What follows belongs to an exercise in optimizing a design on an open flow for small area; a production flow would make more cautious choices. At most, simulation tests tie the RTL to the original design; equivalence was not proved. Some runs may be left out. An edit can pass the tests and still lose a function that they never use. For runs 2 to 4 and 11, only the layout was checked, not whether the RTL still works.

===== run.sh =====
#!/bin/bash
# synth_recipe.tcl (not shown) runs the flow's synth.tcl, then flattens the netlist and writes it again
# the make line also repeats each setting of config.mk as NAME=value (left out here)
make -C /OpenROAD-flow-scripts/flow DESIGN_CONFIG=/design/flow/config.mk WORK_HOME=/design/flow/orfs CLKGATE_MAP_FILE= SYNTH_SCRIPT=/design/flow/synth_recipe.tcl finish

===== config.mk =====
export PLATFORM = sky130hd
export DESIGN_NAME = main
export DESIGN_NICKNAME = main
export VERILOG_FILES = /design/flow/design.v
export SDC_FILE = /design/flow/constraint.sdc
export NUM_CORES = 4
export LEC_CHECK = 0
export CAP_MARGIN = 20
export CORE_MARGIN = 2
export CORE_UTILIZATION = 40
export SLEW_MARGIN = 20

===== constraint.sdc =====
create_clock -name core_clock -period 15.0 [get_ports {clk}]
set_input_delay 3.0000 -clock core_clock [delete_from_list [all_inputs] [get_ports {clk}]]
set_output_delay 3.0000 -clock core_clock [all_outputs]
set_load 0.01 [all_outputs]

===== design.v =====
module main(in, op, apply, tail, valid, empty, clk, reset);
    parameter WIDTH = 8;
    parameter QUEUE_SIZE = 5;
    input clk, reset, apply;
    input [WIDTH - 1 : 0] in;
    input [2 : 0] op;
    output reg [WIDTH - 1 : 0] tail;
    output reg valid;
    output reg empty;
    reg [WIDTH - 1 : 0] queue [QUEUE_SIZE-1 : 0];
    reg [2 : 0] size;
    reg [WIDTH - 1 : 0] op1, op2;
    integer i;
    always @(posedge clk or posedge reset)
        if (reset) begin
            valid <= 1;
            empty <= 1;
            size <= 0;
        end
        else
            if (apply) begin
                if (op === 0) begin
                    if (size === 5) valid <= 0;
                    else begin
                        size <= size + 1;
                        queue[size] <= in;
                        tail <= in;
                        empty <= 0;
                    end
                end
                else if (op === 1) begin
                    if (size === 0) valid <= 0;
                    else begin
                        for (i = 0; i < QUEUE_SIZE - 1; i = i + 1) begin
                            queue[i] <= queue[i+1];
                        end;
                        queue[size - 1] <= 8'bx;
                        if (size === 1) empty <= 1;
                        size <= size - 1;
                    end
                end
                else if (op === 2) begin
                    if (size < 2) valid <= 0;
                    else begin
                        for (i = 0; i < QUEUE_SIZE - 2; i = i + 1) begin
                            queue[i] <= queue[i+2];
                        end;
                        queue[size - 1] <= 8'bx;
                        queue[size - 2] <= queue[0] + queue[1];
                        size <= size - 1;
                        tail <= queue[0] + queue[1];
                    end
                end
                else if (op === 3) begin
                    if (size < 2) valid <= 0;
                    else begin
                        for (i = 0; i < QUEUE_SIZE - 2; i = i + 1) begin
                            queue[i] <= queue[i+2];
                        end;
                        queue[size - 1] <= 8'bx;
                        queue[size - 2] <= queue[0] * queue[1];
                        size <= size - 1;
                        tail <= queue[0] * queue[1];
                    end
                end
                else if (op === 4) begin
                    if (size < 2) valid <= 0;
                    else begin
                        for (i = 0; i < QUEUE_SIZE - 2; i = i + 1) begin
                            queue[i] <= queue[i+2];
                        end;
                        queue[size - 1] <= 8'bx;
                        queue[size - 2] <= queue[1] - queue[0];
                        size <= size - 1;
                        tail <= queue[1] - queue[0];
                    end
                end
                else if (op === 5) begin
                    if (size < 2) valid <= 0;
                    else begin
                        if (queue[0] === 0) valid <= 0;
                        else begin
                            for (i = 0; i < QUEUE_SIZE - 2; i = i + 1) begin
                                queue[i] <= queue[i+2];
                            end;
                            queue[size - 1] <= 8'bx;
                            queue[size - 2] <= queue[1] / queue[0];
                            size <= size - 1;
                            tail <= queue[1] / queue[0];
                        end
                    end
                end
                else if (op === 6) begin
                    if (size < 2) valid <= 0;
                    else begin
                        if (queue[0] === 0) valid <= 0;
                        else begin
                            for (i = 0; i < QUEUE_SIZE - 2; i = i + 1) begin
                                queue[i] <= queue[i+2];
                            end;
                            queue[size - 1] <= 8'bx;
                            queue[size - 2] <= queue[1] % queue[0];
                            size <= size - 1;
                            tail <= queue[1] % queue[0];
                        end
                    end
                end
                else begin
                    valid <= 0;
                end
            end
endmodule  

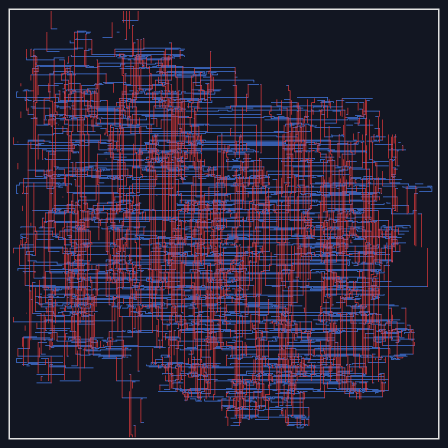
(run_1/wires.png)
Two of the layers only.
[blue] metal 1 | wire length: 10500 um
[red] metal 2 | wire length: 10200 um

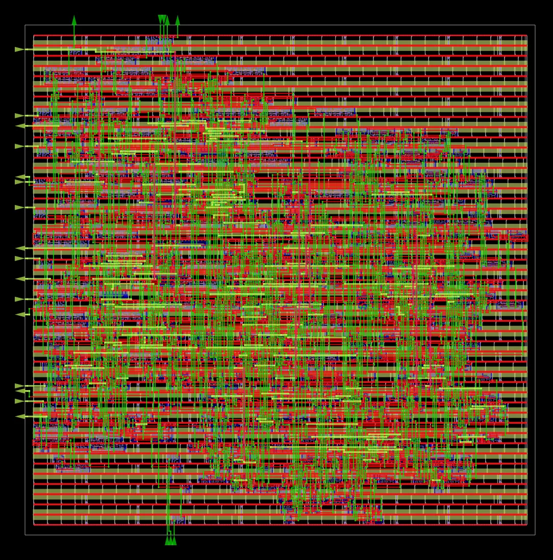
(run_1/routing.png)
GR Util All Layers: 24.4%
met3 routed WL: 1270 um

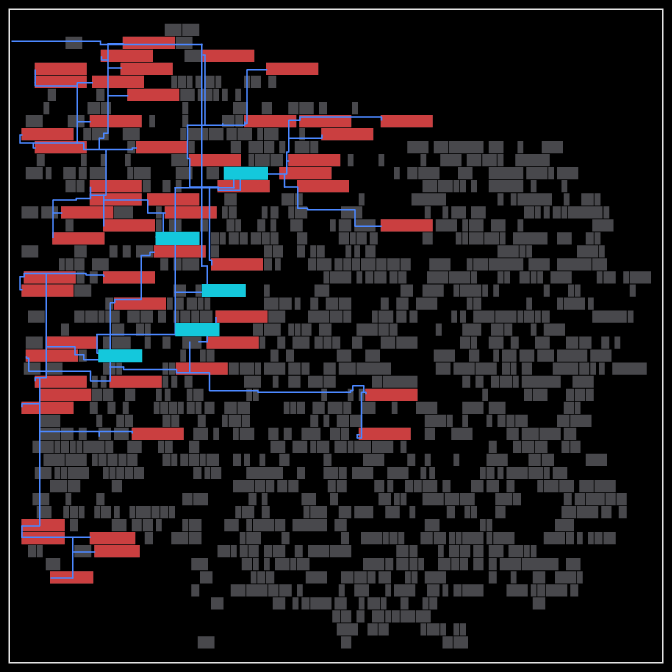
(run_1/clk_routes.png)
[red] flip-flops | count: 53
[cyan] clock drivers | count: 5
[blue] clock wires | length: 815 um
routed clock nets: 6

==> flow_metrics.env, run 1 <==
export IMPL_relSlewSlack_pct=27.8
export IMPL_drtIter0Drc=623
export IMPL_start_util_pct=40.6
export IMPL_hold_path_class="flip-flop to flip-flop"
export IMPL_slowest_stage="o41ai_1"
export IMPL_seq_cells=53
export IMPL_top_layer="met4"
export IMPL_ys_ff_latch=53
export IMPL_wl_met2_um=10200
export IMPL_dominant_cells="multi-input gates"
export IMPL_synthTopCellsByArea="edfxtp_1 (21%), ha_1 (14%), a21oi_1 (5.4%)"
export IMPL_synthAdderAreaFrac_pct=17.9
export IMPL_multi_input_gates=721
export IMPL_fin_crit_ns=13.66
export IMPL_met1_usage_pct=36.1
export IMPL_yosysTopAreaCell="edfxtp_1"
export IMPL_worstSetupEndpoint="queue[1][3]$_DFFE_PP_"
export IMPL_tightest_slew_ns=1.07
export IMPL_critPathMaxStageDelay_ns=0.93
export IMPL_fin_cells=1094
export IMPL_grt_ovfl_total=0
export IMPL_crit_path_frequent_cell="ha_1"
export IMPL_n_all_buffers=28
export IMPL_synth_most_common_cell="nand2_1"
export IMPL_top_register="queue"
export IMPL_wirelength_met1_um=10500
export IMPL_tap_cells=225
export IMPL_dieArea_um2=18500
export IMPL_min_period_over_period_pct=91.1
export IMPL_synth_enable_flop_cells=48
export IMPL_final_cell_mix="nand2_1 (95), nor2_1 (86), ha_1 (76), a21oi_1 (74), inv_1 (59)"
export IMPL_routed_wl_um=22300
export IMPL_cts_root_buf="clkbuf_16"
export IMPL_clkTransAtPathRegs_ns=0.08
export IMPL_reg_top3="queue x40, tail x8, size x3"
export IMPL_seqAreaFraction_pct=20.9
export IMPL_path_max_fanout=10
export IMPL_grt_first_pass_wirelength_um=35200
export IMPL_clkLatencyLatePin_ns=0.30
export IMPL_worstPathArrival_ns=13.71
export IMPL_grt_pass1_vias=6228
export IMPL_setup_slack_ns=1.34
export IMPL_htree_levels=2
export IMPL_wl_per_cell_um=20.3
export IMPL_multiInputGateArea_um2=5030
export IMPL_via_per_inst=6.13
export IMPL_dpl_cell_area_um2=7350
export IMPL_clockBufferDepth=2
export IMPL_reg2reg_depth=46
export IMPL_skew_ns=0.00489
export IMPL_die_y_um=136
export IMPL_holdBufCountCts=0
export IMPL_multi_input_area_share_pct=66.9
export IMPL_detail_route_antenna_nets=0
export IMPL_status="finished clean"
export IMPL_inv_count=59
export IMPL_crit_cells=46
export IMPL_cts_tree="built"
export IMPL_synthSimpleGateAreaFrac_pct=20.2
export IMPL_layout_drive_gt1_share_pct=4.60
export IMPL_syn_to_final_growth_pct=7.73
export IMPL_rsz0062_at_grt="false"
export IMPL_whs_ns=0.468
export IMPL_hold_depth=1
export IMPL_crit_required_ns=15.05
export IMPL_hpwl_um=16900
export IMPL_final_util_pct=43.8
export IMPL_grt_antenna_before_repair=0
export IMPL_num_fill_cells=1759
export IMPL_end_kind="flip-flop"
export IMPL_finalHoldViolCount=0
export IMPL_post_place_ws_ns=1.65
export IMPL_met3_usage_pct=1.64
export IMPL_cap_violations=0
export IMPL_max_freq_mhz=73.2
export IMPL_slew_viol_final=0
export IMPL_cpLargestDelayFamily="compound AO/OA/AOI/OAI gates"
export IMPL_core_rowCount=48
export IMPL_seq_area_frac_synth_pct=22.5
export IMPL_worstSetupPathType="flip-flop to flip-flop"
export IMPL_dp_cells=1085
export IMPL_nonClkBufAreaFrac_pct=3.50
export IMPL_reg2reg_slack_ns=1.34
export IMPL_finalInstanceArea_um2=7510
export IMPL_n_antenna_cell=0
==> run_1/placement_by_type.png <==
Fill, decap, tap and diode cells in gray.
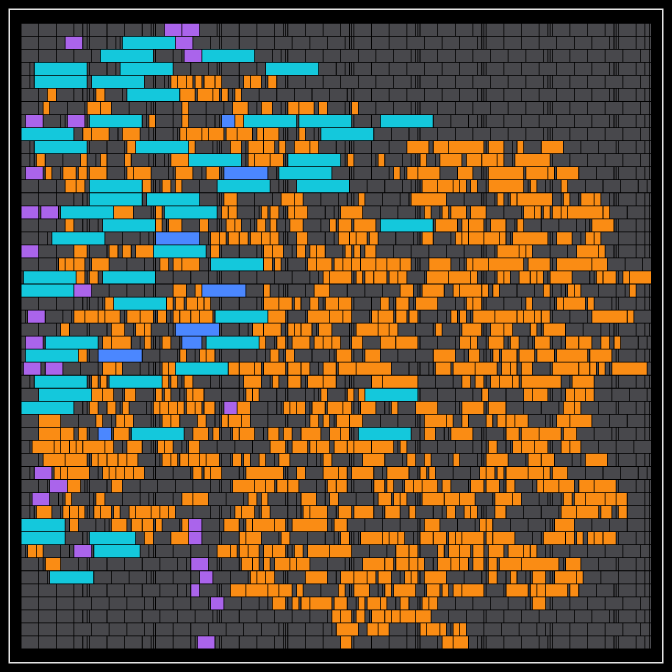

## Run 2: what changed since run 1
==> design.v (replaced) <==
module main(in, op, apply, tail, valid, empty, clk, reset);
    input clk, reset, apply;
    input [7:0] in;
    input [2:0] op;
    output [7:0] tail;
    output reg valid;
    output empty;
    reg [7:0] t, f0, f1, f2, f3;
    reg [2:0] size;
    assign tail = t;
    assign empty = (size == 3'd0);
    wire [7:0] a = f0;                         
    wire [7:0] b = (size == 3'd2) ? t : f1;    
    wire is_add = (op == 3'd2);
    wire is_mul = (op == 3'd3);
    wire is_sub = (op == 3'd4);
    wire is_div = (op == 3'd5) | (op == 3'd6);
    wire is_quo = (op == 3'd5);
    wire is_as  = is_add | is_sub;
    wire [7:0] hz;
    assign hz[0] = 1'b1;
    genvar j;
    generate
        for (j = 1; j < 8; j = j + 1) begin : g_hz
            assign hz[j] = hz[j-1] & ~a[8-j];
        end
    endgenerate
    wire [7:0] rr [0:8];
    wire [7:0] quo;
    assign rr[8] = 8'd0;
    generate
        for (j = 7; j >= 0; j = j - 1) begin : g_row
            localparam W = 8 - j;
            wire [W-1:0] x, y, s, r;
            wire c;
            if (j == 0) begin : g_last
                assign x = is_as ? b : {rr[1][W-2:0], is_div & b[0]};
                assign y = is_add ? a : (is_mul ? (a & {8{b[0]}}) : ~a);
                assign {c, s} = x + y + {7'd0, ~(is_add | is_mul)};
            end else begin : g_mid
                if (W == 1) begin : g_one
                    assign x = is_div & b[j];
                end else begin : g_more
                    assign x = {rr[j+1][W-2:0], is_div & b[j]};
                end
                assign y = is_mul ? (a[W-1:0] & {W{b[j]}}) : ~a[W-1:0];
                assign {c, s} = x + y + {{(W-1){1'b0}}, ~is_mul};
            end
            assign quo[j] = c & hz[j];
            assign r = (~is_div | quo[j]) ? s : x;
            assign rr[j] = r;
        end
    endgenerate
    wire [7:0] res = is_quo ? quo : rr[0];
    wire push = (op == 3'd0);
    wire pop  = (op == 3'd1);
    wire two  = (size[2] | size[1]);           
    wire good = push ? (size != 3'd5) :
                pop  ? (size != 3'd0) :
                (op == 3'd7) ? 1'b0 :
                is_div ? (two & (a != 8'd0)) : two;
    wire ok = apply & good;
    wire arith = ~push & ~pop;
    wire [7:0] nv = push ? in : res;
    always @(posedge clk or posedge reset)
        if (reset) begin
            valid <= 1'b1;
            size <= 3'd0;
        end else if (apply) begin
            if (!good) valid <= 1'b0;
            else size <= push ? size + 3'd1 : size - 3'd1;
        end
    always @(posedge clk)
        if (ok) begin
            if (!pop) t <= nv;
            if (push) begin
                if (size <= 3'd1) f0 <= t;
                if (size <= 3'd2) f1 <= t;
                if (size <= 3'd3) f2 <= t;
                f3 <= t;
            end else if (pop) begin
                f0 <= f1;
                f1 <= f2;
                f2 <= f3;
            end else begin
                f0 <= (size > 3'd3) ? f2 : t;
                f1 <= (size > 3'd4) ? f3 : t;
                f2 <= t;
                f3 <= t;
            end
        end
endmodule
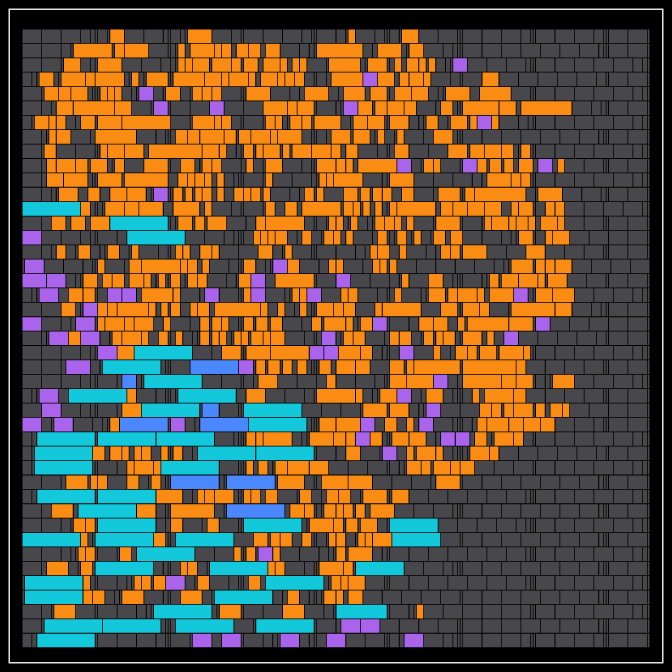
(run_2/placement_by_type.png)
Fill, decap, tap and diode cells in gray.
[cyan] sequential cells | cells: 44 | share of their area: 20%
[purple] remaining buffers and delay cells | cells: 63 | share of their area: 8.4%
[orange] combinational and other logic | cells: 592 | share of their area: 69%
[blue] clock drivers and dummy loads | cells: 8 | share of their area: 2.7%

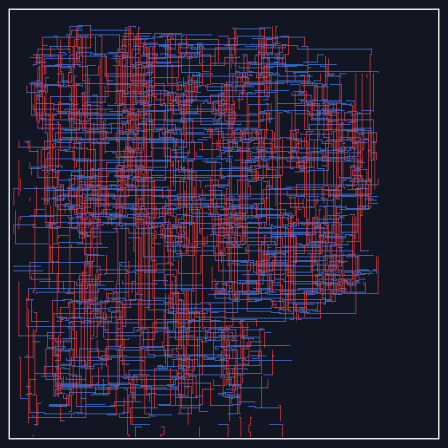
(run_2/wires.png)
Two of the layers only.
[blue] metal 1 | wire length: 7740 um
[red] metal 2 | wire length: 8340 um

==> run 2 against run 1 <==
- setup slack worse by 0.70 ns
- core utilization rose by 4.0 points
- critical path depth is 10 higher
- via count fell by 20%
- maximum frequency fell by 4.9%
- clock skew increased by 0.0021 ns
- sequential cell count is 9 lower
==> flow_metrics.env, run 2 <==
export IMPL_status="finished clean"
export IMPL_seqAreaFraction_pct=19.7
export IMPL_vias=5392
export IMPL_synthAdderAreaFrac_pct=10.2
export IMPL_r2r_start="size[0]$_DFFE_PP0P_"
export IMPL_detail_route_antenna_nets=0
export IMPL_multi_input_area_share_pct=64.7
export IMPL_start_util_pct=41.0
export IMPL_crit_required_ns=15.01
export IMPL_htree_levels=2
export IMPL_n_antenna_cell=0
export IMPL_pin_count=24
export IMPL_place_gp_congestion=0.958
export IMPL_syn_inst=664
export IMPL_crit_path_start="op[2]"
export IMPL_seq_area_frac_synth_pct=22.9
export IMPL_synthSimpleGateAreaFrac_pct=19.1
export IMPL_final_cell_mix="nor2_1 (62), a21oi_1 (62), nand2_1 (61), edfxtp_1 (40), buf_4 (40)"
export IMPL_syn_to_final_growth_pct=16.4
export IMPL_crit_cells=56
export IMPL_relSlewSlack_pct=42.7
export IMPL_finalHoldViolCount=0
export IMPL_syn_area_per_cell_um2=8.57
export IMPL_synth_compound_gate_area_share_pct=28.8
export IMPL_dominant_cells="multi-input gates"
export IMPL_clkbuf_count=5
export IMPL_final_util_pct=47.7
export IMPL_met3RoutedLength_um=796
export IMPL_grt_met2_usage_pct=38.2
export IMPL_met3_usage_pct=2.40
export IMPL_top_layer="met4"
export IMPL_multi_input_gates=564
export IMPL_cap_violations=0
export IMPL_slew_viol_final=0
export IMPL_num_fill_cells=1320
export IMPL_min_period_over_period_pct=95.7
export IMPL_tightest_slew_ns=0.836
export IMPL_clockBufferDepth=2
export IMPL_wirelength_met1_um=7740
export IMPL_fin_crit_ns=14.36
export IMPL_finalSetupTns_ns=0
export IMPL_seq_cells=44
export IMPL_clkTransAtPathRegs_ns=0.07
export IMPL_grt_pass1_vias=5253
export IMPL_tap_cells=180
export IMPL_syn_nets=716
export IMPL_dpl_cell_area_um2=6270
export IMPL_n_all_buffers=63
export IMPL_holdCritStartpoint="valid$_DFFE_PP1P_"
export IMPL_synth_enable_flop_cells=40
export IMPL_setup_viol=0
export IMPL_cts_made_buffers=5
export IMPL_path_buf_inv=6
export IMPL_routed_wl_um=17200
export IMPL_synth_area_mux_share_pct=8.09
export IMPL_regArea_um2=1300
export IMPL_cts_sinks=44
export IMPL_holdBufCountCts=0
export IMPL_skew_ns=0.00704
export IMPL_worstSetupEndpoint="t[7]$_DFFE_PP_"
export IMPL_hpwl_um=13500
export IMPL_r2r_end="t[7]$_DFFE_PP_"
export IMPL_hold_path_class="flip-flop to flip-flop"
export IMPL_core_rowCount=43
export IMPL_synthArstFlopShare_pct=9.09
export IMPL_synthTopCellsByArea="edfxtp_1 (21%), ha_1 (6.2%), a21oi_1 (5.8%)"
export IMPL_grt_max_degree=31
export IMPL_design_core_area_um2=13900
export IMPL_die_y_um=123
export IMPL_reg2reg_depth=57
export IMPL_holdPathEnd="valid$_DFFE_PP1P_"
export IMPL_setup_slack_ns=0.641
export IMPL_worstPathArrival_ns=14.37
export IMPL_cpLargestDelayFamily="compound AO/OA/AOI/OAI gates"
export IMPL_synth_commonest_cells="a21oi_1 (66), nor2_1 (64), nand2_1 (62)"
export IMPL_io_buffer_count=23
export IMPL_grt_ovfl_total=0
export IMPL_dieArea_um2=15200
export IMPL_cts_setup_buffers=0
export IMPL_critPathMaxStageDelay_ns=0.52
export IMPL_max_freq_mhz=69.6
export IMPL_synth_ff_type="edfxtp_1"
export IMPL_synth_cell_types=97
export IMPL_clockNetworkAreaShare_pct=2.59
export IMPL_grt_first_pass_wirelength_um=27200
export IMPL_met1_usage_pct=31.3
export IMPL_slowest_stage="fa_1"
export IMPL_synthXorXnorAreaFrac_pct=6.46
export IMPL_fin_nets=758
export IMPL_drc_errors=0
export IMPL_yosys_area_top_type_share_pct=21.1
export IMPL_inv_count=28
export IMPL_wl_met2_um=8340
export IMPL_worstSetupPathType="primary input to flip-flop"
export IMPL_drtIter0Drc=497
export IMPL_grt_antenna_before_repair=0
export IMPL_synth_most_common_cell="a21oi_1"
export IMPL_syn_area_um2=5690
export IMPL_drtPass1Iterations=5
export IMPL_finalInstanceArea_um2=6630
export IMPL_startpoint_type="primary input"
export IMPL_yosysTopAreaCell="edfxtp_1"
export IMPL_fin_cells=887
export IMPL_via_per_inst=6.08
export IMPL_nonClkBufAreaFrac_pct=8.08
export IMPL_multiInputGateArea_um2=4290
export IMPL_whs_ns=0.459
export IMPL_synth_top_family_by_area="compound AO/OA/AOI/OAI gates"
export IMPL_cts_root_buf="clkbuf_16"
export IMPL_reg2reg_slack_ns=2.66
export IMPL_hold_depth=1
export IMPL_path_max_fanout=11
export IMPL_dp_cells=876
export IMPL_wl_per_cell_um=19.4
export IMPL_clkLatencyLatePin_ns=0.28
export IMPL_cts_tree="built"
export IMPL_crit_path_frequent_cell="ha_1"
export IMPL_end_kind="flip-flop"
export IMPL_ys_warn_count=1
export IMPL_post_place_ws_ns=-0.157
export IMPL_layout_drive_gt1_share_pct=18.2
export IMPL_grtUsageTotal_pct=22.8
export IMPL_cts_resized=0
export IMPL_ys_ff_latch=44
export IMPL_die_x_um=123
export IMPL_grt_busiest_layer="met2"
==> run_2/power_grid.png <==
Pins as bars on the die edge. Tap cells in gray.
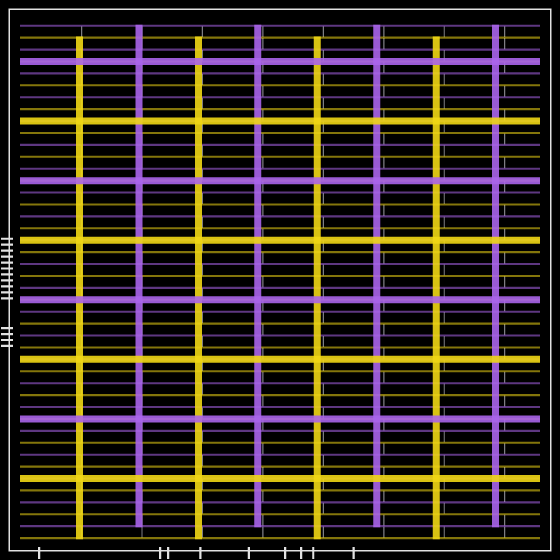

## Run 3: what changed since run 2
--- a/design.v
+++ b/design.v
@@ -33,9 +33,9 @@
             localparam W = 8 - j;
             wire [W-1:0] x, y, s, r;
-            wire c;
+            wire [W:0] c;
             if (j == 0) begin : g_last
                 assign x = is_as ? b : {rr[1][W-2:0], is_div & b[0]};
                 assign y = is_add ? a : (is_mul ? (a & {8{b[0]}}) : ~a);
-                assign {c, s} = x + y + {7'd0, ~(is_add | is_mul)};
+                assign c[0] = ~(is_add | is_mul);
             end else begin : g_mid
                 if (W == 1) begin : g_one
@@ -45,7 +45,12 @@
                 end
                 assign y = is_mul ? (a[W-1:0] & {W{b[j]}}) : ~a[W-1:0];
-                assign {c, s} = x + y + {{(W-1){1'b0}}, ~is_mul};
+                assign c[0] = ~is_mul;
             end
-            assign quo[j] = c & hz[j];
+            genvar i;
+            for (i = 0; i < W; i = i + 1) begin : g_bit
+                assign s[i] = x[i] ^ y[i] ^ c[i];
+                assign c[i+1] = (x[i] & y[i]) | (c[i] & (x[i] ^ y[i]));
+            end
+            assign quo[j] = c[W] & hz[j];
             assign r = (~is_div | quo[j]) ? s : x;
             assign rr[j] = r;
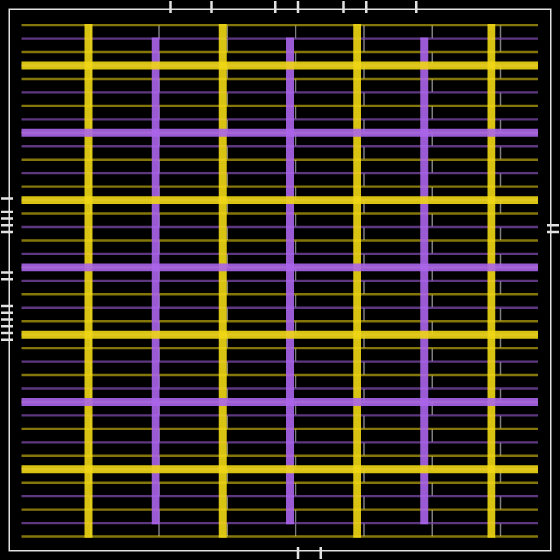
(run_3/power_grid.png)
Pins as bars on the die edge. Tap cells in gray.
[purple] VDD
[yellow] VSS
tap cells: 140
rows: 38

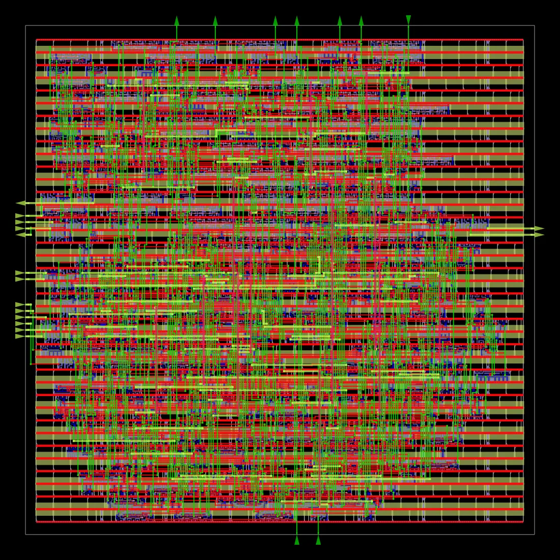
(run_3/routing.png)
wl on met1: 6520 um
met2 wire length: 6840 um
Total Wirelength: 14700 um
via count: 4449
met3 routed WL: 1010 um

==> run 3 against run 2 <==
- largest cell class unchanged
- core utilization rose by 9.6 points
- highest routed layer unchanged
- area after synthesis down 22%
- clock skew fell by 0.00095 ns
- maximum frequency fell by 23%
- the layout now fails its checks (negative setup slack)
- die area down 22%
==> flow_metrics.env, run 3 <==
export IMPL_cpLargestDelayFamily="adder cells"
export IMPL_clockNetworkAreaShare_pct=1.72
export IMPL_die_y_um=109
export IMPL_dominant_cells="multi-input gates"
export IMPL_synthTopCellsByArea="edfxtp_1 (27%), fa_1 (15%), nor2_1 (5.9%)"
export IMPL_crit_path_start="op[1]"
export IMPL_slew_viol_final=0
export IMPL_top_layer="met4"
export IMPL_reg2reg_slack_ns=-1.51
export IMPL_syn_area_um2=4420
export IMPL_synthArstFlopShare_pct=9.09
export IMPL_clkLatencyLatePin_ns=0.30
export IMPL_detail_route_antenna_nets=0
export IMPL_rsz0062_at_grt="true"
export IMPL_final_cell_mix="buf_4 (131), nor2_1 (64), nand2_1 (55), a21oi_1 (42), edfxtp_1 (40)"
export IMPL_grt_max_degree=29
export IMPL_max_freq_mhz=53.6
export IMPL_syn_area_per_cell_um2=8.70
export IMPL_grt_first_pass_wirelength_um=23900
export IMPL_synth_compound_gate_area_share_pct=21.9
export IMPL_fin_crit_ns=18.64
export IMPL_grt_met2_usage_pct=41.5
export IMPL_tightest_slew_ns=0.957
export IMPL_ys_warn_count=1
export IMPL_cap_violations=0
export IMPL_path_max_fanout=4
export IMPL_tap_cells=140
export IMPL_place_gp_congestion=0.952
export IMPL_die_x_um=109
export IMPL_min_period_over_period_pct=124
export IMPL_met3_usage_pct=4.12
export IMPL_setup_viol=8
export IMPL_synthSimpleGateAreaFrac_pct=20.1
export IMPL_grt_antenna_before_repair=0
export IMPL_crit_cells=74
export IMPL_final_util_pct=57.3
export IMPL_wl_per_cell_um=18.7
export IMPL_inv_count=28
export IMPL_multi_input_area_share_pct=52.3
export IMPL_grtUsageTotal_pct=26.4
export IMPL_clkTransAtPathRegs_ns=0.09
export IMPL_yosys_area_top_type_share_pct=27.2
export IMPL_syn_to_final_growth_pct=39.9
export IMPL_violations="negative setup slack"
export IMPL_slowest_stage="or4_4"
export IMPL_n_antenna_cell=0
export IMPL_cts_sinks=44
export IMPL_drtPass1Iterations=5
export IMPL_hpwl_um=11500
export IMPL_multiInputGateArea_um2=3240
export IMPL_r2r_start="size[0]$_DFFE_PP0P_"
export IMPL_critPathMaxStageDelay_ns=0.46
export IMPL_synthXorXnorAreaFrac_pct=1.39
export IMPL_ys_ff_latch=44
export IMPL_fin_nets=703
export IMPL_synth_top_family_by_area="compound AO/OA/AOI/OAI gates"
export IMPL_cts_tree="built"
export IMPL_path_buf_inv=9
export IMPL_drc_errors=0
export IMPL_synth_most_common_cell="nor2_1"
export IMPL_seqAreaFraction_pct=21.1
export IMPL_reg2reg_depth=76
export IMPL_dp_cells=753
export IMPL_cts_made_buffers=5
export IMPL_worstPathArrival_ns=18.70
export IMPL_holdBufCountCts=0
export IMPL_htree_levels=2
export IMPL_setup_slack_ns=-3.64
export IMPL_fin_cells=788
export IMPL_clkbuf_count=5
export IMPL_layout_drive_gt1_share_pct=36.1
export IMPL_status="finished with violations"
export IMPL_syn_inst=508
export IMPL_grt_ovfl_total=0
export IMPL_dpl_cell_area_um2=5730
export IMPL_grt_pass1_vias=4554
export IMPL_nonClkBufAreaFrac_pct=20.4
export IMPL_holdPathEnd="valid$_DFFE_PP1P_"
export IMPL_synth_ff_type="edfxtp_1"
export IMPL_drtIter0Drc=373
export IMPL_worstSetupPathType="primary input to flip-flop"
export IMPL_via_per_inst=5.65
export IMPL_regArea_um2=1300
export IMPL_clockBufferDepth=2
export IMPL_finalHoldViolCount=0
export IMPL_dieArea_um2=11900
export IMPL_seq_cells=44
export IMPL_pin_count=24
export IMPL_hold_depth=1
export IMPL_start_util_pct=41.0
export IMPL_grt_busiest_layer="met2"
export IMPL_synthAdderAreaFrac_pct=17.5
export IMPL_post_place_ws_ns=-4.46
export IMPL_crit_path_frequent_cell="fa_2"
export IMPL_yosysTopAreaCell="edfxtp_1"
export IMPL_num_fill_cells=971
export IMPL_cts_root_buf="clkbuf_8"
export IMPL_syn_nets=564
export IMPL_cts_resized=54
export IMPL_n_all_buffers=158
export IMPL_whs_ns=0.485
export IMPL_relSlewSlack_pct=36.0
export IMPL_holdCritStartpoint="valid$_DFFE_PP1P_"
export IMPL_finalSetupTns_ns=-28.61
export IMPL_r2r_end="t[7]$_DFFE_PP_"
==> run_3/clk_routes.png <==
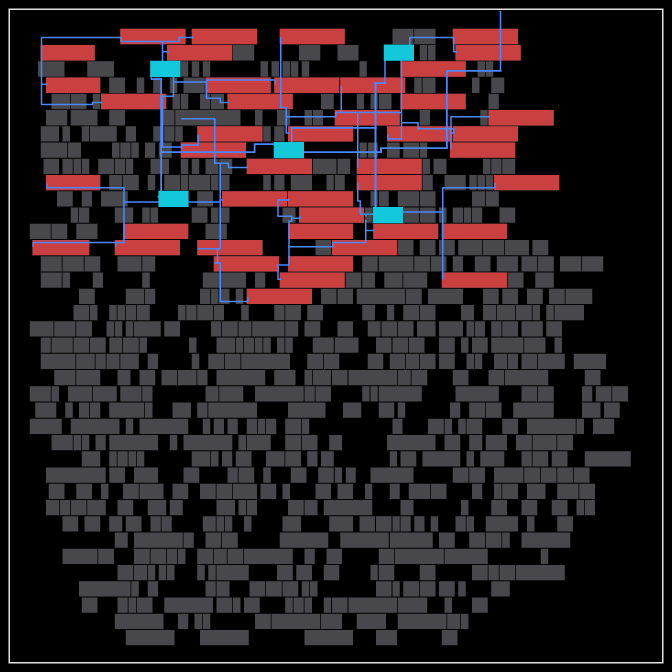

## Run 4: files that changed since run 3, shown whole
==> design.v <==
module main(in, op, apply, tail, valid, empty, clk, reset);
    input clk, reset, apply;
    input [7:0] in;
    input [2:0] op;
    output [7:0] tail;
    output reg valid;
    output empty;
    reg [7:0] t, f0, f1, f2, f3;
    reg [2:0] size;
    assign tail = t;
    assign empty = (size == 3'd0);
    reg [7:0] a, b;                            
    always @(*)
        case (size)
            3'd2: begin a = f3; b = t;  end
            3'd3: begin a = f2; b = f3; end
            3'd4: begin a = f1; b = f2; end
            default: begin a = f0; b = f1; end
        endcase
    wire is_add = (op == 3'd2);
    wire is_mul = (op == 3'd3);
    wire is_sub = (op == 3'd4);
    wire is_quo = (op == 3'd5);
    wire is_rem = (op == 3'd6);
    wire is_div = is_quo | is_rem;
    wire [7:0] hz;
    assign hz[0] = 1'b1;
    assign hz[1] = hz[0] & ~a[7];
    assign hz[2] = hz[1] & ~a[6];
    assign hz[3] = hz[2] & ~a[5];
    assign hz[4] = hz[3] & ~a[4];
    assign hz[5] = hz[4] & ~a[3];
    assign hz[6] = hz[5] & ~a[2];
    assign hz[7] = hz[6] & ~a[1];
    wire [7:0] quo;
    wire [7:0] m0;   
    wire [0:0] d7_x, d7_y, d7_s, d7_r;
    wire [1:0] d7_c;
    assign d7_x = b[7];
    assign d7_y = ~a[0:0];
    assign d7_c[0] = 1'b1;
    assign d7_s[0] = d7_x[0] ^ d7_y[0] ^ d7_c[0];
    assign d7_c[1] = (d7_x[0] & d7_y[0]) | (d7_c[0] & (d7_x[0] ^ d7_y[0]));
    assign quo[7] = d7_c[1] & hz[7];
    assign d7_r = quo[7] ? d7_s : d7_x;
    wire [1:0] d6_x, d6_y, d6_s, d6_r;
    wire [2:0] d6_c;
    assign d6_x = {d7_r, b[6]};
    assign d6_y = ~a[1:0];
    assign d6_c[0] = 1'b1;
    assign d6_s[0] = d6_x[0] ^ d6_y[0] ^ d6_c[0];
    assign d6_c[1] = (d6_x[0] & d6_y[0]) | (d6_c[0] & (d6_x[0] ^ d6_y[0]));
    assign d6_s[1] = d6_x[1] ^ d6_y[1] ^ d6_c[1];
    assign d6_c[2] = (d6_x[1] & d6_y[1]) | (d6_c[1] & (d6_x[1] ^ d6_y[1]));
    assign quo[6] = d6_c[2] & hz[6];
    assign d6_r = quo[6] ? d6_s : d6_x;
    wire [2:0] d5_x, d5_y, d5_s, d5_r;
    wire [3:0] d5_c;
    assign d5_x = {d6_r, b[5]};
    assign d5_y = ~a[2:0];
    assign d5_c[0] = 1'b1;
    assign d5_s[0] = d5_x[0] ^ d5_y[0] ^ d5_c[0];
    assign d5_c[1] = (d5_x[0] & d5_y[0]) | (d5_c[0] & (d5_x[0] ^ d5_y[0]));
    assign d5_s[1] = d5_x[1] ^ d5_y[1] ^ d5_c[1];
    assign d5_c[2] = (d5_x[1] & d5_y[1]) | (d5_c[1] & (d5_x[1] ^ d5_y[1]));
    assign d5_s[2] = d5_x[2] ^ d5_y[2] ^ d5_c[2];
    assign d5_c[3] = (d5_x[2] & d5_y[2]) | (d5_c[2] & (d5_x[2] ^ d5_y[2]));
    assign quo[5] = d5_c[3] & hz[5];
    assign d5_r = quo[5] ? d5_s : d5_x;
    wire [3:0] d4_x, d4_y, d4_s, d4_r;
    wire [4:0] d4_c;
    assign d4_x = {d5_r, b[4]};
    assign d4_y = ~a[3:0];
    assign d4_c[0] = 1'b1;
    assign d4_s[0] = d4_x[0] ^ d4_y[0] ^ d4_c[0];
    assign d4_c[1] = (d4_x[0] & d4_y[0]) | (d4_c[0] & (d4_x[0] ^ d4_y[0]));
    assign d4_s[1] = d4_x[1] ^ d4_y[1] ^ d4_c[1];
    assign d4_c[2] = (d4_x[1] & d4_y[1]) | (d4_c[1] & (d4_x[1] ^ d4_y[1]));
    assign d4_s[2] = d4_x[2] ^ d4_y[2] ^ d4_c[2];
    assign d4_c[3] = (d4_x[2] & d4_y[2]) | (d4_c[2] & (d4_x[2] ^ d4_y[2]));
    assign d4_s[3] = d4_x[3] ^ d4_y[3] ^ d4_c[3];
    assign d4_c[4] = (d4_x[3] & d4_y[3]) | (d4_c[3] & (d4_x[3] ^ d4_y[3]));
    assign quo[4] = d4_c[4] & hz[4];
    assign d4_r = quo[4] ? d4_s : d4_x;
    wire [4:0] d3_x, d3_y, d3_s, d3_r;
    wire [5:0] d3_c;
    assign d3_x = {d4_r, b[3]};
    assign d3_y = ~a[4:0];
    assign d3_c[0] = 1'b1;
    assign d3_s[0] = d3_x[0] ^ d3_y[0] ^ d3_c[0];
    assign d3_c[1] = (d3_x[0] & d3_y[0]) | (d3_c[0] & (d3_x[0] ^ d3_y[0]));
    assign d3_s[1] = d3_x[1] ^ d3_y[1] ^ d3_c[1];
    assign d3_c[2] = (d3_x[1] & d3_y[1]) | (d3_c[1] & (d3_x[1] ^ d3_y[1]));
    assign d3_s[2] = d3_x[2] ^ d3_y[2] ^ d3_c[2];
    assign d3_c[3] = (d3_x[2] & d3_y[2]) | (d3_c[2] & (d3_x[2] ^ d3_y[2]));
    assign d3_s[3] = d3_x[3] ^ d3_y[3] ^ d3_c[3];
    assign d3_c[4] = (d3_x[3] & d3_y[3]) | (d3_c[3] & (d3_x[3] ^ d3_y[3]));
    assign d3_s[4] = d3_x[4] ^ d3_y[4] ^ d3_c[4];
    assign d3_c[5] = (d3_x[4] & d3_y[4]) | (d3_c[4] & (d3_x[4] ^ d3_y[4]));
    assign quo[3] = d3_c[5] & hz[3];
    assign d3_r = quo[3] ? d3_s : d3_x;
    wire [5:0] d2_x, d2_y, d2_s, d2_r;
    wire [6:0] d2_c;
    assign d2_x = {d3_r, b[2]};
    assign d2_y = ~a[5:0];
    assign d2_c[0] = 1'b1;
    assign d2_s[0] = d2_x[0] ^ d2_y[0] ^ d2_c[0];
    assign d2_c[1] = (d2_x[0] & d2_y[0]) | (d2_c[0] & (d2_x[0] ^ d2_y[0]));
    assign d2_s[1] = d2_x[1] ^ d2_y[1] ^ d2_c[1];
    assign d2_c[2] = (d2_x[1] & d2_y[1]) | (d2_c[1] & (d2_x[1] ^ d2_y[1]));
    assign d2_s[2] = d2_x[2] ^ d2_y[2] ^ d2_c[2];
    assign d2_c[3] = (d2_x[2] & d2_y[2]) | (d2_c[2] & (d2_x[2] ^ d2_y[2]));
    assign d2_s[3] = d2_x[3] ^ d2_y[3] ^ d2_c[3];
    assign d2_c[4] = (d2_x[3] & d2_y[3]) | (d2_c[3] & (d2_x[3] ^ d2_y[3]));
    assign d2_s[4] = d2_x[4] ^ d2_y[4] ^ d2_c[4];
    assign d2_c[5] = (d2_x[4] & d2_y[4]) | (d2_c[4] & (d2_x[4] ^ d2_y[4]));
    assign d2_s[5] = d2_x[5] ^ d2_y[5] ^ d2_c[5];
    assign d2_c[6] = (d2_x[5] & d2_y[5]) | (d2_c[5] & (d2_x[5] ^ d2_y[5]));
    assign quo[2] = d2_c[6] & hz[2];
    assign d2_r = quo[2] ? d2_s : d2_x;
    wire [6:0] d1_x, d1_y, d1_s, d1_r;
    wire [7:0] d1_c;
    assign d1_x = {d2_r, b[1]};
    assign d1_y = ~a[6:0];
    assign d1_c[0] = 1'b1;
    assign d1_s[0] = d1_x[0] ^ d1_y[0] ^ d1_c[0];
    assign d1_c[1] = (d1_x[0] & d1_y[0]) | (d1_c[0] & (d1_x[0] ^ d1_y[0]));
    assign d1_s[1] = d1_x[1] ^ d1_y[1] ^ d1_c[1];
    assign d1_c[2] = (d1_x[1] & d1_y[1]) | (d1_c[1] & (d1_x[1] ^ d1_y[1]));
    assign d1_s[2] = d1_x[2] ^ d1_y[2] ^ d1_c[2];
    assign d1_c[3] = (d1_x[2] & d1_y[2]) | (d1_c[2] & (d1_x[2] ^ d1_y[2]));
    assign d1_s[3] = d1_x[3] ^ d1_y[3] ^ d1_c[3];
    assign d1_c[4] = (d1_x[3] & d1_y[3]) | (d1_c[3] & (d1_x[3] ^ d1_y[3]));
    assign d1_s[4] = d1_x[4] ^ d1_y[4] ^ d1_c[4];
    assign d1_c[5] = (d1_x[4] & d1_y[4]) | (d1_c[4] & (d1_x[4] ^ d1_y[4]));
    assign d1_s[5] = d1_x[5] ^ d1_y[5] ^ d1_c[5];
    assign d1_c[6] = (d1_x[5] & d1_y[5]) | (d1_c[5] & (d1_x[5] ^ d1_y[5]));
    assign d1_s[6] = d1_x[6] ^ d1_y[6] ^ d1_c[6];
    assign d1_c[7] = (d1_x[6] & d1_y[6]) | (d1_c[6] & (d1_x[6] ^ d1_y[6]));
    assign quo[1] = d1_c[7] & hz[1];
    assign d1_r = quo[1] ? d1_s : d1_x;
    wire [7:0] d0_x, d0_y, d0_s, d0_r;
    wire [8:0] d0_c;
    assign d0_x = {d1_r, b[0]};
    assign d0_y = ~a[7:0];
    assign d0_c[0] = 1'b1;
    assign d0_s[0] = d0_x[0] ^ d0_y[0] ^ d0_c[0];
    assign d0_c[1] = (d0_x[0] & d0_y[0]) | (d0_c[0] & (d0_x[0] ^ d0_y[0]));
    assign d0_s[1] = d0_x[1] ^ d0_y[1] ^ d0_c[1];
    assign d0_c[2] = (d0_x[1] & d0_y[1]) | (d0_c[1] & (d0_x[1] ^ d0_y[1]));
    assign d0_s[2] = d0_x[2] ^ d0_y[2] ^ d0_c[2];
    assign d0_c[3] = (d0_x[2] & d0_y[2]) | (d0_c[2] & (d0_x[2] ^ d0_y[2]));
    assign d0_s[3] = d0_x[3] ^ d0_y[3] ^ d0_c[3];
    assign d0_c[4] = (d0_x[3] & d0_y[3]) | (d0_c[3] & (d0_x[3] ^ d0_y[3]));
    assign d0_s[4] = d0_x[4] ^ d0_y[4] ^ d0_c[4];
    assign d0_c[5] = (d0_x[4] & d0_y[4]) | (d0_c[4] & (d0_x[4] ^ d0_y[4]));
    assign d0_s[5] = d0_x[5] ^ d0_y[5] ^ d0_c[5];
    assign d0_c[6] = (d0_x[5] & d0_y[5]) | (d0_c[5] & (d0_x[5] ^ d0_y[5]));
    assign d0_s[6] = d0_x[6] ^ d0_y[6] ^ d0_c[6];
    assign d0_c[7] = (d0_x[6] & d0_y[6]) | (d0_c[6] & (d0_x[6] ^ d0_y[6]));
    assign d0_s[7] = d0_x[7] ^ d0_y[7] ^ d0_c[7];
    assign d0_c[8] = (d0_x[7] & d0_y[7]) | (d0_c[7] & (d0_x[7] ^ d0_y[7]));
    assign quo[0] = d0_c[8] & hz[0];
    assign d0_r = quo[0] ? d0_s : d0_x;
    wire [0:0] m7_r;
    assign m7_r = a[0] & b[7];
    wire [1:0] m6_r;
    wire [1:0] m6_s;
    wire [2:0] m6_c;
    assign m6_s[0] = a[0] & b[6];
    assign m6_c[1] = 1'b0;
    assign m6_s[1] = m7_r[0] ^ (a[1] & b[6]) ^ m6_c[1];
    assign m6_c[2] = (m7_r[0] & (a[1] & b[6])) | (m6_c[1] & (m7_r[0] ^ (a[1] & b[6])));
    assign m6_r = m6_s;
    wire [2:0] m5_r;
    wire [2:0] m5_s;
    wire [3:0] m5_c;
    assign m5_s[0] = a[0] & b[5];
    assign m5_c[1] = 1'b0;
    assign m5_s[1] = m6_r[0] ^ (a[1] & b[5]) ^ m5_c[1];
    assign m5_c[2] = (m6_r[0] & (a[1] & b[5])) | (m5_c[1] & (m6_r[0] ^ (a[1] & b[5])));
    assign m5_s[2] = m6_r[1] ^ (a[2] & b[5]) ^ m5_c[2];
    assign m5_c[3] = (m6_r[1] & (a[2] & b[5])) | (m5_c[2] & (m6_r[1] ^ (a[2] & b[5])));
    assign m5_r = m5_s;
    wire [3:0] m4_r;
    wire [3:0] m4_s;
    wire [4:0] m4_c;
    assign m4_s[0] = a[0] & b[4];
    assign m4_c[1] = 1'b0;
    assign m4_s[1] = m5_r[0] ^ (a[1] & b[4]) ^ m4_c[1];
    assign m4_c[2] = (m5_r[0] & (a[1] & b[4])) | (m4_c[1] & (m5_r[0] ^ (a[1] & b[4])));
    assign m4_s[2] = m5_r[1] ^ (a[2] & b[4]) ^ m4_c[2];
    assign m4_c[3] = (m5_r[1] & (a[2] & b[4])) | (m4_c[2] & (m5_r[1] ^ (a[2] & b[4])));
    assign m4_s[3] = m5_r[2] ^ (a[3] & b[4]) ^ m4_c[3];
    assign m4_c[4] = (m5_r[2] & (a[3] & b[4])) | (m4_c[3] & (m5_r[2] ^ (a[3] & b[4])));
    assign m4_r = m4_s;
    wire [4:0] m3_r;
    wire [4:0] m3_s;
    wire [5:0] m3_c;
    assign m3_s[0] = a[0] & b[3];
    assign m3_c[1] = 1'b0;
    assign m3_s[1] = m4_r[0] ^ (a[1] & b[3]) ^ m3_c[1];
    assign m3_c[2] = (m4_r[0] & (a[1] & b[3])) | (m3_c[1] & (m4_r[0] ^ (a[1] & b[3])));
    assign m3_s[2] = m4_r[1] ^ (a[2] & b[3]) ^ m3_c[2];
    assign m3_c[3] = (m4_r[1] & (a[2] & b[3])) | (m3_c[2] & (m4_r[1] ^ (a[2] & b[3])));
    assign m3_s[3] = m4_r[2] ^ (a[3] & b[3]) ^ m3_c[3];
    assign m3_c[4] = (m4_r[2] & (a[3] & b[3])) | (m3_c[3] & (m4_r[2] ^ (a[3] & b[3])));
    assign m3_s[4] = m4_r[3] ^ (a[4] & b[3]) ^ m3_c[4];
    assign m3_c[5] = (m4_r[3] & (a[4] & b[3])) | (m3_c[4] & (m4_r[3] ^ (a[4] & b[3])));
    assign m3_r = m3_s;
    wire [5:0] m2_r;
    wire [5:0] m2_s;
    wire [6:0] m2_c;
    assign m2_s[0] = a[0] & b[2];
    assign m2_c[1] = 1'b0;
    assign m2_s[1] = m3_r[0] ^ (a[1] & b[2]) ^ m2_c[1];
    assign m2_c[2] = (m3_r[0] & (a[1] & b[2])) | (m2_c[1] & (m3_r[0] ^ (a[1] & b[2])));
    assign m2_s[2] = m3_r[1] ^ (a[2] & b[2]) ^ m2_c[2];
    assign m2_c[3] = (m3_r[1] & (a[2] & b[2])) | (m2_c[2] & (m3_r[1] ^ (a[2] & b[2])));
    assign m2_s[3] = m3_r[2] ^ (a[3] & b[2]) ^ m2_c[3];
    assign m2_c[4] = (m3_r[2] & (a[3] & b[2])) | (m2_c[3] & (m3_r[2] ^ (a[3] & b[2])));
    assign m2_s[4] = m3_r[3] ^ (a[4] & b[2]) ^ m2_c[4];
    assign m2_c[5] = (m3_r[3] & (a[4] & b[2])) | (m2_c[4] & (m3_r[3] ^ (a[4] & b[2])));
    assign m2_s[5] = m3_r[4] ^ (a[5] & b[2]) ^ m2_c[5];
    assign m2_c[6] = (m3_r[4] & (a[5] & b[2])) | (m2_c[5] & (m3_r[4] ^ (a[5] & b[2])));
    assign m2_r = m2_s;
    wire [6:0] m1_r;
    wire [6:0] m1_s;
    wire [7:0] m1_c;
    assign m1_s[0] = a[0] & b[1];
    assign m1_c[1] = 1'b0;
    assign m1_s[1] = m2_r[0] ^ (a[1] & b[1]) ^ m1_c[1];
    assign m1_c[2] = (m2_r[0] & (a[1] & b[1])) | (m1_c[1] & (m2_r[0] ^ (a[1] & b[1])));
    assign m1_s[2] = m2_r[1] ^ (a[2] & b[1]) ^ m1_c[2];
    assign m1_c[3] = (m2_r[1] & (a[2] & b[1])) | (m1_c[2] & (m2_r[1] ^ (a[2] & b[1])));
    assign m1_s[3] = m2_r[2] ^ (a[3] & b[1]) ^ m1_c[3];
    assign m1_c[4] = (m2_r[2] & (a[3] & b[1])) | (m1_c[3] & (m2_r[2] ^ (a[3] & b[1])));
    assign m1_s[4] = m2_r[3] ^ (a[4] & b[1]) ^ m1_c[4];
    assign m1_c[5] = (m2_r[3] & (a[4] & b[1])) | (m1_c[4] & (m2_r[3] ^ (a[4] & b[1])));
    assign m1_s[5] = m2_r[4] ^ (a[5] & b[1]) ^ m1_c[5];
    assign m1_c[6] = (m2_r[4] & (a[5] & b[1])) | (m1_c[5] & (m2_r[4] ^ (a[5] & b[1])));
    assign m1_s[6] = m2_r[5] ^ (a[6] & b[1]) ^ m1_c[6];
    assign m1_c[7] = (m2_r[5] & (a[6] & b[1])) | (m1_c[6] & (m2_r[5] ^ (a[6] & b[1])));
    assign m1_r = m1_s;
    wire [7:0] m0_r;
    wire [7:0] m0_s;
    wire [8:0] m0_c;
    assign m0_s[0] = a[0] & b[0];
    assign m0_c[1] = 1'b0;
    assign m0_s[1] = m1_r[0] ^ (a[1] & b[0]) ^ m0_c[1];
    assign m0_c[2] = (m1_r[0] & (a[1] & b[0])) | (m0_c[1] & (m1_r[0] ^ (a[1] & b[0])));
    assign m0_s[2] = m1_r[1] ^ (a[2] & b[0]) ^ m0_c[2];
    assign m0_c[3] = (m1_r[1] & (a[2] & b[0])) | (m0_c[2] & (m1_r[1] ^ (a[2] & b[0])));
    assign m0_s[3] = m1_r[2] ^ (a[3] & b[0]) ^ m0_c[3];
    assign m0_c[4] = (m1_r[2] & (a[3] & b[0])) | (m0_c[3] & (m1_r[2] ^ (a[3] & b[0])));
    assign m0_s[4] = m1_r[3] ^ (a[4] & b[0]) ^ m0_c[4];
    assign m0_c[5] = (m1_r[3] & (a[4] & b[0])) | (m0_c[4] & (m1_r[3] ^ (a[4] & b[0])));
    assign m0_s[5] = m1_r[4] ^ (a[5] & b[0]) ^ m0_c[5];
    assign m0_c[6] = (m1_r[4] & (a[5] & b[0])) | (m0_c[5] & (m1_r[4] ^ (a[5] & b[0])));
    assign m0_s[6] = m1_r[5] ^ (a[6] & b[0]) ^ m0_c[6];
    assign m0_c[7] = (m1_r[5] & (a[6] & b[0])) | (m0_c[6] & (m1_r[5] ^ (a[6] & b[0])));
    assign m0_s[7] = m1_r[6] ^ (a[7] & b[0]) ^ m0_c[7];
    assign m0_c[8] = (m1_r[6] & (a[7] & b[0])) | (m0_c[7] & (m1_r[6] ^ (a[7] & b[0])));
    assign m0_r = m0_s;
    wire [7:0] prod = m0_r;
    wire [7:0] rem = d0_r;
    wire [7:0] as_s;
    wire [8:0] as_c;
    wire [7:0] as_y = a ^ {8{is_sub}};
    assign as_c[0] = is_sub;
    assign as_s[0] = b[0] ^ as_y[0] ^ as_c[0];
    assign as_c[1] = (b[0] & as_y[0]) | (as_c[0] & (b[0] ^ as_y[0]));
    assign as_s[1] = b[1] ^ as_y[1] ^ as_c[1];
    assign as_c[2] = (b[1] & as_y[1]) | (as_c[1] & (b[1] ^ as_y[1]));
    assign as_s[2] = b[2] ^ as_y[2] ^ as_c[2];
    assign as_c[3] = (b[2] & as_y[2]) | (as_c[2] & (b[2] ^ as_y[2]));
    assign as_s[3] = b[3] ^ as_y[3] ^ as_c[3];
    assign as_c[4] = (b[3] & as_y[3]) | (as_c[3] & (b[3] ^ as_y[3]));
    assign as_s[4] = b[4] ^ as_y[4] ^ as_c[4];
    assign as_c[5] = (b[4] & as_y[4]) | (as_c[4] & (b[4] ^ as_y[4]));
    assign as_s[5] = b[5] ^ as_y[5] ^ as_c[5];
    assign as_c[6] = (b[5] & as_y[5]) | (as_c[5] & (b[5] ^ as_y[5]));
    assign as_s[6] = b[6] ^ as_y[6] ^ as_c[6];
    assign as_c[7] = (b[6] & as_y[6]) | (as_c[6] & (b[6] ^ as_y[6]));
    assign as_s[7] = b[7] ^ as_y[7] ^ as_c[7];
    assign as_c[8] = (b[7] & as_y[7]) | (as_c[7] & (b[7] ^ as_y[7]));
    wire [7:0] as = as_s;
    wire [7:0] res = is_quo ? quo : is_rem ? rem : is_mul ? prod : as;
    wire push = (op == 3'd0);
    wire pop  = (op == 3'd1);
    wire two  = size[2] | size[1];             
    wire good = push ? (size != 3'd5) :
                pop  ? (size != 3'd0) :
                (op == 3'd7) ? 1'b0 :
                is_div ? (two & (a != 8'd0)) : two;
    wire ok = apply & good;
    wire [7:0] nv = push ? in : res;
    always @(posedge clk or posedge reset)
        if (reset) begin
            valid <= 1'b1;
            size <= 3'd0;
        end else if (apply) begin
            if (!good) valid <= 1'b0;
            else size <= push ? size + 3'd1 : size - 3'd1;
        end
    always @(posedge clk)
        if (ok & ~pop) begin
            t <= nv;
            f0 <= f1;
            f1 <= f2;
            f2 <= f3;
            f3 <= t;
        end
endmodule
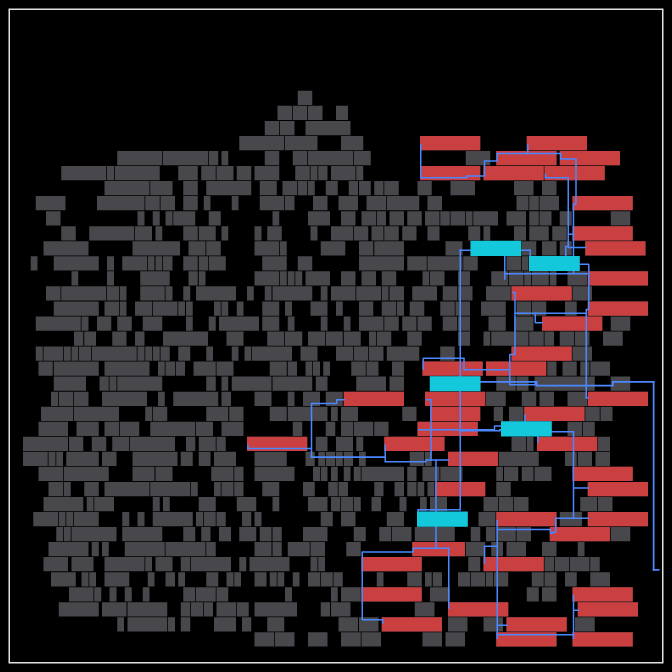
(run_4/clk_routes.png)
Worst-Skew Late Latency: 0.29 ns
clk_skew: 0.00620 ns

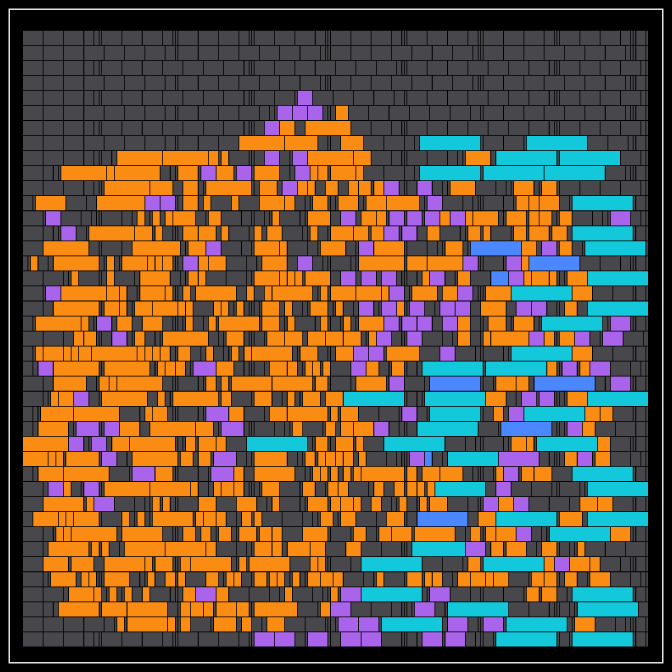
(run_4/placement_by_type.png)
Fill, decap, tap and diode cells in gray.
[orange] combinational and other logic | cells: 473 | share of their area: 62%
[blue] clock drivers and dummy loads | cells: 8 | share of their area: 2.6%
[cyan] sequential cells | cells: 44 | share of their area: 20%
[purple] remaining buffers and delay cells | cells: 116 | share of their area: 15%

==> run 4 against run 3 <==
- still fails the layout checks on negative setup slack
- wire length increased by 9.7%
- clock-buffer cell count unchanged
- maximum frequency increased by 21%
- sequential share of layout area decreased by 1.6 points
- clock skew about the same
- via count increased by 3.1%
- setup slack improved by 3.3 ns
- critical endpoint unchanged
- core utilization decreased by 4.2 points
- highest routed layer unchanged
- design area increased by 8.4%
- final cell count increased by 3.2%
==> flow_metrics.env, run 4 <==
export IMPL_detail_route_antenna_nets=0
export IMPL_synth_compound_gate_area_share_pct=19.1
export IMPL_path_max_fanout=8
export IMPL_r2r_end="t[7]$_DFFE_PP_"
export IMPL_met1_usage_pct=32.1
export IMPL_syn_area_um2=5190
export IMPL_grt_ovfl_total=0
export IMPL_syn_inst=544
export IMPL_startpoint_type="flip-flop"
export IMPL_setup_slack_ns=-0.369
export IMPL_pin_count=24
export IMPL_clkTransAtPathRegs_ns=0.07
export IMPL_seqAreaFraction_pct=19.4
export IMPL_clockNetworkAreaShare_pct=2.50
export IMPL_hold_depth=1
export IMPL_whs_ns=0.471
export IMPL_htree_levels=2
export IMPL_inv_count=58
export IMPL_worstSetupEndpoint="t[7]$_DFFE_PP_"
export IMPL_design_core_area_um2=12600
export IMPL_synthArstFlopShare_pct=9.09
export IMPL_fin_nets=726
export IMPL_dp_cells=785
export IMPL_grt_busiest_layer="met2"
export IMPL_worstPathArrival_ns=15.38
export IMPL_wirelength_met1_um=7060
export IMPL_seq_area_frac_synth_pct=25.1
export IMPL_post_place_ws_ns=-0.696
export IMPL_path_buf_inv=12
export IMPL_synthTopCellsByArea="edfxtp_1 (23%), fa_1 (19%), ha_1 (5.3%)"
export IMPL_cts_sinks=44
export IMPL_grt_antenna_before_repair=0
export IMPL_fin_cells=813
export IMPL_synth_cell_types=77
export IMPL_crit_required_ns=15.01
export IMPL_multi_input_gates=415
export IMPL_max_freq_mhz=65.1
export IMPL_finalSetupTns_ns=-2.37
export IMPL_via_per_inst=5.64
export IMPL_syn_nets=630
export IMPL_grtUsageTotal_pct=23.5
export IMPL_final_util_pct=53.1
export IMPL_dieArea_um2=13900
export IMPL_layout_drive_gt1_share_pct=30.3
export IMPL_yosysTopAreaCell="edfxtp_1"
export IMPL_crit_path_start="size[0]$_DFFE_PP0P_"
export IMPL_vias=4589
export IMPL_core_rowCount=41
export IMPL_cts_made_buffers=5
export IMPL_cpLargestDelayFamily="adder cells"
export IMPL_ys_warn_count=1
export IMPL_slowest_stage="fa_2"
export IMPL_io_buffer_count=23
export IMPL_cap_violations=0
export IMPL_holdBufCountCts=0
export IMPL_reg2reg_depth=64
export IMPL_hold_path_class="flip-flop to flip-flop"
export IMPL_die_y_um=118
export IMPL_holdPathEnd="valid$_DFFE_PP1P_"
export IMPL_rsz0062_at_grt="true"
export IMPL_cts_root_buf="clkbuf_16"
export IMPL_die_x_um=118
export IMPL_relSlewSlack_pct=38.6
export IMPL_fin_crit_ns=15.37
export IMPL_status="finished with violations"
export IMPL_seq_cells=44
export IMPL_crit_path_frequent_cell="fa_2"
export IMPL_drc_errors=0
export IMPL_cts_setup_buffers=16
export IMPL_clkbuf_count=5
export IMPL_finalInstanceArea_um2=6700
export IMPL_grt_pass1_vias=4620
export IMPL_grt_first_pass_wirelength_um=25500
export IMPL_met3RoutedLength_um=862
export IMPL_synth_ff_type="edfxtp_1"
export IMPL_n_antenna_cell=0
export IMPL_nonClkBufAreaFrac_pct=14.4
export IMPL_synth_enable_flop_cells=40
export IMPL_met3_usage_pct=2.66
export IMPL_synth_top_family_by_area="adder cells"
export IMPL_synth_most_common_cell="inv_1"
export IMPL_syn_to_final_growth_pct=29.2
export IMPL_hpwl_um=12500
export IMPL_r2r_start="size[0]$_DFFE_PP0P_"
export IMPL_violations="negative setup slack"
export IMPL_regArea_um2=1300
export IMPL_grt_max_degree=26
export IMPL_critPathMaxStageDelay_ns=0.42
export IMPL_synth_commonest_cells="inv_1 (55), fa_1 (50), nand2_1 (43)"
export IMPL_routed_wl_um=16200
export IMPL_yosys_area_top_type_share_pct=23.1
export IMPL_setup_viol=8
export IMPL_reg2reg_slack_ns=-0.37
export IMPL_end_kind="flip-flop"
export IMPL_dpl_cell_area_um2=6220
export IMPL_multiInputGateArea_um2=3830
==> run_4/routing.png <==
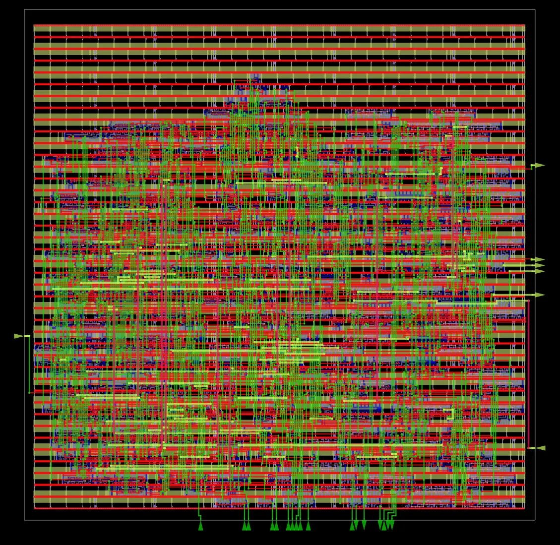

## Run 5: what changed since run 4
--- a/design.v
+++ b/design.v
@@ -10,12 +10,6 @@
     assign tail = t;
     assign empty = (size == 3'd0);
-    reg [7:0] a, b;                            
-    always @(*)
-        case (size)
-            3'd2: begin a = f3; b = t;  end
-            3'd3: begin a = f2; b = f3; end
-            3'd4: begin a = f1; b = f2; end
-            default: begin a = f0; b = f1; end
-        endcase
+    wire [7:0] a = f0;                         
+    wire [7:0] b = (size == 3'd2) ? t : f1;    
     wire is_add = (op == 3'd2);
     wire is_mul = (op == 3'd3);
@@ -305,10 +299,21 @@
         end
     always @(posedge clk)
-        if (ok & ~pop) begin
-            t <= nv;
-            f0 <= f1;
-            f1 <= f2;
-            f2 <= f3;
-            f3 <= t;
+        if (ok) begin
+            if (!pop) t <= nv;
+            if (push) begin
+                if (size <= 3'd1) f0 <= t;
+                if (size <= 3'd2) f1 <= t;
+                if (size <= 3'd3) f2 <= t;
+                f3 <= t;
+            end else if (pop) begin
+                f0 <= f1;
+                f1 <= f2;
+                f2 <= f3;
+            end else begin
+                f0 <= (size > 3'd3) ? f2 : t;
+                f1 <= (size > 3'd4) ? f3 : t;
+                f2 <= t;
+                f3 <= t;
+            end
         end
 endmodule
--- a/config.mk
+++ b/config.mk
@@ -6,4 +6,5 @@
 export NUM_CORES = 4
 export LEC_CHECK = 0
+export ABC_AREA = 1
 export CAP_MARGIN = 20
 export CORE_MARGIN = 2
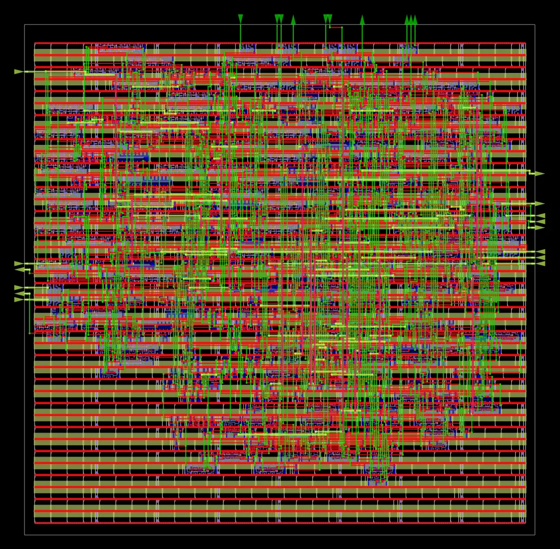
(run_5/routing.png)
WL per Instance: 17.1 um
wl on met1: 6000 um
Total Wirelength: 13900 um
met2 wire length: 6630 um

==> run 5 against run 4 <==
- now clean on timing, DRC and antenna
- global-route usage is 1.4 points lower
- synthesized cell count increased by 12%
- first-iteration DRC count decreased by 14%
- design area down 14%
- critical path type unchanged
- largest cell class unchanged
==> flow_metrics.env, run 5 <==
export IMPL_clockNetworkAreaShare_pct=2.98
export IMPL_whs_ns=0.483
export IMPL_worstSetupEndpoint="t[5]$_DFFE_PP_"
export IMPL_synth_area_mux_share_pct=0.401
export IMPL_synth_cell_types=47
export IMPL_synth_most_common_cell="nand2_1"
export IMPL_top_layer="met4"
export IMPL_holdCritStartpoint="valid$_DFFE_PP1P_"
export IMPL_status="finished clean"
export IMPL_r2r_start="size[2]$_DFFE_PP0P_"
export IMPL_reg2reg_depth=67
export IMPL_finalInstanceArea_um2=5750
export IMPL_grt_pass1_vias=4283
export IMPL_synth_commonest_cells="nand2_1 (123), inv_1 (88), o21ai_0 (58)"
export IMPL_final_util_pct=47.5
export IMPL_cts_sinks=44
export IMPL_pin_count=24
export IMPL_grt_first_pass_wirelength_um=22600
export IMPL_regArea_um2=1310
export IMPL_path_max_fanout=14
export IMPL_holdBufCountCts=0
export IMPL_ys_warn_count=1
export IMPL_crit_cells=67
export IMPL_multi_input_area_share_pct=57.7
export IMPL_synthAdderAreaFrac_pct=26.7
export IMPL_hold_depth=1
export IMPL_syn_nets=701
export IMPL_met3RoutedLength_um=727
export IMPL_tightest_slew_ns=0.986
export IMPL_die_x_um=116
export IMPL_clockBufferDepth=2
export IMPL_slowest_stage="dfrtp_2"
export IMPL_met3_usage_pct=2.93
export IMPL_drc_errors=0
export IMPL_max_freq_mhz=70.0
export IMPL_crit_required_ns=15.02
export IMPL_fin_cells=811
export IMPL_end_kind="flip-flop"
export IMPL_seq_area_frac_synth_pct=26.1
export IMPL_worstPathArrival_ns=14.31
export IMPL_holdPathEnd="valid$_DFFE_PP1P_"
export IMPL_yosysTopAreaCell="edfxtp_1"
export IMPL_synthSimpleGateAreaFrac_pct=21.7
export IMPL_yosys_area_top_type_share_pct=24.0
export IMPL_inv_count=97
export IMPL_cts_resized=3
export IMPL_fin_nets=733
export IMPL_cts_made_buffers=5
export IMPL_final_cell_mix="nand2_1 (120), inv_1 (86), o21ai_0 (56), nor2_1 (51), fa_1 (46)"
export IMPL_ys_ff_latch=44
export IMPL_detail_route_antenna_nets=0
export IMPL_slew_viol_final=0
export IMPL_syn_to_final_growth_pct=15.2
export IMPL_path_buf_inv=16
export IMPL_met1_usage_pct=29.8
export IMPL_n_antenna_cell=0
export IMPL_layout_drive_gt1_share_pct=12.4
export IMPL_core_rowCount=40
export IMPL_finalHoldViolCount=0
export IMPL_dominant_cells="multi-input gates"
export IMPL_syn_area_um2=4990
export IMPL_drtIter0Drc=378
export IMPL_synth_ff_type="edfxtp_1"
export IMPL_dpl_cell_area_um2=5440
export IMPL_cts_setup_buffers=0
export IMPL_synth_top_family_by_area="adder cells"
export IMPL_htree_levels=2
export IMPL_worstSetupPathType="flip-flop to flip-flop"
export IMPL_dieArea_um2=13400
export IMPL_clkbuf_count=5
export IMPL_post_place_ws_ns=-0.256
export IMPL_grt_busiest_layer="met2"
export IMPL_place_gp_congestion=0.888
export IMPL_critPathMaxStageDelay_ns=0.44
export IMPL_cts_tree="built"
export IMPL_setup_slack_ns=0.715
export IMPL_hold_path_class="flip-flop to flip-flop"
export IMPL_clkTransAtPathRegs_ns=0.07
export IMPL_crit_path_start="size[2]$_DFFE_PP0P_"
export IMPL_synthXorXnorAreaFrac_pct=1.93
export IMPL_syn_area_per_cell_um2=8.19
export IMPL_grt_antenna_before_repair=0
export IMPL_io_buffer_count=23
export IMPL_syn_inst=610
export IMPL_synth_enable_flop_cells=40
export IMPL_design_core_area_um2=12100
export IMPL_die_y_um=116
export IMPL_finalSetupTns_ns=0
export IMPL_startpoint_type="flip-flop"
export IMPL_start_util_pct=41.2
export IMPL_crit_path_frequent_cell="fa_1"
export IMPL_via_per_inst=5.27
export IMPL_n_all_buffers=42
export IMPL_grt_met2_usage_pct=36.5
export IMPL_seqAreaFraction_pct=22.7
export IMPL_clkLatencyLatePin_ns=0.29
export IMPL_num_fill_cells=1245
export IMPL_fin_crit_ns=14.28
export IMPL_synthTopCellsByArea="edfxtp_1 (24%), fa_1 (20%), nand2_1 (9.2%)"
export IMPL_setup_viol=0
export IMPL_vias=4271
export IMPL_relSlewSlack_pct=34.1
export IMPL_seq_cells=44
export IMPL_multiInputGateArea_um2=3320
export IMPL_hpwl_um=10900
export IMPL_grt_ovfl_total=0
export IMPL_cts_root_buf="clkbuf_16"
export IMPL_synthArstFlopShare_pct=9.09
export IMPL_grt_max_degree=34
export IMPL_cpLargestDelayFamily="adder cells"
export IMPL_cap_violations=0
export IMPL_synth_compound_gate_area_share_pct=14.2
export IMPL_tap_cells=168
export IMPL_reg2reg_slack_ns=0.72
export IMPL_drtPass1Iterations=5
export IMPL_multi_input_gates=452
export IMPL_min_period_over_period_pct=95.2
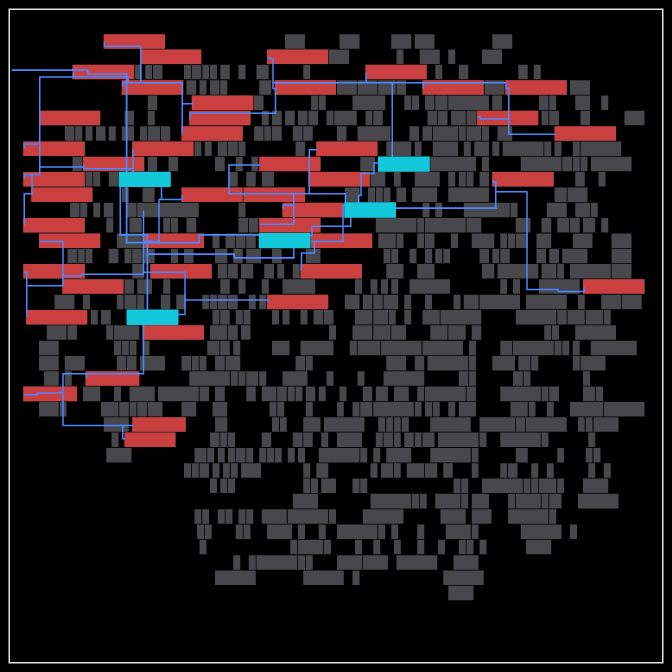
(run_5/clk_routes.png)
clk_skew: 0.00412 ns

==> run_5/placement_by_type.png <==
Fill, decap, tap and diode cells in gray.
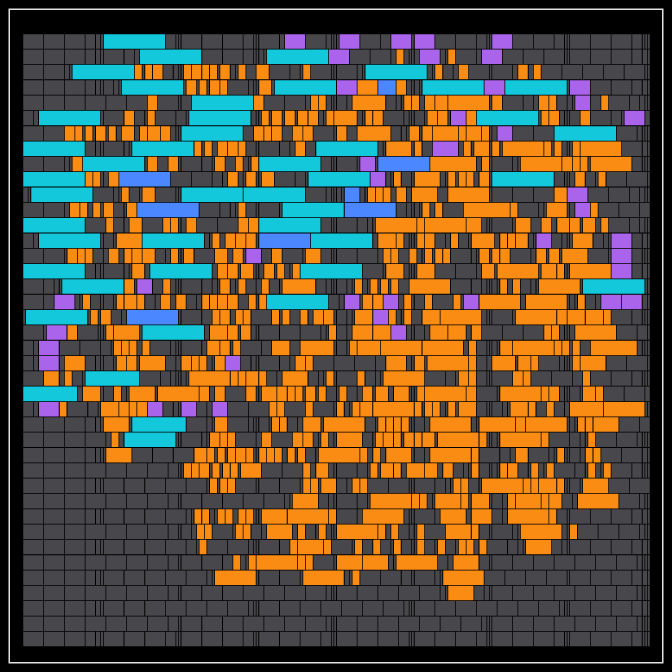

## Run 6: what changed since run 5
--- a/config.mk
+++ b/config.mk
@@ -6,5 +6,4 @@
 export NUM_CORES = 4
 export LEC_CHECK = 0
-export ABC_AREA = 1
 export CAP_MARGIN = 20
 export CORE_MARGIN = 2
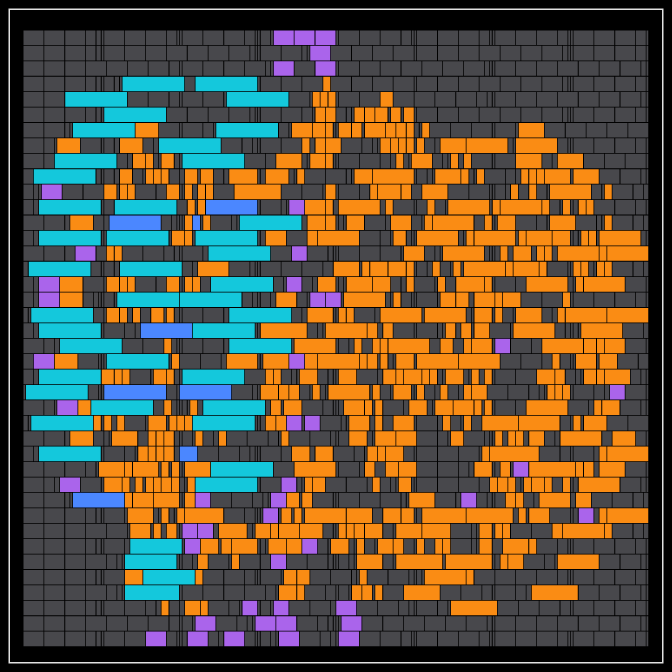
(run_6/placement_by_type.png)
Fill, decap, tap and diode cells in gray.
[cyan] sequential cells | cells: 44 | share of their area: 24%
[purple] remaining buffers and delay cells | cells: 47 | share of their area: 7.4%
[orange] combinational and other logic | cells: 459 | share of their area: 66%
[blue] clock drivers and dummy loads | cells: 8 | share of their area: 3.0%

==> run 6 against run 5 <==
- critical path depth fell by 5
- via count fell by 7.8%
- still clean on timing, DRC and antenna
- area after synthesis fell by 1.2%
- register-to-register slack barely moved
- sequential cell count did not move
- clock-buffer cell count did not move
- critical path type unchanged
==> flow_metrics.env, run 6 <==
export IMPL_status="finished clean"
export IMPL_vias=3937
export IMPL_drc_errors=0
export IMPL_synthTopCellsByArea="edfxtp_1 (24%), fa_1 (20%), ha_1 (7.1%)"
export IMPL_r2r_start="size[2]$_DFFE_PP0P_"
export IMPL_cts_tree="built"
export IMPL_clockNetworkAreaShare_pct=2.94
export IMPL_cap_violations=0
export IMPL_cts_resized=4
export IMPL_finalInstanceArea_um2=5710
export IMPL_crit_path_frequent_cell="fa_1"
export IMPL_inv_count=51
export IMPL_syn_nets=612
export IMPL_r2r_end="t[7]$_DFFE_PP_"
export IMPL_wl_per_cell_um=18.4
export IMPL_dp_cells=694
export IMPL_slew_viol_final=0
export IMPL_n_all_buffers=47
export IMPL_critPathMaxStageDelay_ns=0.43
export IMPL_drtIter0Drc=316
export IMPL_layout_drive_gt1_share_pct=14.9
export IMPL_grt_busiest_layer="met2"
export IMPL_clkbuf_count=5
export IMPL_routed_wl_um=13000
export IMPL_ys_warn_count=1
export IMPL_holdBufCountCts=0
export IMPL_regArea_um2=1300
export IMPL_holdPathEnd="valid$_DFFE_PP1P_"
export IMPL_wirelength_met1_um=5660
export IMPL_synth_most_common_cell="nor2_1"
export IMPL_clkTransAtPathRegs_ns=0.06
export IMPL_synth_top_family_by_area="adder cells"
export IMPL_synth_ff_type="edfxtp_1"
export IMPL_wl_met2_um=6490
export IMPL_hold_depth=1
export IMPL_io_buffer_count=23
export IMPL_startpoint_type="flip-flop"
export IMPL_synthSimpleGateAreaFrac_pct=15.5
export IMPL_syn_to_final_growth_pct=15.7
export IMPL_path_buf_inv=7
export IMPL_grt_met2_usage_pct=35.8
export IMPL_final_util_pct=47.5
export IMPL_synthAdderAreaFrac_pct=28.0
export IMPL_grt_max_degree=34
export IMPL_seqAreaFraction_pct=22.8
export IMPL_worstSetupEndpoint="t[7]$_DFFE_PP_"
export IMPL_multi_input_area_share_pct=60.5
export IMPL_end_kind="flip-flop"
export IMPL_path_max_fanout=6
export IMPL_setup_viol=0
export IMPL_hold_path_class="flip-flop to flip-flop"
export IMPL_ys_ff_latch=44
export IMPL_clockBufferDepth=2
export IMPL_syn_area_um2=4930
export IMPL_finalSetupTns_ns=0
export IMPL_dominant_cells="multi-input gates"
export IMPL_cts_setup_buffers=0
export IMPL_detail_route_antenna_nets=0
export IMPL_via_per_inst=5.58
export IMPL_met3_usage_pct=2.06
export IMPL_yosys_area_top_type_share_pct=24.3
export IMPL_final_cell_mix="nor2_1 (87), nand2_1 (55), inv_1 (45), fa_1 (44), edfxtp_1 (40)"
export IMPL_min_period_over_period_pct=95.2
export IMPL_grt_first_pass_wirelength_um=21400
export IMPL_cts_root_buf="clkbuf_16"
export IMPL_grt_antenna_before_repair=0
export IMPL_multiInputGateArea_um2=3450
export IMPL_relSlewSlack_pct=33.6
export IMPL_post_place_ws_ns=-0.255
export IMPL_yosysTopAreaCell="edfxtp_1"
export IMPL_multi_input_gates=408
export IMPL_grtUsageTotal_pct=20.8
export IMPL_max_freq_mhz=70.0
export IMPL_finalHoldViolCount=0
export IMPL_fin_crit_ns=14.29
export IMPL_grt_pass1_vias=4124
export IMPL_reg2reg_slack_ns=0.71
export IMPL_clkLatencyLatePin_ns=0.29
export IMPL_syn_area_per_cell_um2=9.47
export IMPL_tap_cells=147
export IMPL_hpwl_um=10200
export IMPL_seq_area_frac_synth_pct=26.4
export IMPL_crit_required_ns=15.03
export IMPL_num_fill_cells=1137
export IMPL_htree_levels=2
export IMPL_core_rowCount=40
export IMPL_synthArstFlopShare_pct=9.09
export IMPL_crit_path_start="size[2]$_DFFE_PP0P_"
export IMPL_fin_cells=705
export IMPL_worstPathArrival_ns=14.31
export IMPL_tightest_slew_ns=0.993
export IMPL_start_util_pct=41.1
export IMPL_seq_cells=44
export IMPL_synth_commonest_cells="nor2_1 (87), nand2_1 (55), fa_1 (49)"
export IMPL_synth_area_mux_share_pct=7.89
export IMPL_nonClkBufAreaFrac_pct=7.19
export IMPL_syn_inst=521
export IMPL_design_core_area_um2=12000
export IMPL_fin_nets=648
export IMPL_reg2reg_depth=62
export IMPL_n_antenna_cell=0
export IMPL_skew_ns=0.00604
export IMPL_setup_slack_ns=0.715
export IMPL_dieArea_um2=13200
export IMPL_die_y_um=115
export IMPL_crit_cells=62
export IMPL_met3RoutedLength_um=522
export IMPL_worstSetupPathType="flip-flop to flip-flop"
export IMPL_cts_made_buffers=5
export IMPL_cpLargestDelayFamily="adder cells"
export IMPL_holdCritStartpoint="valid$_DFFE_PP1P_"
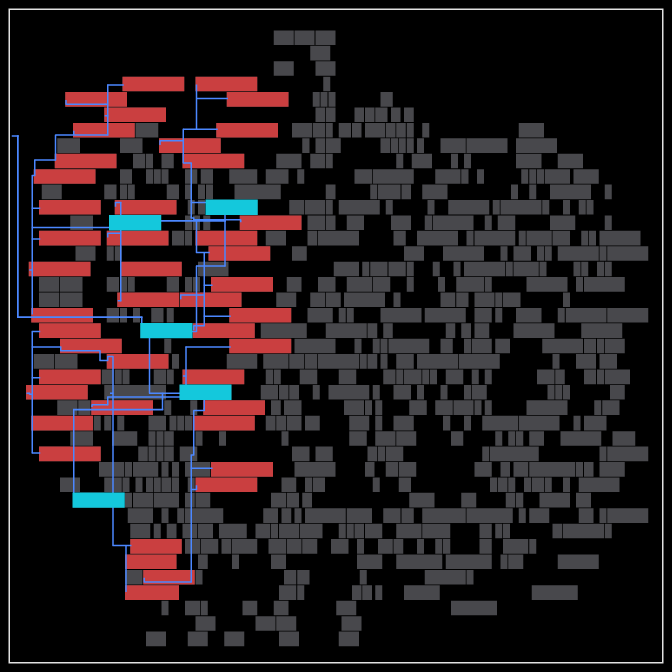
(run_6/clk_routes.png)

==> run_6/wires.png <==
Two of the layers only.
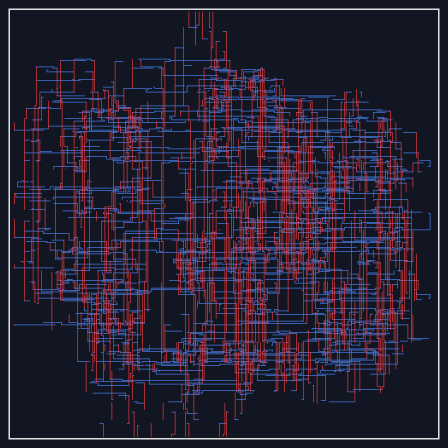

## Run 7: what changed since run 6
--- a/config.mk
+++ b/config.mk
@@ -9,3 +9,4 @@
 export CORE_MARGIN = 2
 export CORE_UTILIZATION = 40
+export CTS_BUF_LIST = sky130_fd_sc_hd__clkbuf_8
 export SLEW_MARGIN = 20
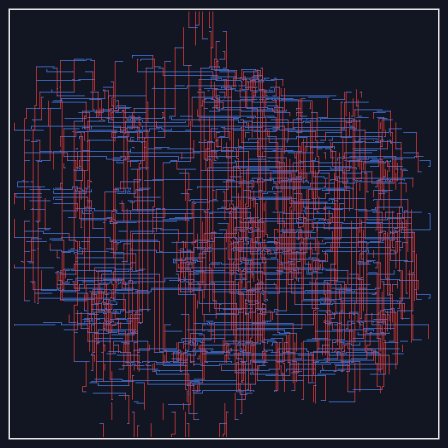
(run_7/wires.png)
Two of the layers only.
[red] metal 2 | wire length: 6470 um
[blue] metal 1 | wire length: 5760 um

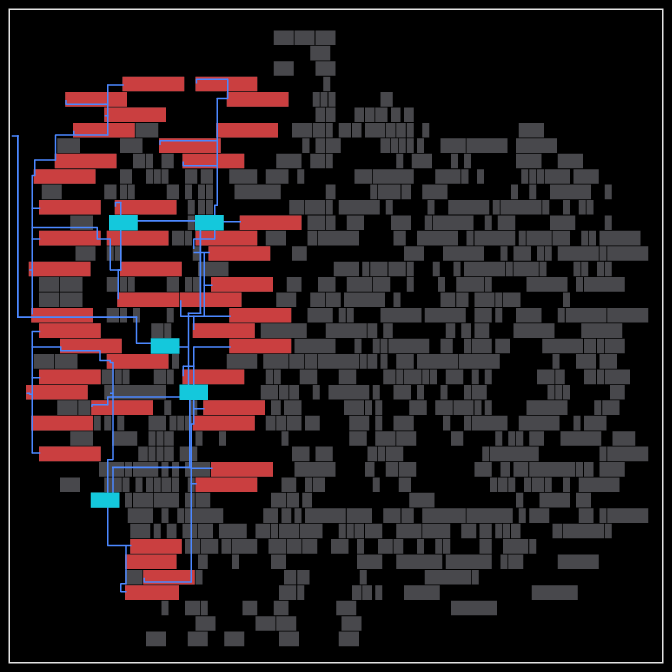
(run_7/clk_routes.png)
Worst-Skew Late Latency: 0.30 ns

==> run 7 against run 6 <==
- critical endpoint unchanged
- first-iteration DRC count shrank 22%
- synthesized cell count is the same
- wire length shrank 0.26%
==> flow_metrics.env, run 7 <==
export IMPL_status="finished clean"
export IMPL_wirelength_met1_um=5760
export IMPL_worstPathArrival_ns=14.25
export IMPL_grt_ovfl_total=0
export IMPL_final_common_cell="nor2_1"
export IMPL_synth_cell_types=64
export IMPL_dominant_cells="multi-input gates"
export IMPL_grt_busiest_layer="met2"
export IMPL_relSlewSlack_pct=32.2
export IMPL_ys_warn_count=1
export IMPL_vias=3912
export IMPL_end_kind="flip-flop"
export IMPL_cts_made_buffers=5
export IMPL_multi_input_area_share_pct=61.1
export IMPL_setup_viol=0
export IMPL_crit_path_frequent_cell="fa_1"
export IMPL_setup_slack_ns=0.798
export IMPL_crit_required_ns=15.05
export IMPL_met1_usage_pct=27.6
export IMPL_hold_depth=1
export IMPL_synthSimpleGateAreaFrac_pct=15.5
export IMPL_ys_ff_latch=44
export IMPL_startpoint_type="flip-flop"
export IMPL_htree_levels=2
export IMPL_inv_count=51
export IMPL_dpl_cell_area_um2=5430
export IMPL_synth_most_common_cell="nor2_1"
export IMPL_n_all_buffers=47
export IMPL_regArea_um2=1300
export IMPL_grt_pass1_vias=4115
export IMPL_cap_violations=0
export IMPL_min_period_over_period_pct=94.7
export IMPL_final_util_pct=47.1
export IMPL_dp_cells=694
export IMPL_clockBufferDepth=2
export IMPL_crit_path_start="size[2]$_DFFE_PP0P_"
export IMPL_multi_input_gates=408
export IMPL_syn_area_per_cell_um2=9.47
export IMPL_synthTopCellsByArea="edfxtp_1 (24%), fa_1 (20%), ha_1 (7.1%)"
export IMPL_synth_ff_type="edfxtp_1"
export IMPL_met3RoutedLength_um=510
export IMPL_start_util_pct=41.1
export IMPL_path_max_fanout=6
export IMPL_top_layer="met4"
export IMPL_skew_ns=0.00816
export IMPL_holdPathEnd="valid$_DFFE_PP1P_"
export IMPL_finalSetupTns_ns=0
export IMPL_wl_met2_um=6470
export IMPL_cts_sinks=44
export IMPL_tightest_slew_ns=1.01
export IMPL_synth_top_family_by_area="adder cells"
export IMPL_clkTransAtPathRegs_ns=0.08
export IMPL_reg2reg_depth=62
export IMPL_syn_area_um2=4930
export IMPL_syn_inst=521
export IMPL_nonClkBufAreaFrac_pct=7.26
export IMPL_finalInstanceArea_um2=5660
export IMPL_worstSetupEndpoint="t[7]$_DFFE_PP_"
export IMPL_detail_route_antenna_nets=0
export IMPL_multiInputGateArea_um2=3460
export IMPL_cts_root_buf="clkbuf_8"
export IMPL_grt_met2_usage_pct=35.7
export IMPL_die_x_um=115
export IMPL_cts_resized=5
export IMPL_grt_first_pass_wirelength_um=21300
export IMPL_routed_wl_um=12900
export IMPL_worstSetupPathType="flip-flop to flip-flop"
export IMPL_grtUsageTotal_pct=20.7
export IMPL_finalHoldViolCount=0
export IMPL_synthArstFlopShare_pct=9.09
export IMPL_final_cell_mix="nor2_1 (87), nand2_1 (55), inv_1 (45), fa_1 (43), edfxtp_1 (40)"
export IMPL_yosys_area_top_type_share_pct=24.3
export IMPL_syn_to_final_growth_pct=14.7
export IMPL_cts_setup_buffers=0
export IMPL_holdBufCountCts=0
export IMPL_die_y_um=115
export IMPL_tap_cells=147
export IMPL_synth_compound_gate_area_share_pct=12.7
export IMPL_hpwl_um=10200
export IMPL_holdCritStartpoint="valid$_DFFE_PP1P_"
export IMPL_drtIter0Drc=245
export IMPL_io_buffer_count=23
export IMPL_fin_crit_ns=14.20
export IMPL_synth_area_mux_share_pct=7.89
export IMPL_dieArea_um2=13200
export IMPL_place_gp_congestion=0.928
export IMPL_clkbuf_count=5
export IMPL_slew_viol_final=0
export IMPL_design_core_area_um2=12000
export IMPL_post_place_ws_ns=-0.255
export IMPL_synth_enable_flop_cells=40
export IMPL_path_buf_inv=7
export IMPL_layout_drive_gt1_share_pct=15.1
export IMPL_reg2reg_slack_ns=0.80
export IMPL_critPathMaxStageDelay_ns=0.43
export IMPL_clockNetworkAreaShare_pct=1.97
export IMPL_seq_area_frac_synth_pct=26.4
export IMPL_whs_ns=0.464
export IMPL_crit_cells=62
export IMPL_grt_antenna_before_repair=0
export IMPL_r2r_start="size[2]$_DFFE_PP0P_"
export IMPL_num_fill_cells=1140
export IMPL_core_rowCount=40
export IMPL_fin_cells=705
export IMPL_yosysTopAreaCell="edfxtp_1"
export IMPL_synthAdderAreaFrac_pct=28.0
export IMPL_max_freq_mhz=70.4
export IMPL_pin_count=24
export IMPL_met3_usage_pct=1.74
export IMPL_seq_cells=44
export IMPL_synth_commonest_cells="nor2_1 (87), nand2_1 (55), fa_1 (49)"
export IMPL_n_antenna_cell=0
export IMPL_drtPass1Iterations=4
export IMPL_cts_tree="built"
export IMPL_drc_errors=0
export IMPL_hold_path_class="flip-flop to flip-flop"
export IMPL_grt_max_degree=34
export IMPL_fin_nets=648
export IMPL_slowest_stage="fa_1"
export IMPL_cpLargestDelayFamily="adder cells"
export IMPL_r2r_end="t[7]$_DFFE_PP_"
export IMPL_wl_per_cell_um=18.4
export IMPL_synthXorXnorAreaFrac_pct=4.08
export IMPL_via_per_inst=5.55
export IMPL_seqAreaFraction_pct=23.0
export IMPL_rsz0062_at_grt="false"
export IMPL_syn_nets=612
==> run_7/placement_by_type.png <==
Fill, decap, tap and diode cells in gray.
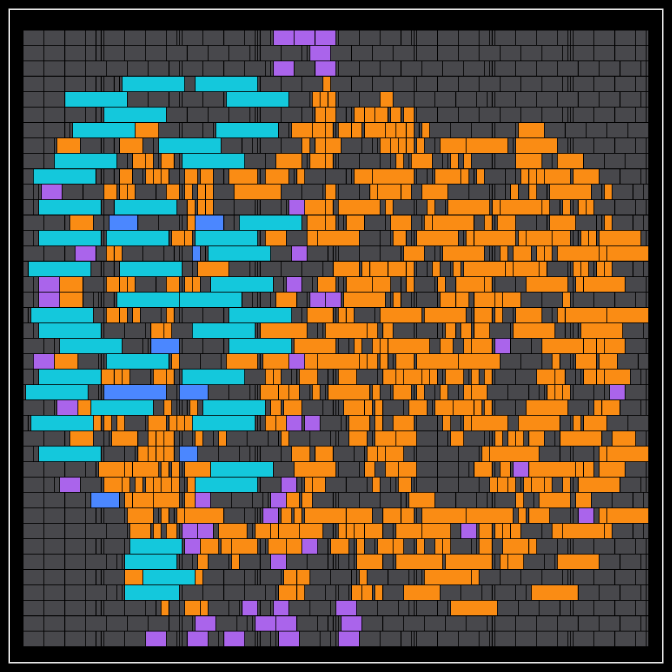

## Run 8: what changed since run 7
==> flow/run.sh (new file) <==
#!/bin/bash
# The standard layout (standard.sh: ORFS synthesis to final layout), with two changes:
#  - each port gets a sky130_fd_sc_hd__buf_1 as its buffer (buffer_ports -buffer_cell)
#    instead of the default clkdlybuf4s50_1;
#  - clock tree synthesis builds from clkbuf_8 and adds no dummy loads.
# The make output goes to standard.log in the work folder; ORFS's per-step logs stay under
# orfs/logs/.
set -euo pipefail
export BUFFER_PORTS_ARGS="-buffer_cell sky130_fd_sc_hd__buf_1"
export CTS_ARGS="-sink_clustering_enable -repair_clock_nets -dont_use_dummy_load -buf_list sky130_fd_sc_hd__clkbuf_8"
bash standard.sh finish > standard.log 2>&1
==> standard.sh (new file) <==
#!/bin/bash
# synth_recipe.tcl (not shown) runs the flow's synth.tcl, then flattens the netlist and writes it again
# the make line also repeats each setting of config.mk as NAME=value (left out here)
make -C /OpenROAD-flow-scripts/flow DESIGN_CONFIG=/design/flow/config.mk WORK_HOME=/design/flow/orfs CLKGATE_MAP_FILE= SYNTH_SCRIPT=/design/flow/synth_recipe.tcl "${@:-finish}"
--- a/config.mk
+++ b/config.mk
@@ -9,4 +9,3 @@
 export CORE_MARGIN = 2
 export CORE_UTILIZATION = 40
-export CTS_BUF_LIST = sky130_fd_sc_hd__clkbuf_8
 export SLEW_MARGIN = 20
removed: run.sh
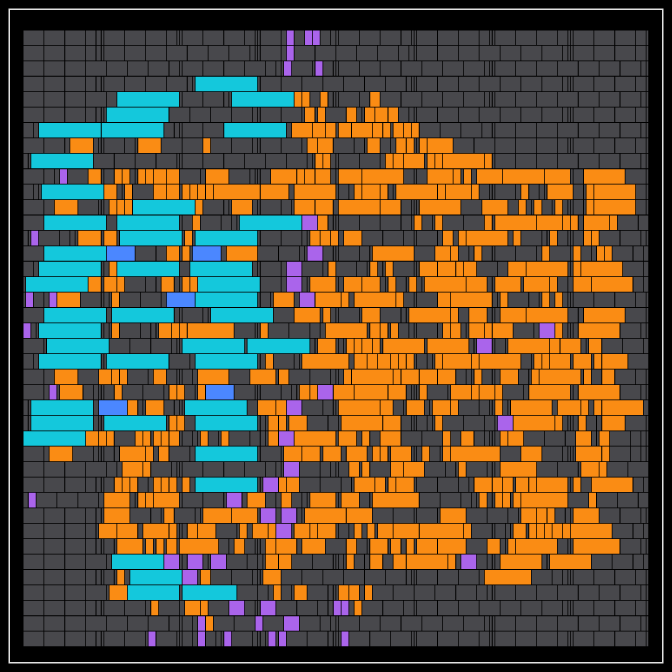
(run_8/placement_by_type.png)
Fill, decap, tap and diode cells in gray.
Rows: 40
post-route cell area: 5470 um2
area of the core: 12000 um2
Final Util: 45.6%

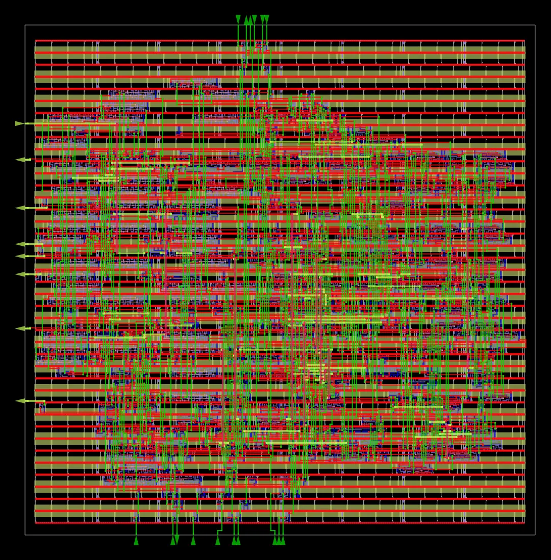
(run_8/routing.png)
met2 wire length: 6250 um
WL per Instance: 17.9 um

==> run 8 against run 7 <==
- maximum frequency decreased by 1.0%
- die area unchanged
- synthesized cell count unchanged
- global-route usage decreased by 0.65 points
- worst hold slack got worse by 0.0053 ns
- critical endpoint unchanged
- still clean
- area after synthesis unchanged
- wire length decreased by 2.6%
- clock skew increased by 0.016 ns
- design area decreased by 3.3%
- critical path type unchanged
- setup slack got worse by 0.15 ns
- clock-buffer cell count unchanged
==> flow_metrics.env, run 8 <==
export IMPL_status="finished clean"
export IMPL_drtPass1Iterations=7
export IMPL_critPathMaxStageDelay_ns=0.43
export IMPL_worstSetupPathType="flip-flop to flip-flop"
export IMPL_crit_path_start="size[2]$_DFFE_PP0P_"
export IMPL_synth_compound_gate_area_share_pct=12.7
export IMPL_grt_busiest_layer="met2"
export IMPL_synthArstFlopShare_pct=9.09
export IMPL_slew_viol_final=0
export IMPL_syn_area_um2=4930
export IMPL_reg2reg_depth=61
export IMPL_finalHoldViolCount=0
export IMPL_syn_inst=521
export IMPL_drtIter0Drc=244
export IMPL_grt_first_pass_wirelength_um=20600
export IMPL_htree_levels=2
export IMPL_clkLatencyLatePin_ns=0.30
export IMPL_path_max_fanout=6
export IMPL_grt_met2_usage_pct=34.0
export IMPL_whs_ns=0.459
export IMPL_holdBufCountCts=0
export IMPL_clockBufferDepth=2
export IMPL_routed_wl_um=12600
export IMPL_met3_usage_pct=1.79
export IMPL_vias=3876
export IMPL_clockNetworkAreaShare_pct=1.26
export IMPL_syn_to_final_growth_pct=10.9
export IMPL_met1_usage_pct=27.7
export IMPL_seq_cells=44
export IMPL_finalSetupTns_ns=0
export IMPL_synthSimpleGateAreaFrac_pct=15.5
export IMPL_tightest_slew_ns=0.883
export IMPL_relSlewSlack_pct=40.9
export IMPL_syn_area_per_cell_um2=9.47
export IMPL_slowest_stage="fa_1"
export IMPL_worstSetupEndpoint="t[7]$_DFFE_PP_"
export IMPL_cts_resized=5
export IMPL_min_period_over_period_pct=95.7
export IMPL_io_buffer_count=23
export IMPL_final_common_cell="nor2_1"
export IMPL_grt_pass1_vias=3929
export IMPL_ys_ff_latch=44
export IMPL_r2r_start="size[2]$_DFFE_PP0P_"
export IMPL_holdCritStartpoint="valid$_DFFE_PP1P_"
export IMPL_fin_nets=649
export IMPL_fin_crit_ns=14.35
export IMPL_dpl_cell_area_um2=5290
export IMPL_reg2reg_slack_ns=0.65
export IMPL_place_gp_congestion=0.946
export IMPL_wirelength_met1_um=5590
export IMPL_synthAdderAreaFrac_pct=28.0
export IMPL_final_cell_mix="nor2_1 (87), nand2_1 (55), inv_1 (45), fa_1 (45), edfxtp_1 (40)"
export IMPL_multi_input_area_share_pct=63.1
export IMPL_yosysTopAreaCell="edfxtp_1"
## Run 9: what changed since run 8
==> flow/run.sh (replaced) <==
#!/bin/bash
# The standard layout (standard.sh: ORFS synthesis to final layout), with two changes:
#  - each port gets a sky130_fd_sc_hd__buf_1 as its buffer (buffer_ports -buffer_cell)
#    instead of the default clkdlybuf4s50_1;
#  - clock tree synthesis builds from clkbuf_4/clkbuf_8 and adds no dummy loads.
# The make output goes to standard.log in the work folder; ORFS's per-step logs stay under
# orfs/logs/.
set -euo pipefail
export BUFFER_PORTS_ARGS="-buffer_cell sky130_fd_sc_hd__buf_1"
export CTS_ARGS="-sink_clustering_enable -repair_clock_nets -dont_use_dummy_load -buf_list {sky130_fd_sc_hd__clkbuf_4 sky130_fd_sc_hd__clkbuf_8}"
bash standard.sh finish > standard.log 2>&1
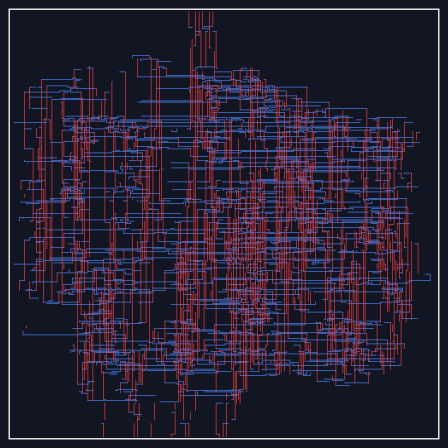
(run_9/wires.png)
Two of the layers only.
[blue] metal 1 | wire length: 5590 um
[red] metal 2 | wire length: 6250 um

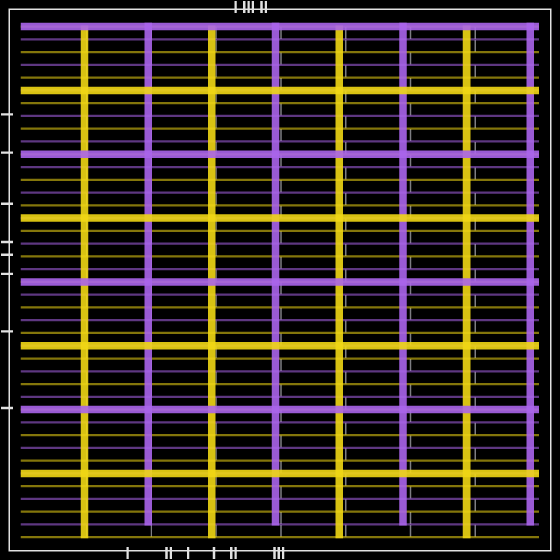
(run_9/power_grid.png)
Pins as bars on the die edge. Tap cells in gray.
[yellow] VSS
[purple] VDD
met5 straps: 8
met4 straps: 8
signal pins: 24
met1 rails: 41

==> run 9 against run 8 <==
- clock skew stayed put
- critical path depth stayed put
- area after synthesis stayed put
- via count stayed put
- sequential cell count stayed put
- core utilization stayed put
- clock-buffer cell count stayed put
- final cell count stayed put
- critical endpoint unchanged
- highest routed layer unchanged
==> flow_metrics.env, run 9 <==
export IMPL_status="finished clean"
export IMPL_cap_violations=0
export IMPL_clkLatencyLatePin_ns=0.30
export IMPL_grt_busiest_layer="met2"
export IMPL_hold_path_class="flip-flop to flip-flop"
export IMPL_post_place_ws_ns=-0.125
export IMPL_via_per_inst=5.51
export IMPL_dieArea_um2=13200
export IMPL_cts_resized=5
export IMPL_skew_ns=0.0246
export IMPL_finalInstanceArea_um2=5470
export IMPL_drc_errors=0
export IMPL_cpLargestDelayFamily="adder cells"
export IMPL_core_rowCount=40
export IMPL_die_x_um=115
export IMPL_crit_path_start="size[2]$_DFFE_PP0P_"
export IMPL_reg2reg_depth=61
export IMPL_routed_wl_um=12600
export IMPL_cts_tree="built"
export IMPL_finalSetupTns_ns=0
export IMPL_fin_crit_ns=14.35
export IMPL_cts_setup_buffers=0
export IMPL_synthXorXnorAreaFrac_pct=4.08
export IMPL_setup_slack_ns=0.649
export IMPL_dpl_cell_area_um2=5290
export IMPL_synth_top_family_by_area="adder cells"
export IMPL_yosysTopAreaCell="edfxtp_1"
export IMPL_hpwl_um=9980
export IMPL_grt_met2_usage_pct=34.0
export IMPL_max_freq_mhz=69.7
export IMPL_layout_drive_gt1_share_pct=14.7
export IMPL_ys_ff_latch=44
export IMPL_setup_viol=0
export IMPL_r2r_start="size[2]$_DFFE_PP0P_"
export IMPL_r2r_end="t[7]$_DFFE_PP_"
export IMPL_path_max_fanout=6
export IMPL_final_util_pct=45.6
export IMPL_pin_count=24
export IMPL_drtPass1Iterations=7
export IMPL_crit_cells=61
export IMPL_min_period_over_period_pct=95.7
export IMPL_grtUsageTotal_pct=20.0
export IMPL_finalHoldViolCount=0
export IMPL_path_buf_inv=7
export IMPL_fin_cells=703
export IMPL_clockNetworkAreaShare_pct=1.26
export IMPL_slew_viol_final=0
export IMPL_met1_usage_pct=27.7
export IMPL_dominant_cells="multi-input gates"
export IMPL_seqAreaFraction_pct=23.8
export IMPL_detail_route_antenna_nets=0
export IMPL_yosys_area_top_type_share_pct=24.3
export IMPL_synth_ff_type="edfxtp_1"
export IMPL_wl_met2_um=6250
export IMPL_slowest_stage="fa_1"
export IMPL_syn_nets=612
export IMPL_synthTopCellsByArea="edfxtp_1 (24%), fa_1 (20%), ha_1 (7.1%)"
export IMPL_synth_compound_gate_area_share_pct=12.7
export IMPL_design_core_area_um2=12000
export IMPL_cts_sinks=44
export IMPL_regArea_um2=1300
export IMPL_io_buffer_count=23
export IMPL_end_kind="flip-flop"
export IMPL_holdCritStartpoint="valid$_DFFE_PP1P_"
export IMPL_startpoint_type="flip-flop"
export IMPL_place_gp_congestion=0.946
export IMPL_n_antenna_cell=0
export IMPL_worstSetupEndpoint="t[7]$_DFFE_PP_"
export IMPL_critPathMaxStageDelay_ns=0.43
export IMPL_synth_most_common_cell="nor2_1"
export IMPL_vias=3876
export IMPL_synth_commonest_cells="nor2_1 (87), nand2_1 (55), fa_1 (49)"
export IMPL_clockBufferDepth=2
export IMPL_holdPathEnd="valid$_DFFE_PP1P_"
export IMPL_clkTransAtPathRegs_ns=0.07
export IMPL_n_all_buffers=48
export IMPL_synthAdderAreaFrac_pct=28.0
export IMPL_synth_enable_flop_cells=40
export IMPL_wl_per_cell_um=17.9
export IMPL_wirelength_met1_um=5590
export IMPL_tap_cells=147
export IMPL_final_cell_mix="nor2_1 (87), nand2_1 (55), inv_1 (45), fa_1 (45), edfxtp_1 (40)"
export IMPL_die_y_um=115
export IMPL_relSlewSlack_pct=40.9
export IMPL_worstSetupPathType="flip-flop to flip-flop"
export IMPL_syn_inst=521
export IMPL_dp_cells=695
export IMPL_synth_cell_types=64
export IMPL_syn_to_final_growth_pct=10.9
export IMPL_multi_input_gates=408
export IMPL_synthSimpleGateAreaFrac_pct=15.5
export IMPL_syn_area_um2=4930
export IMPL_ys_warn_count=1
export IMPL_reg2reg_slack_ns=0.65
export IMPL_holdBufCountCts=0
export IMPL_synthArstFlopShare_pct=9.09
export IMPL_cts_root_buf="clkbuf_8"
export IMPL_grt_antenna_before_repair=0
export IMPL_fin_nets=649
export IMPL_seq_area_frac_synth_pct=26.4
export IMPL_multiInputGateArea_um2=3450
export IMPL_grt_ovfl_total=0
export IMPL_whs_ns=0.459
export IMPL_num_fill_cells=1154
export IMPL_grt_first_pass_wirelength_um=20600
export IMPL_grt_pass1_vias=3929
export IMPL_crit_path_frequent_cell="fa_1"
export IMPL_grt_max_degree=34
export IMPL_synth_area_mux_share_pct=7.89
export IMPL_hold_depth=1
export IMPL_cts_made_buffers=5
export IMPL_inv_count=51
export IMPL_met3RoutedLength_um=483
export IMPL_worstPathArrival_ns=14.37
export IMPL_final_common_cell="nor2_1"
export IMPL_multi_input_area_share_pct=63.1
export IMPL_nonClkBufAreaFrac_pct=5.01
export IMPL_drtIter0Drc=244
export IMPL_crit_required_ns=15.02
export IMPL_tightest_slew_ns=0.883
export IMPL_met3_usage_pct=1.79
export IMPL_seq_cells=44
export IMPL_syn_area_per_cell_um2=9.47
export IMPL_start_util_pct=41.1
export IMPL_top_layer="met4"
export IMPL_htree_levels=2
export IMPL_clkbuf_count=5
==> run_9/clk_routes.png <==
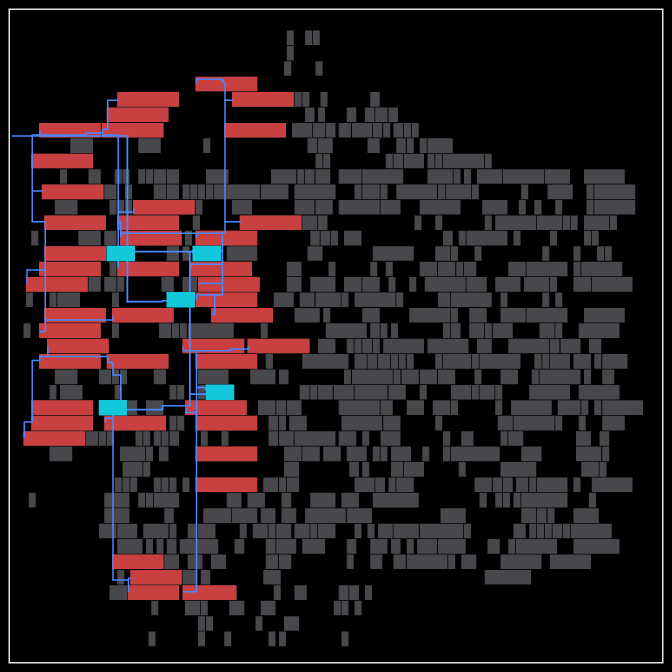

## Run 10: what changed since run 9
==> flow/run.sh (replaced) <==
#!/bin/bash
# The standard layout (standard.sh: ORFS from synthesis to the final layout), with these
# changes, all made through ORFS's own variables:
#  - each port gets a sky130_fd_sc_hd__buf_1 as its buffer (buffer_ports -buffer_cell)
#    instead of the default clkdlybuf4s50_1;
#  - clock tree synthesis builds from clkbuf_4/clkbuf_8 and adds no dummy loads;
#  - after global routing's timing repair, repair_timing -recover_power downsizes gates
#    that have slack to spare (RECOVER_POWER).
# Synthesis is the standard one, unchanged. The make output goes to standard.log in the
# work folder; ORFS's per-step logs stay under orfs/logs/.
set -euo pipefail
bash standard.sh synth > synth.log 2>&1
export BUFFER_PORTS_ARGS="-buffer_cell sky130_fd_sc_hd__buf_1"
export CTS_ARGS="-sink_clustering_enable -repair_clock_nets -dont_use_dummy_load -buf_list {sky130_fd_sc_hd__clkbuf_4 sky130_fd_sc_hd__clkbuf_8}"
export RECOVER_POWER=${RECOVER_POWER_PCT:-100}
bash standard.sh finish > standard.log 2>&1
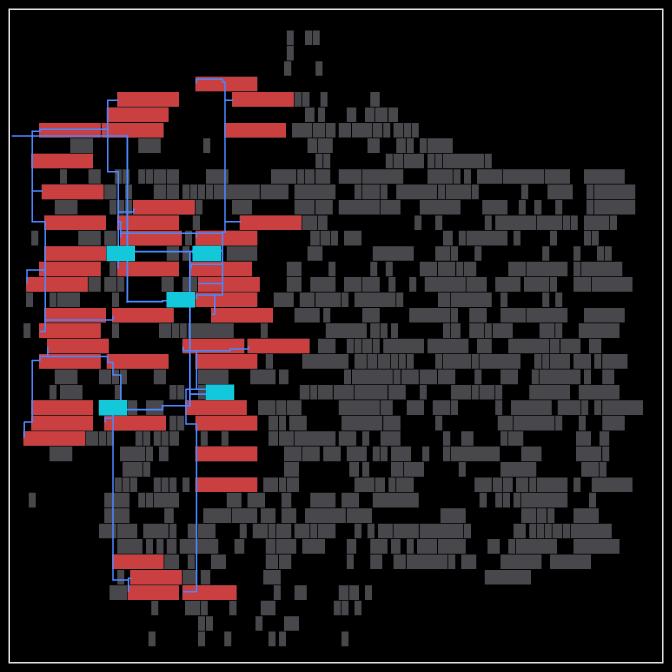
(run_10/clk_routes.png)
[cyan] clock drivers | count: 5
[red] flip-flops | count: 44
[blue] clock wires | length: 480 um
routed clock nets: 6

==> run 10 against run 9 <==
- still clean
- register-to-register slack about the same
- sequential share of layout area about the same
- worst hold slack about the same
- die area unchanged
- design area fell by 0.14%
- clock-buffer cell count unchanged
- synthesized cell count did not move
- final cell count stayed put
- highest routed layer unchanged
==> flow_metrics.env, run 10 <==
export IMPL_status="finished clean"
export IMPL_min_period_over_period_pct=95.7
export IMPL_seq_cells=44
export IMPL_syn_to_final_growth_pct=10.8
export IMPL_inv_count=51
export IMPL_synthTopCellsByArea="edfxtp_1 (24%), fa_1 (20%), ha_1 (7.1%)"
export IMPL_worstSetupEndpoint="t[7]$_DFFE_PP_"
export IMPL_design_core_area_um2=12000
export IMPL_synth_commonest_cells="nor2_1 (87), nand2_1 (55), fa_1 (49)"
export IMPL_crit_path_frequent_cell="fa_1"
export IMPL_io_buffer_count=23
export IMPL_skew_ns=0.0235
export IMPL_final_util_pct=45.5
export IMPL_finalInstanceArea_um2=5470
export IMPL_crit_cells=61
export IMPL_syn_area_um2=4930
export IMPL_yosys_area_top_type_share_pct=24.3
export IMPL_place_gp_congestion=0.946
export IMPL_met1_usage_pct=27.7
export IMPL_top_layer="met4"
export IMPL_grt_busiest_layer="met2"
export IMPL_fin_crit_ns=14.35
export IMPL_multi_input_gates=408
export IMPL_synth_area_mux_share_pct=7.89
export IMPL_finalSetupTns_ns=0
export IMPL_die_y_um=115
export IMPL_cts_resized=5
export IMPL_grt_ovfl_total=0
export IMPL_clockNetworkAreaShare_pct=1.26
export IMPL_max_freq_mhz=69.7
export IMPL_relSlewSlack_pct=11.9
export IMPL_n_antenna_cell=0
export IMPL_worstSetupPathType="flip-flop to flip-flop"
export IMPL_end_kind="flip-flop"
export IMPL_final_common_cell="nor2_1"
export IMPL_r2r_start="size[2]$_DFFE_PP0P_"
export IMPL_wl_per_cell_um=17.9
export IMPL_synth_most_common_cell="nor2_1"
export IMPL_syn_inst=521
export IMPL_yosysTopAreaCell="edfxtp_1"
export IMPL_wl_met2_um=6250
export IMPL_reg2reg_slack_ns=0.65
export IMPL_dp_cells=695
export IMPL_synth_top_family_by_area="adder cells"
export IMPL_met3_usage_pct=1.79
export IMPL_grtUsageTotal_pct=20.0
export IMPL_syn_area_per_cell_um2=9.47
export IMPL_seqAreaFraction_pct=23.8
export IMPL_setup_viol=0
export IMPL_path_buf_inv=7
export IMPL_dominant_cells="multi-input gates"
export IMPL_dpl_cell_area_um2=5290
export IMPL_cap_violations=0
export IMPL_htree_levels=2
export IMPL_drtIter0Drc=243
export IMPL_grt_first_pass_wirelength_um=20600
export IMPL_cts_tree="built"
export IMPL_tap_cells=147
export IMPL_seq_area_frac_synth_pct=26.4
export IMPL_critPathMaxStageDelay_ns=0.43
export IMPL_reg2reg_depth=61
export IMPL_via_per_inst=5.51
export IMPL_core_rowCount=40
export IMPL_holdPathEnd="valid$_DFFE_PP1P_"
export IMPL_met3RoutedLength_um=520
export IMPL_clockBufferDepth=2
export IMPL_synth_cell_types=64
export IMPL_fin_nets=649
export IMPL_ys_ff_latch=44
export IMPL_cts_root_buf="clkbuf_8"
export IMPL_synth_compound_gate_area_share_pct=12.7
export IMPL_holdBufCountCts=0
export IMPL_startpoint_type="flip-flop"
export IMPL_slowest_stage="fa_1"
export IMPL_multiInputGateArea_um2=3450
export IMPL_crit_path_start="size[2]$_DFFE_PP0P_"
export IMPL_syn_nets=612
export IMPL_worstPathArrival_ns=14.37
export IMPL_grt_met2_usage_pct=34.0
export IMPL_finalHoldViolCount=0
export IMPL_synthXorXnorAreaFrac_pct=4.08
export IMPL_grt_antenna_before_repair=0
export IMPL_grt_pass1_vias=3929
export IMPL_whs_ns=0.459
export IMPL_post_place_ws_ns=-0.125
export IMPL_regArea_um2=1300
export IMPL_clkTransAtPathRegs_ns=0.07
export IMPL_synth_enable_flop_cells=40
export IMPL_synth_ff_type="edfxtp_1"
export IMPL_n_all_buffers=48
export IMPL_r2r_end="t[7]$_DFFE_PP_"
export IMPL_dieArea_um2=13200
export IMPL_detail_route_antenna_nets=0
export IMPL_wirelength_met1_um=5530
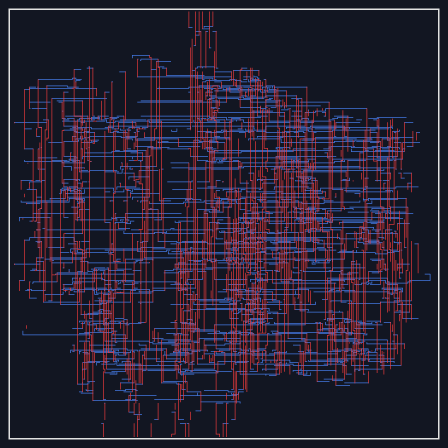
(run_10/wires.png)
Two of the layers only.
via count: 3876
Total Wirelength: 12600 um

==> run_10/placement_by_type.png <==
Fill, decap, tap and diode cells in gray.
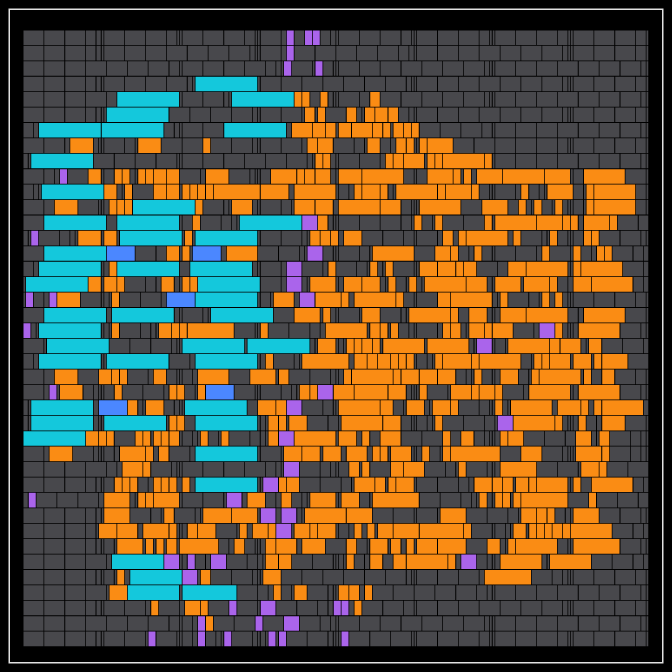

## Run 11: large edit since run 10, in outline
design.v: 319 -> 297 lines; modules unchanged: 0
  main: edited, 319 -> 297 lines
==> run.sh (new file) <==
#!/bin/bash
# synth_recipe.tcl (not shown) runs the flow's synth.tcl, then flattens the netlist and writes it again
# the make line also repeats each setting of config.mk as NAME=value (left out here)
make -C /OpenROAD-flow-scripts/flow DESIGN_CONFIG=/design/flow/config.mk WORK_HOME=/design/flow/orfs CLKGATE_MAP_FILE= SYNTH_SCRIPT=/design/flow/synth_recipe.tcl finish
removed: flow/run.sh
removed: standard.sh
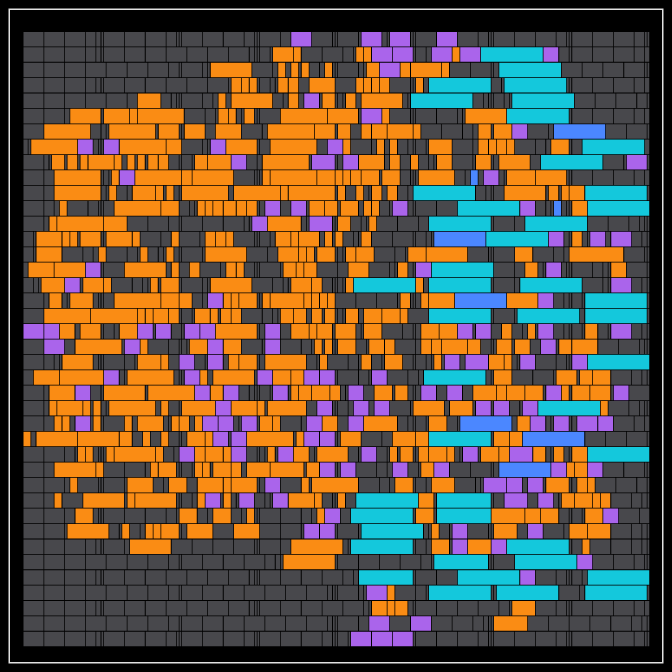
(run_11/placement_by_type.png)
Fill, decap, tap and diode cells in gray.
[blue] clock drivers and dummy loads | cells: 8 | share of their area: 2.6%
[purple] remaining buffers and delay cells | cells: 134 | share of their area: 17%
[orange] combinational and other logic | cells: 443 | share of their area: 60%
[cyan] sequential cells | cells: 44 | share of their area: 21%

==> run 11 against run 10 <==
- the layout now fails its checks (negative setup slack)
- design area up 20%
- via count up 12%
- die area grew 0.47%
- sequential cell count unchanged
- clock-buffer cell count increased by 2
- area after synthesis is 0.48% higher
- register-to-register slack worse by 1.2 ns
- critical path type unchanged
- critical endpoint is now t[1]$_DFFE_PP_
- highest routed layer unchanged
==> flow_metrics.env, run 11 <==
export IMPL_status="finished with violations"
export IMPL_violations="negative setup slack"
export IMPL_final_util_pct=54.6
export IMPL_cts_resized=29
export IMPL_final_cell_mix="buf_4 (105), nand2_1 (46), nor2_1 (46), inv_1 (40), edfxtp_1 (40)"
export IMPL_syn_inst=514
export IMPL_final_common_cell="buf_4"
export IMPL_grt_ovfl_total=0
export IMPL_n_all_buffers=134
export IMPL_worstPathArrival_ns=15.68
export IMPL_tightest_slew_ns=0.970
export IMPL_clkbuf_count=7
export IMPL_dpl_cell_area_um2=6010
export IMPL_cts_tree="built"
export IMPL_r2r_start="size[1]$_DFFE_PP0P_"
export IMPL_synth_cell_types=78
export IMPL_grt_antenna_before_repair=0
export IMPL_holdPathEnd="f2[1]$_DFFE_PP_"
export IMPL_slowest_stage="dfrtp_2"
export IMPL_crit_path_frequent_cell="fa_2"
export IMPL_yosysTopAreaCell="edfxtp_1"
export IMPL_hold_path_class="flip-flop to flip-flop"
export IMPL_holdCritStartpoint="f3[1]$_DFFE_PP_"
export IMPL_grt_max_degree=41
export IMPL_post_place_ws_ns=-0.709
export IMPL_cpLargestDelayFamily="adder cells"
export IMPL_hold_depth=0
export IMPL_met3RoutedLength_um=523
export IMPL_cts_root_buf="clkbuf_16"
export IMPL_synth_commonest_cells="inv_1 (49), nand2_1 (48), nor2_1 (47)"
export IMPL_seq_cells=44
export IMPL_met1_usage_pct=30.0
export IMPL_ys_ff_latch=44
export IMPL_htree_levels=2
export IMPL_setup_slack_ns=-0.531
export IMPL_crit_cells=62
export IMPL_critPathMaxStageDelay_ns=0.46
export IMPL_relSlewSlack_pct=35.4
export IMPL_drtPass1Iterations=5
export IMPL_fin_nets=709
export IMPL_seqAreaFraction_pct=19.8
export IMPL_wirelength_met1_um=6410
export IMPL_synthSimpleGateAreaFrac_pct=17.2
export IMPL_synthTopCellsByArea="edfxtp_1 (24%), fa_1 (19%), ha_1 (5.3%)"
export IMPL_wl_per_cell_um=18.3
export IMPL_die_x_um=115
export IMPL_whs_ns=0.456
export IMPL_syn_area_per_cell_um2=9.64
export IMPL_io_buffer_count=23
export IMPL_setup_viol=8
export IMPL_routed_wl_um=14600
export IMPL_multi_input_area_share_pct=55.1
export IMPL_reg2reg_depth=62
export IMPL_pin_count=24
export IMPL_yosys_area_top_type_share_pct=24.2
export IMPL_worstSetupEndpoint="t[1]$_DFFE_PP_"
export IMPL_path_buf_inv=9
export IMPL_syn_to_final_growth_pct=32.8
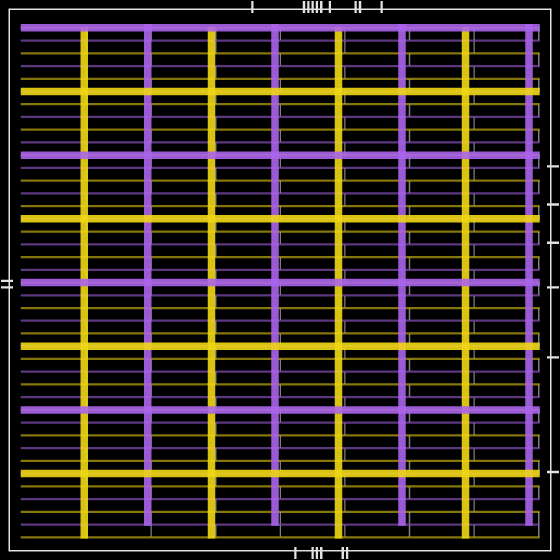
(run_11/power_grid.png)
Pins as bars on the die edge. Tap cells in gray.
[yellow] VSS
[purple] VDD
rows: 40
met1 rails: 41
met4 straps: 8
tap cells: 168
met5 straps: 8


==> notes/layouts.md <==
Pictures saved along the way, in no particular order.

Floorplan with the power grid.
Pins as bars on the die edge. Tap cells in gray.
panel A
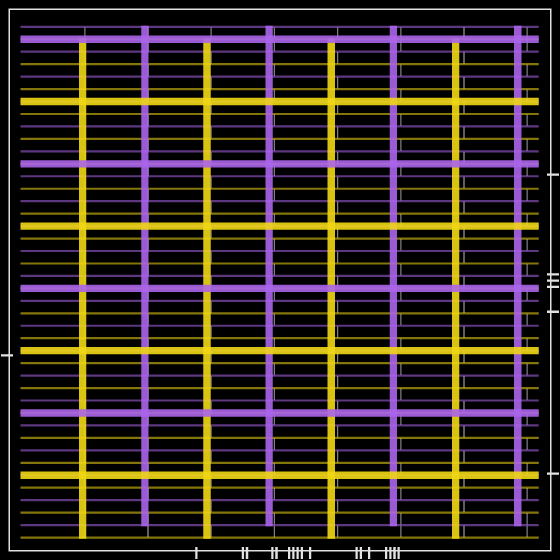
panel B
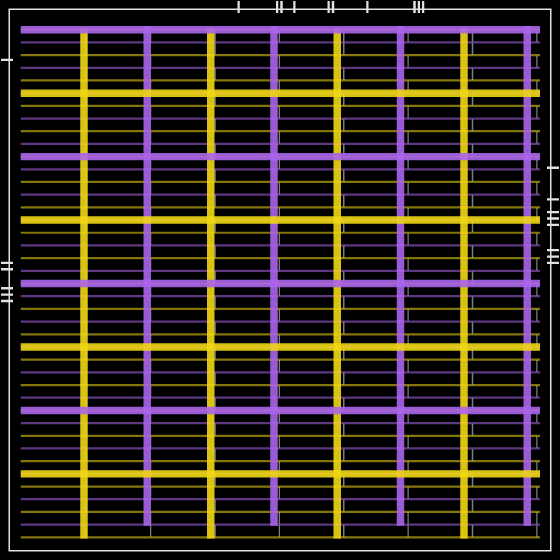
panel C
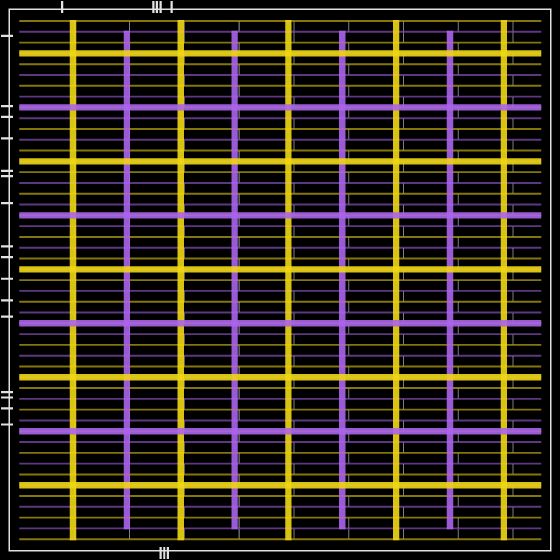
panel B -> run 5
panel C -> run 1
panel A -> run 4


==> screenshots <==
Wires after detailed routing.
Plate I
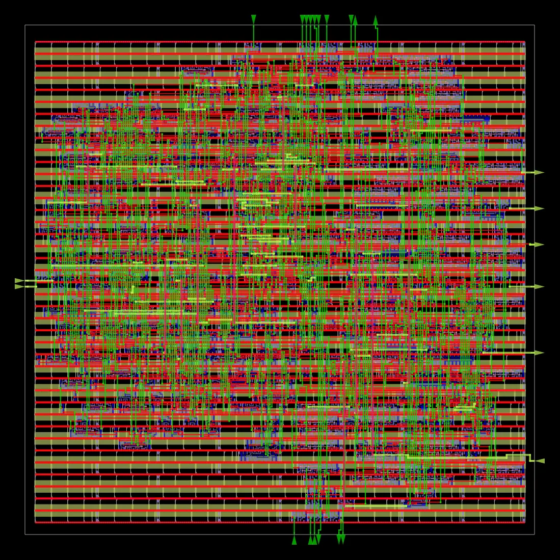
Plate II
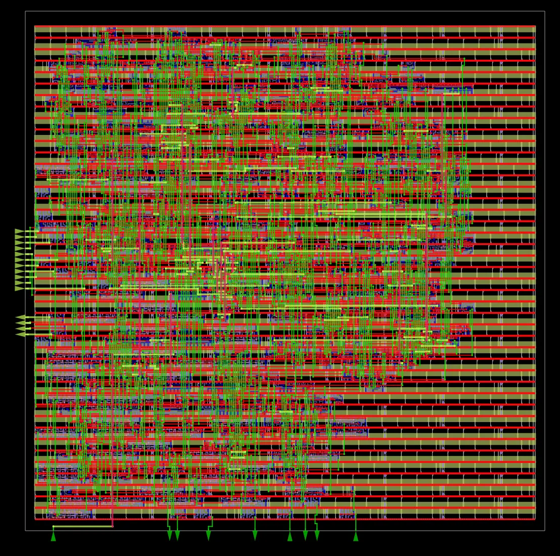
Plate III
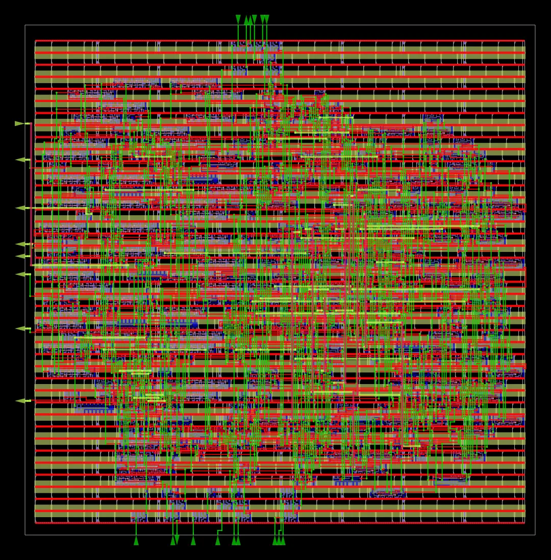
- Plate II = run 2
- Plate III = run 6
- Plate I = run 11
- most wire: Plate II

## re-timing with driven ports
The flow's constraints put no driver on any port. The routed layouts listed below were extracted and timed again, unchanged, in two steps.
Step 1: set_driving_cell puts a clkbuf_16 on clk and a buf_2 on each other input, an assumption about the parent block.
Step 2 moves the port delays by t, midway between the first and last clock arrival at a register: inputs arrive t later, outputs are due t later. That takes back most of the time a late clock gives input paths.
a / b / c = ideal / step 1 / step 2; a / b = the first two.
| run | shift t [ns] | setup WS [ns] | worst setup path after step 2 | clock arrival spread, ns | pins driven straight from the clock port |
|---|---|---|---|---|---|
| run 1 | 0.334 | 1.340 / 1.340 / 1.340 | register to register | 0.006 / 0.006 | 1 |
| run 2 | 0.316 | 0.641 / 0.649 / 0.333 | input to register | 0.007 / 0.007 | 1 |
| run 3 | 0.326 | -3.642 / -3.656 / -3.982 | input to register | 0.006 / 0.006 | 1 |
| run 4 | 0.316 | -0.369 / -0.369 / -0.369 | register to register | 0.006 / 0.006 | 1 |
| run 5 | 0.324 | 0.715 / 0.715 / 0.715 | register to register | 0.005 / 0.005 | 1 |
| run 6 | 0.312 | 0.715 / 0.715 / 0.715 | register to register | 0.006 / 0.006 | 1 |
| run 7 | 0.321 | 0.798 / 0.798 / 0.798 | register to register | 0.008 / 0.008 | 1 |
| run 8 | 0.311 | 0.649 / 0.649 / 0.649 | register to register | 0.024 / 0.025 | 1 |
| run 9 | 0.311 | 0.649 / 0.649 / 0.649 | register to register | 0.024 / 0.025 | 1 |
| run 10 | 0.310 | 0.647 / 0.647 / 0.647 | register to register | 0.024 / 0.023 | 1 |
| run 11 | 0.320 | -0.531 / -0.531 / -0.531 | register to register | 0.005 / 0.005 | 1 |
For run 3, which loses most, drivers alone change the setup slack by -0.014 ns; drivers and shift together by -0.340 ns.
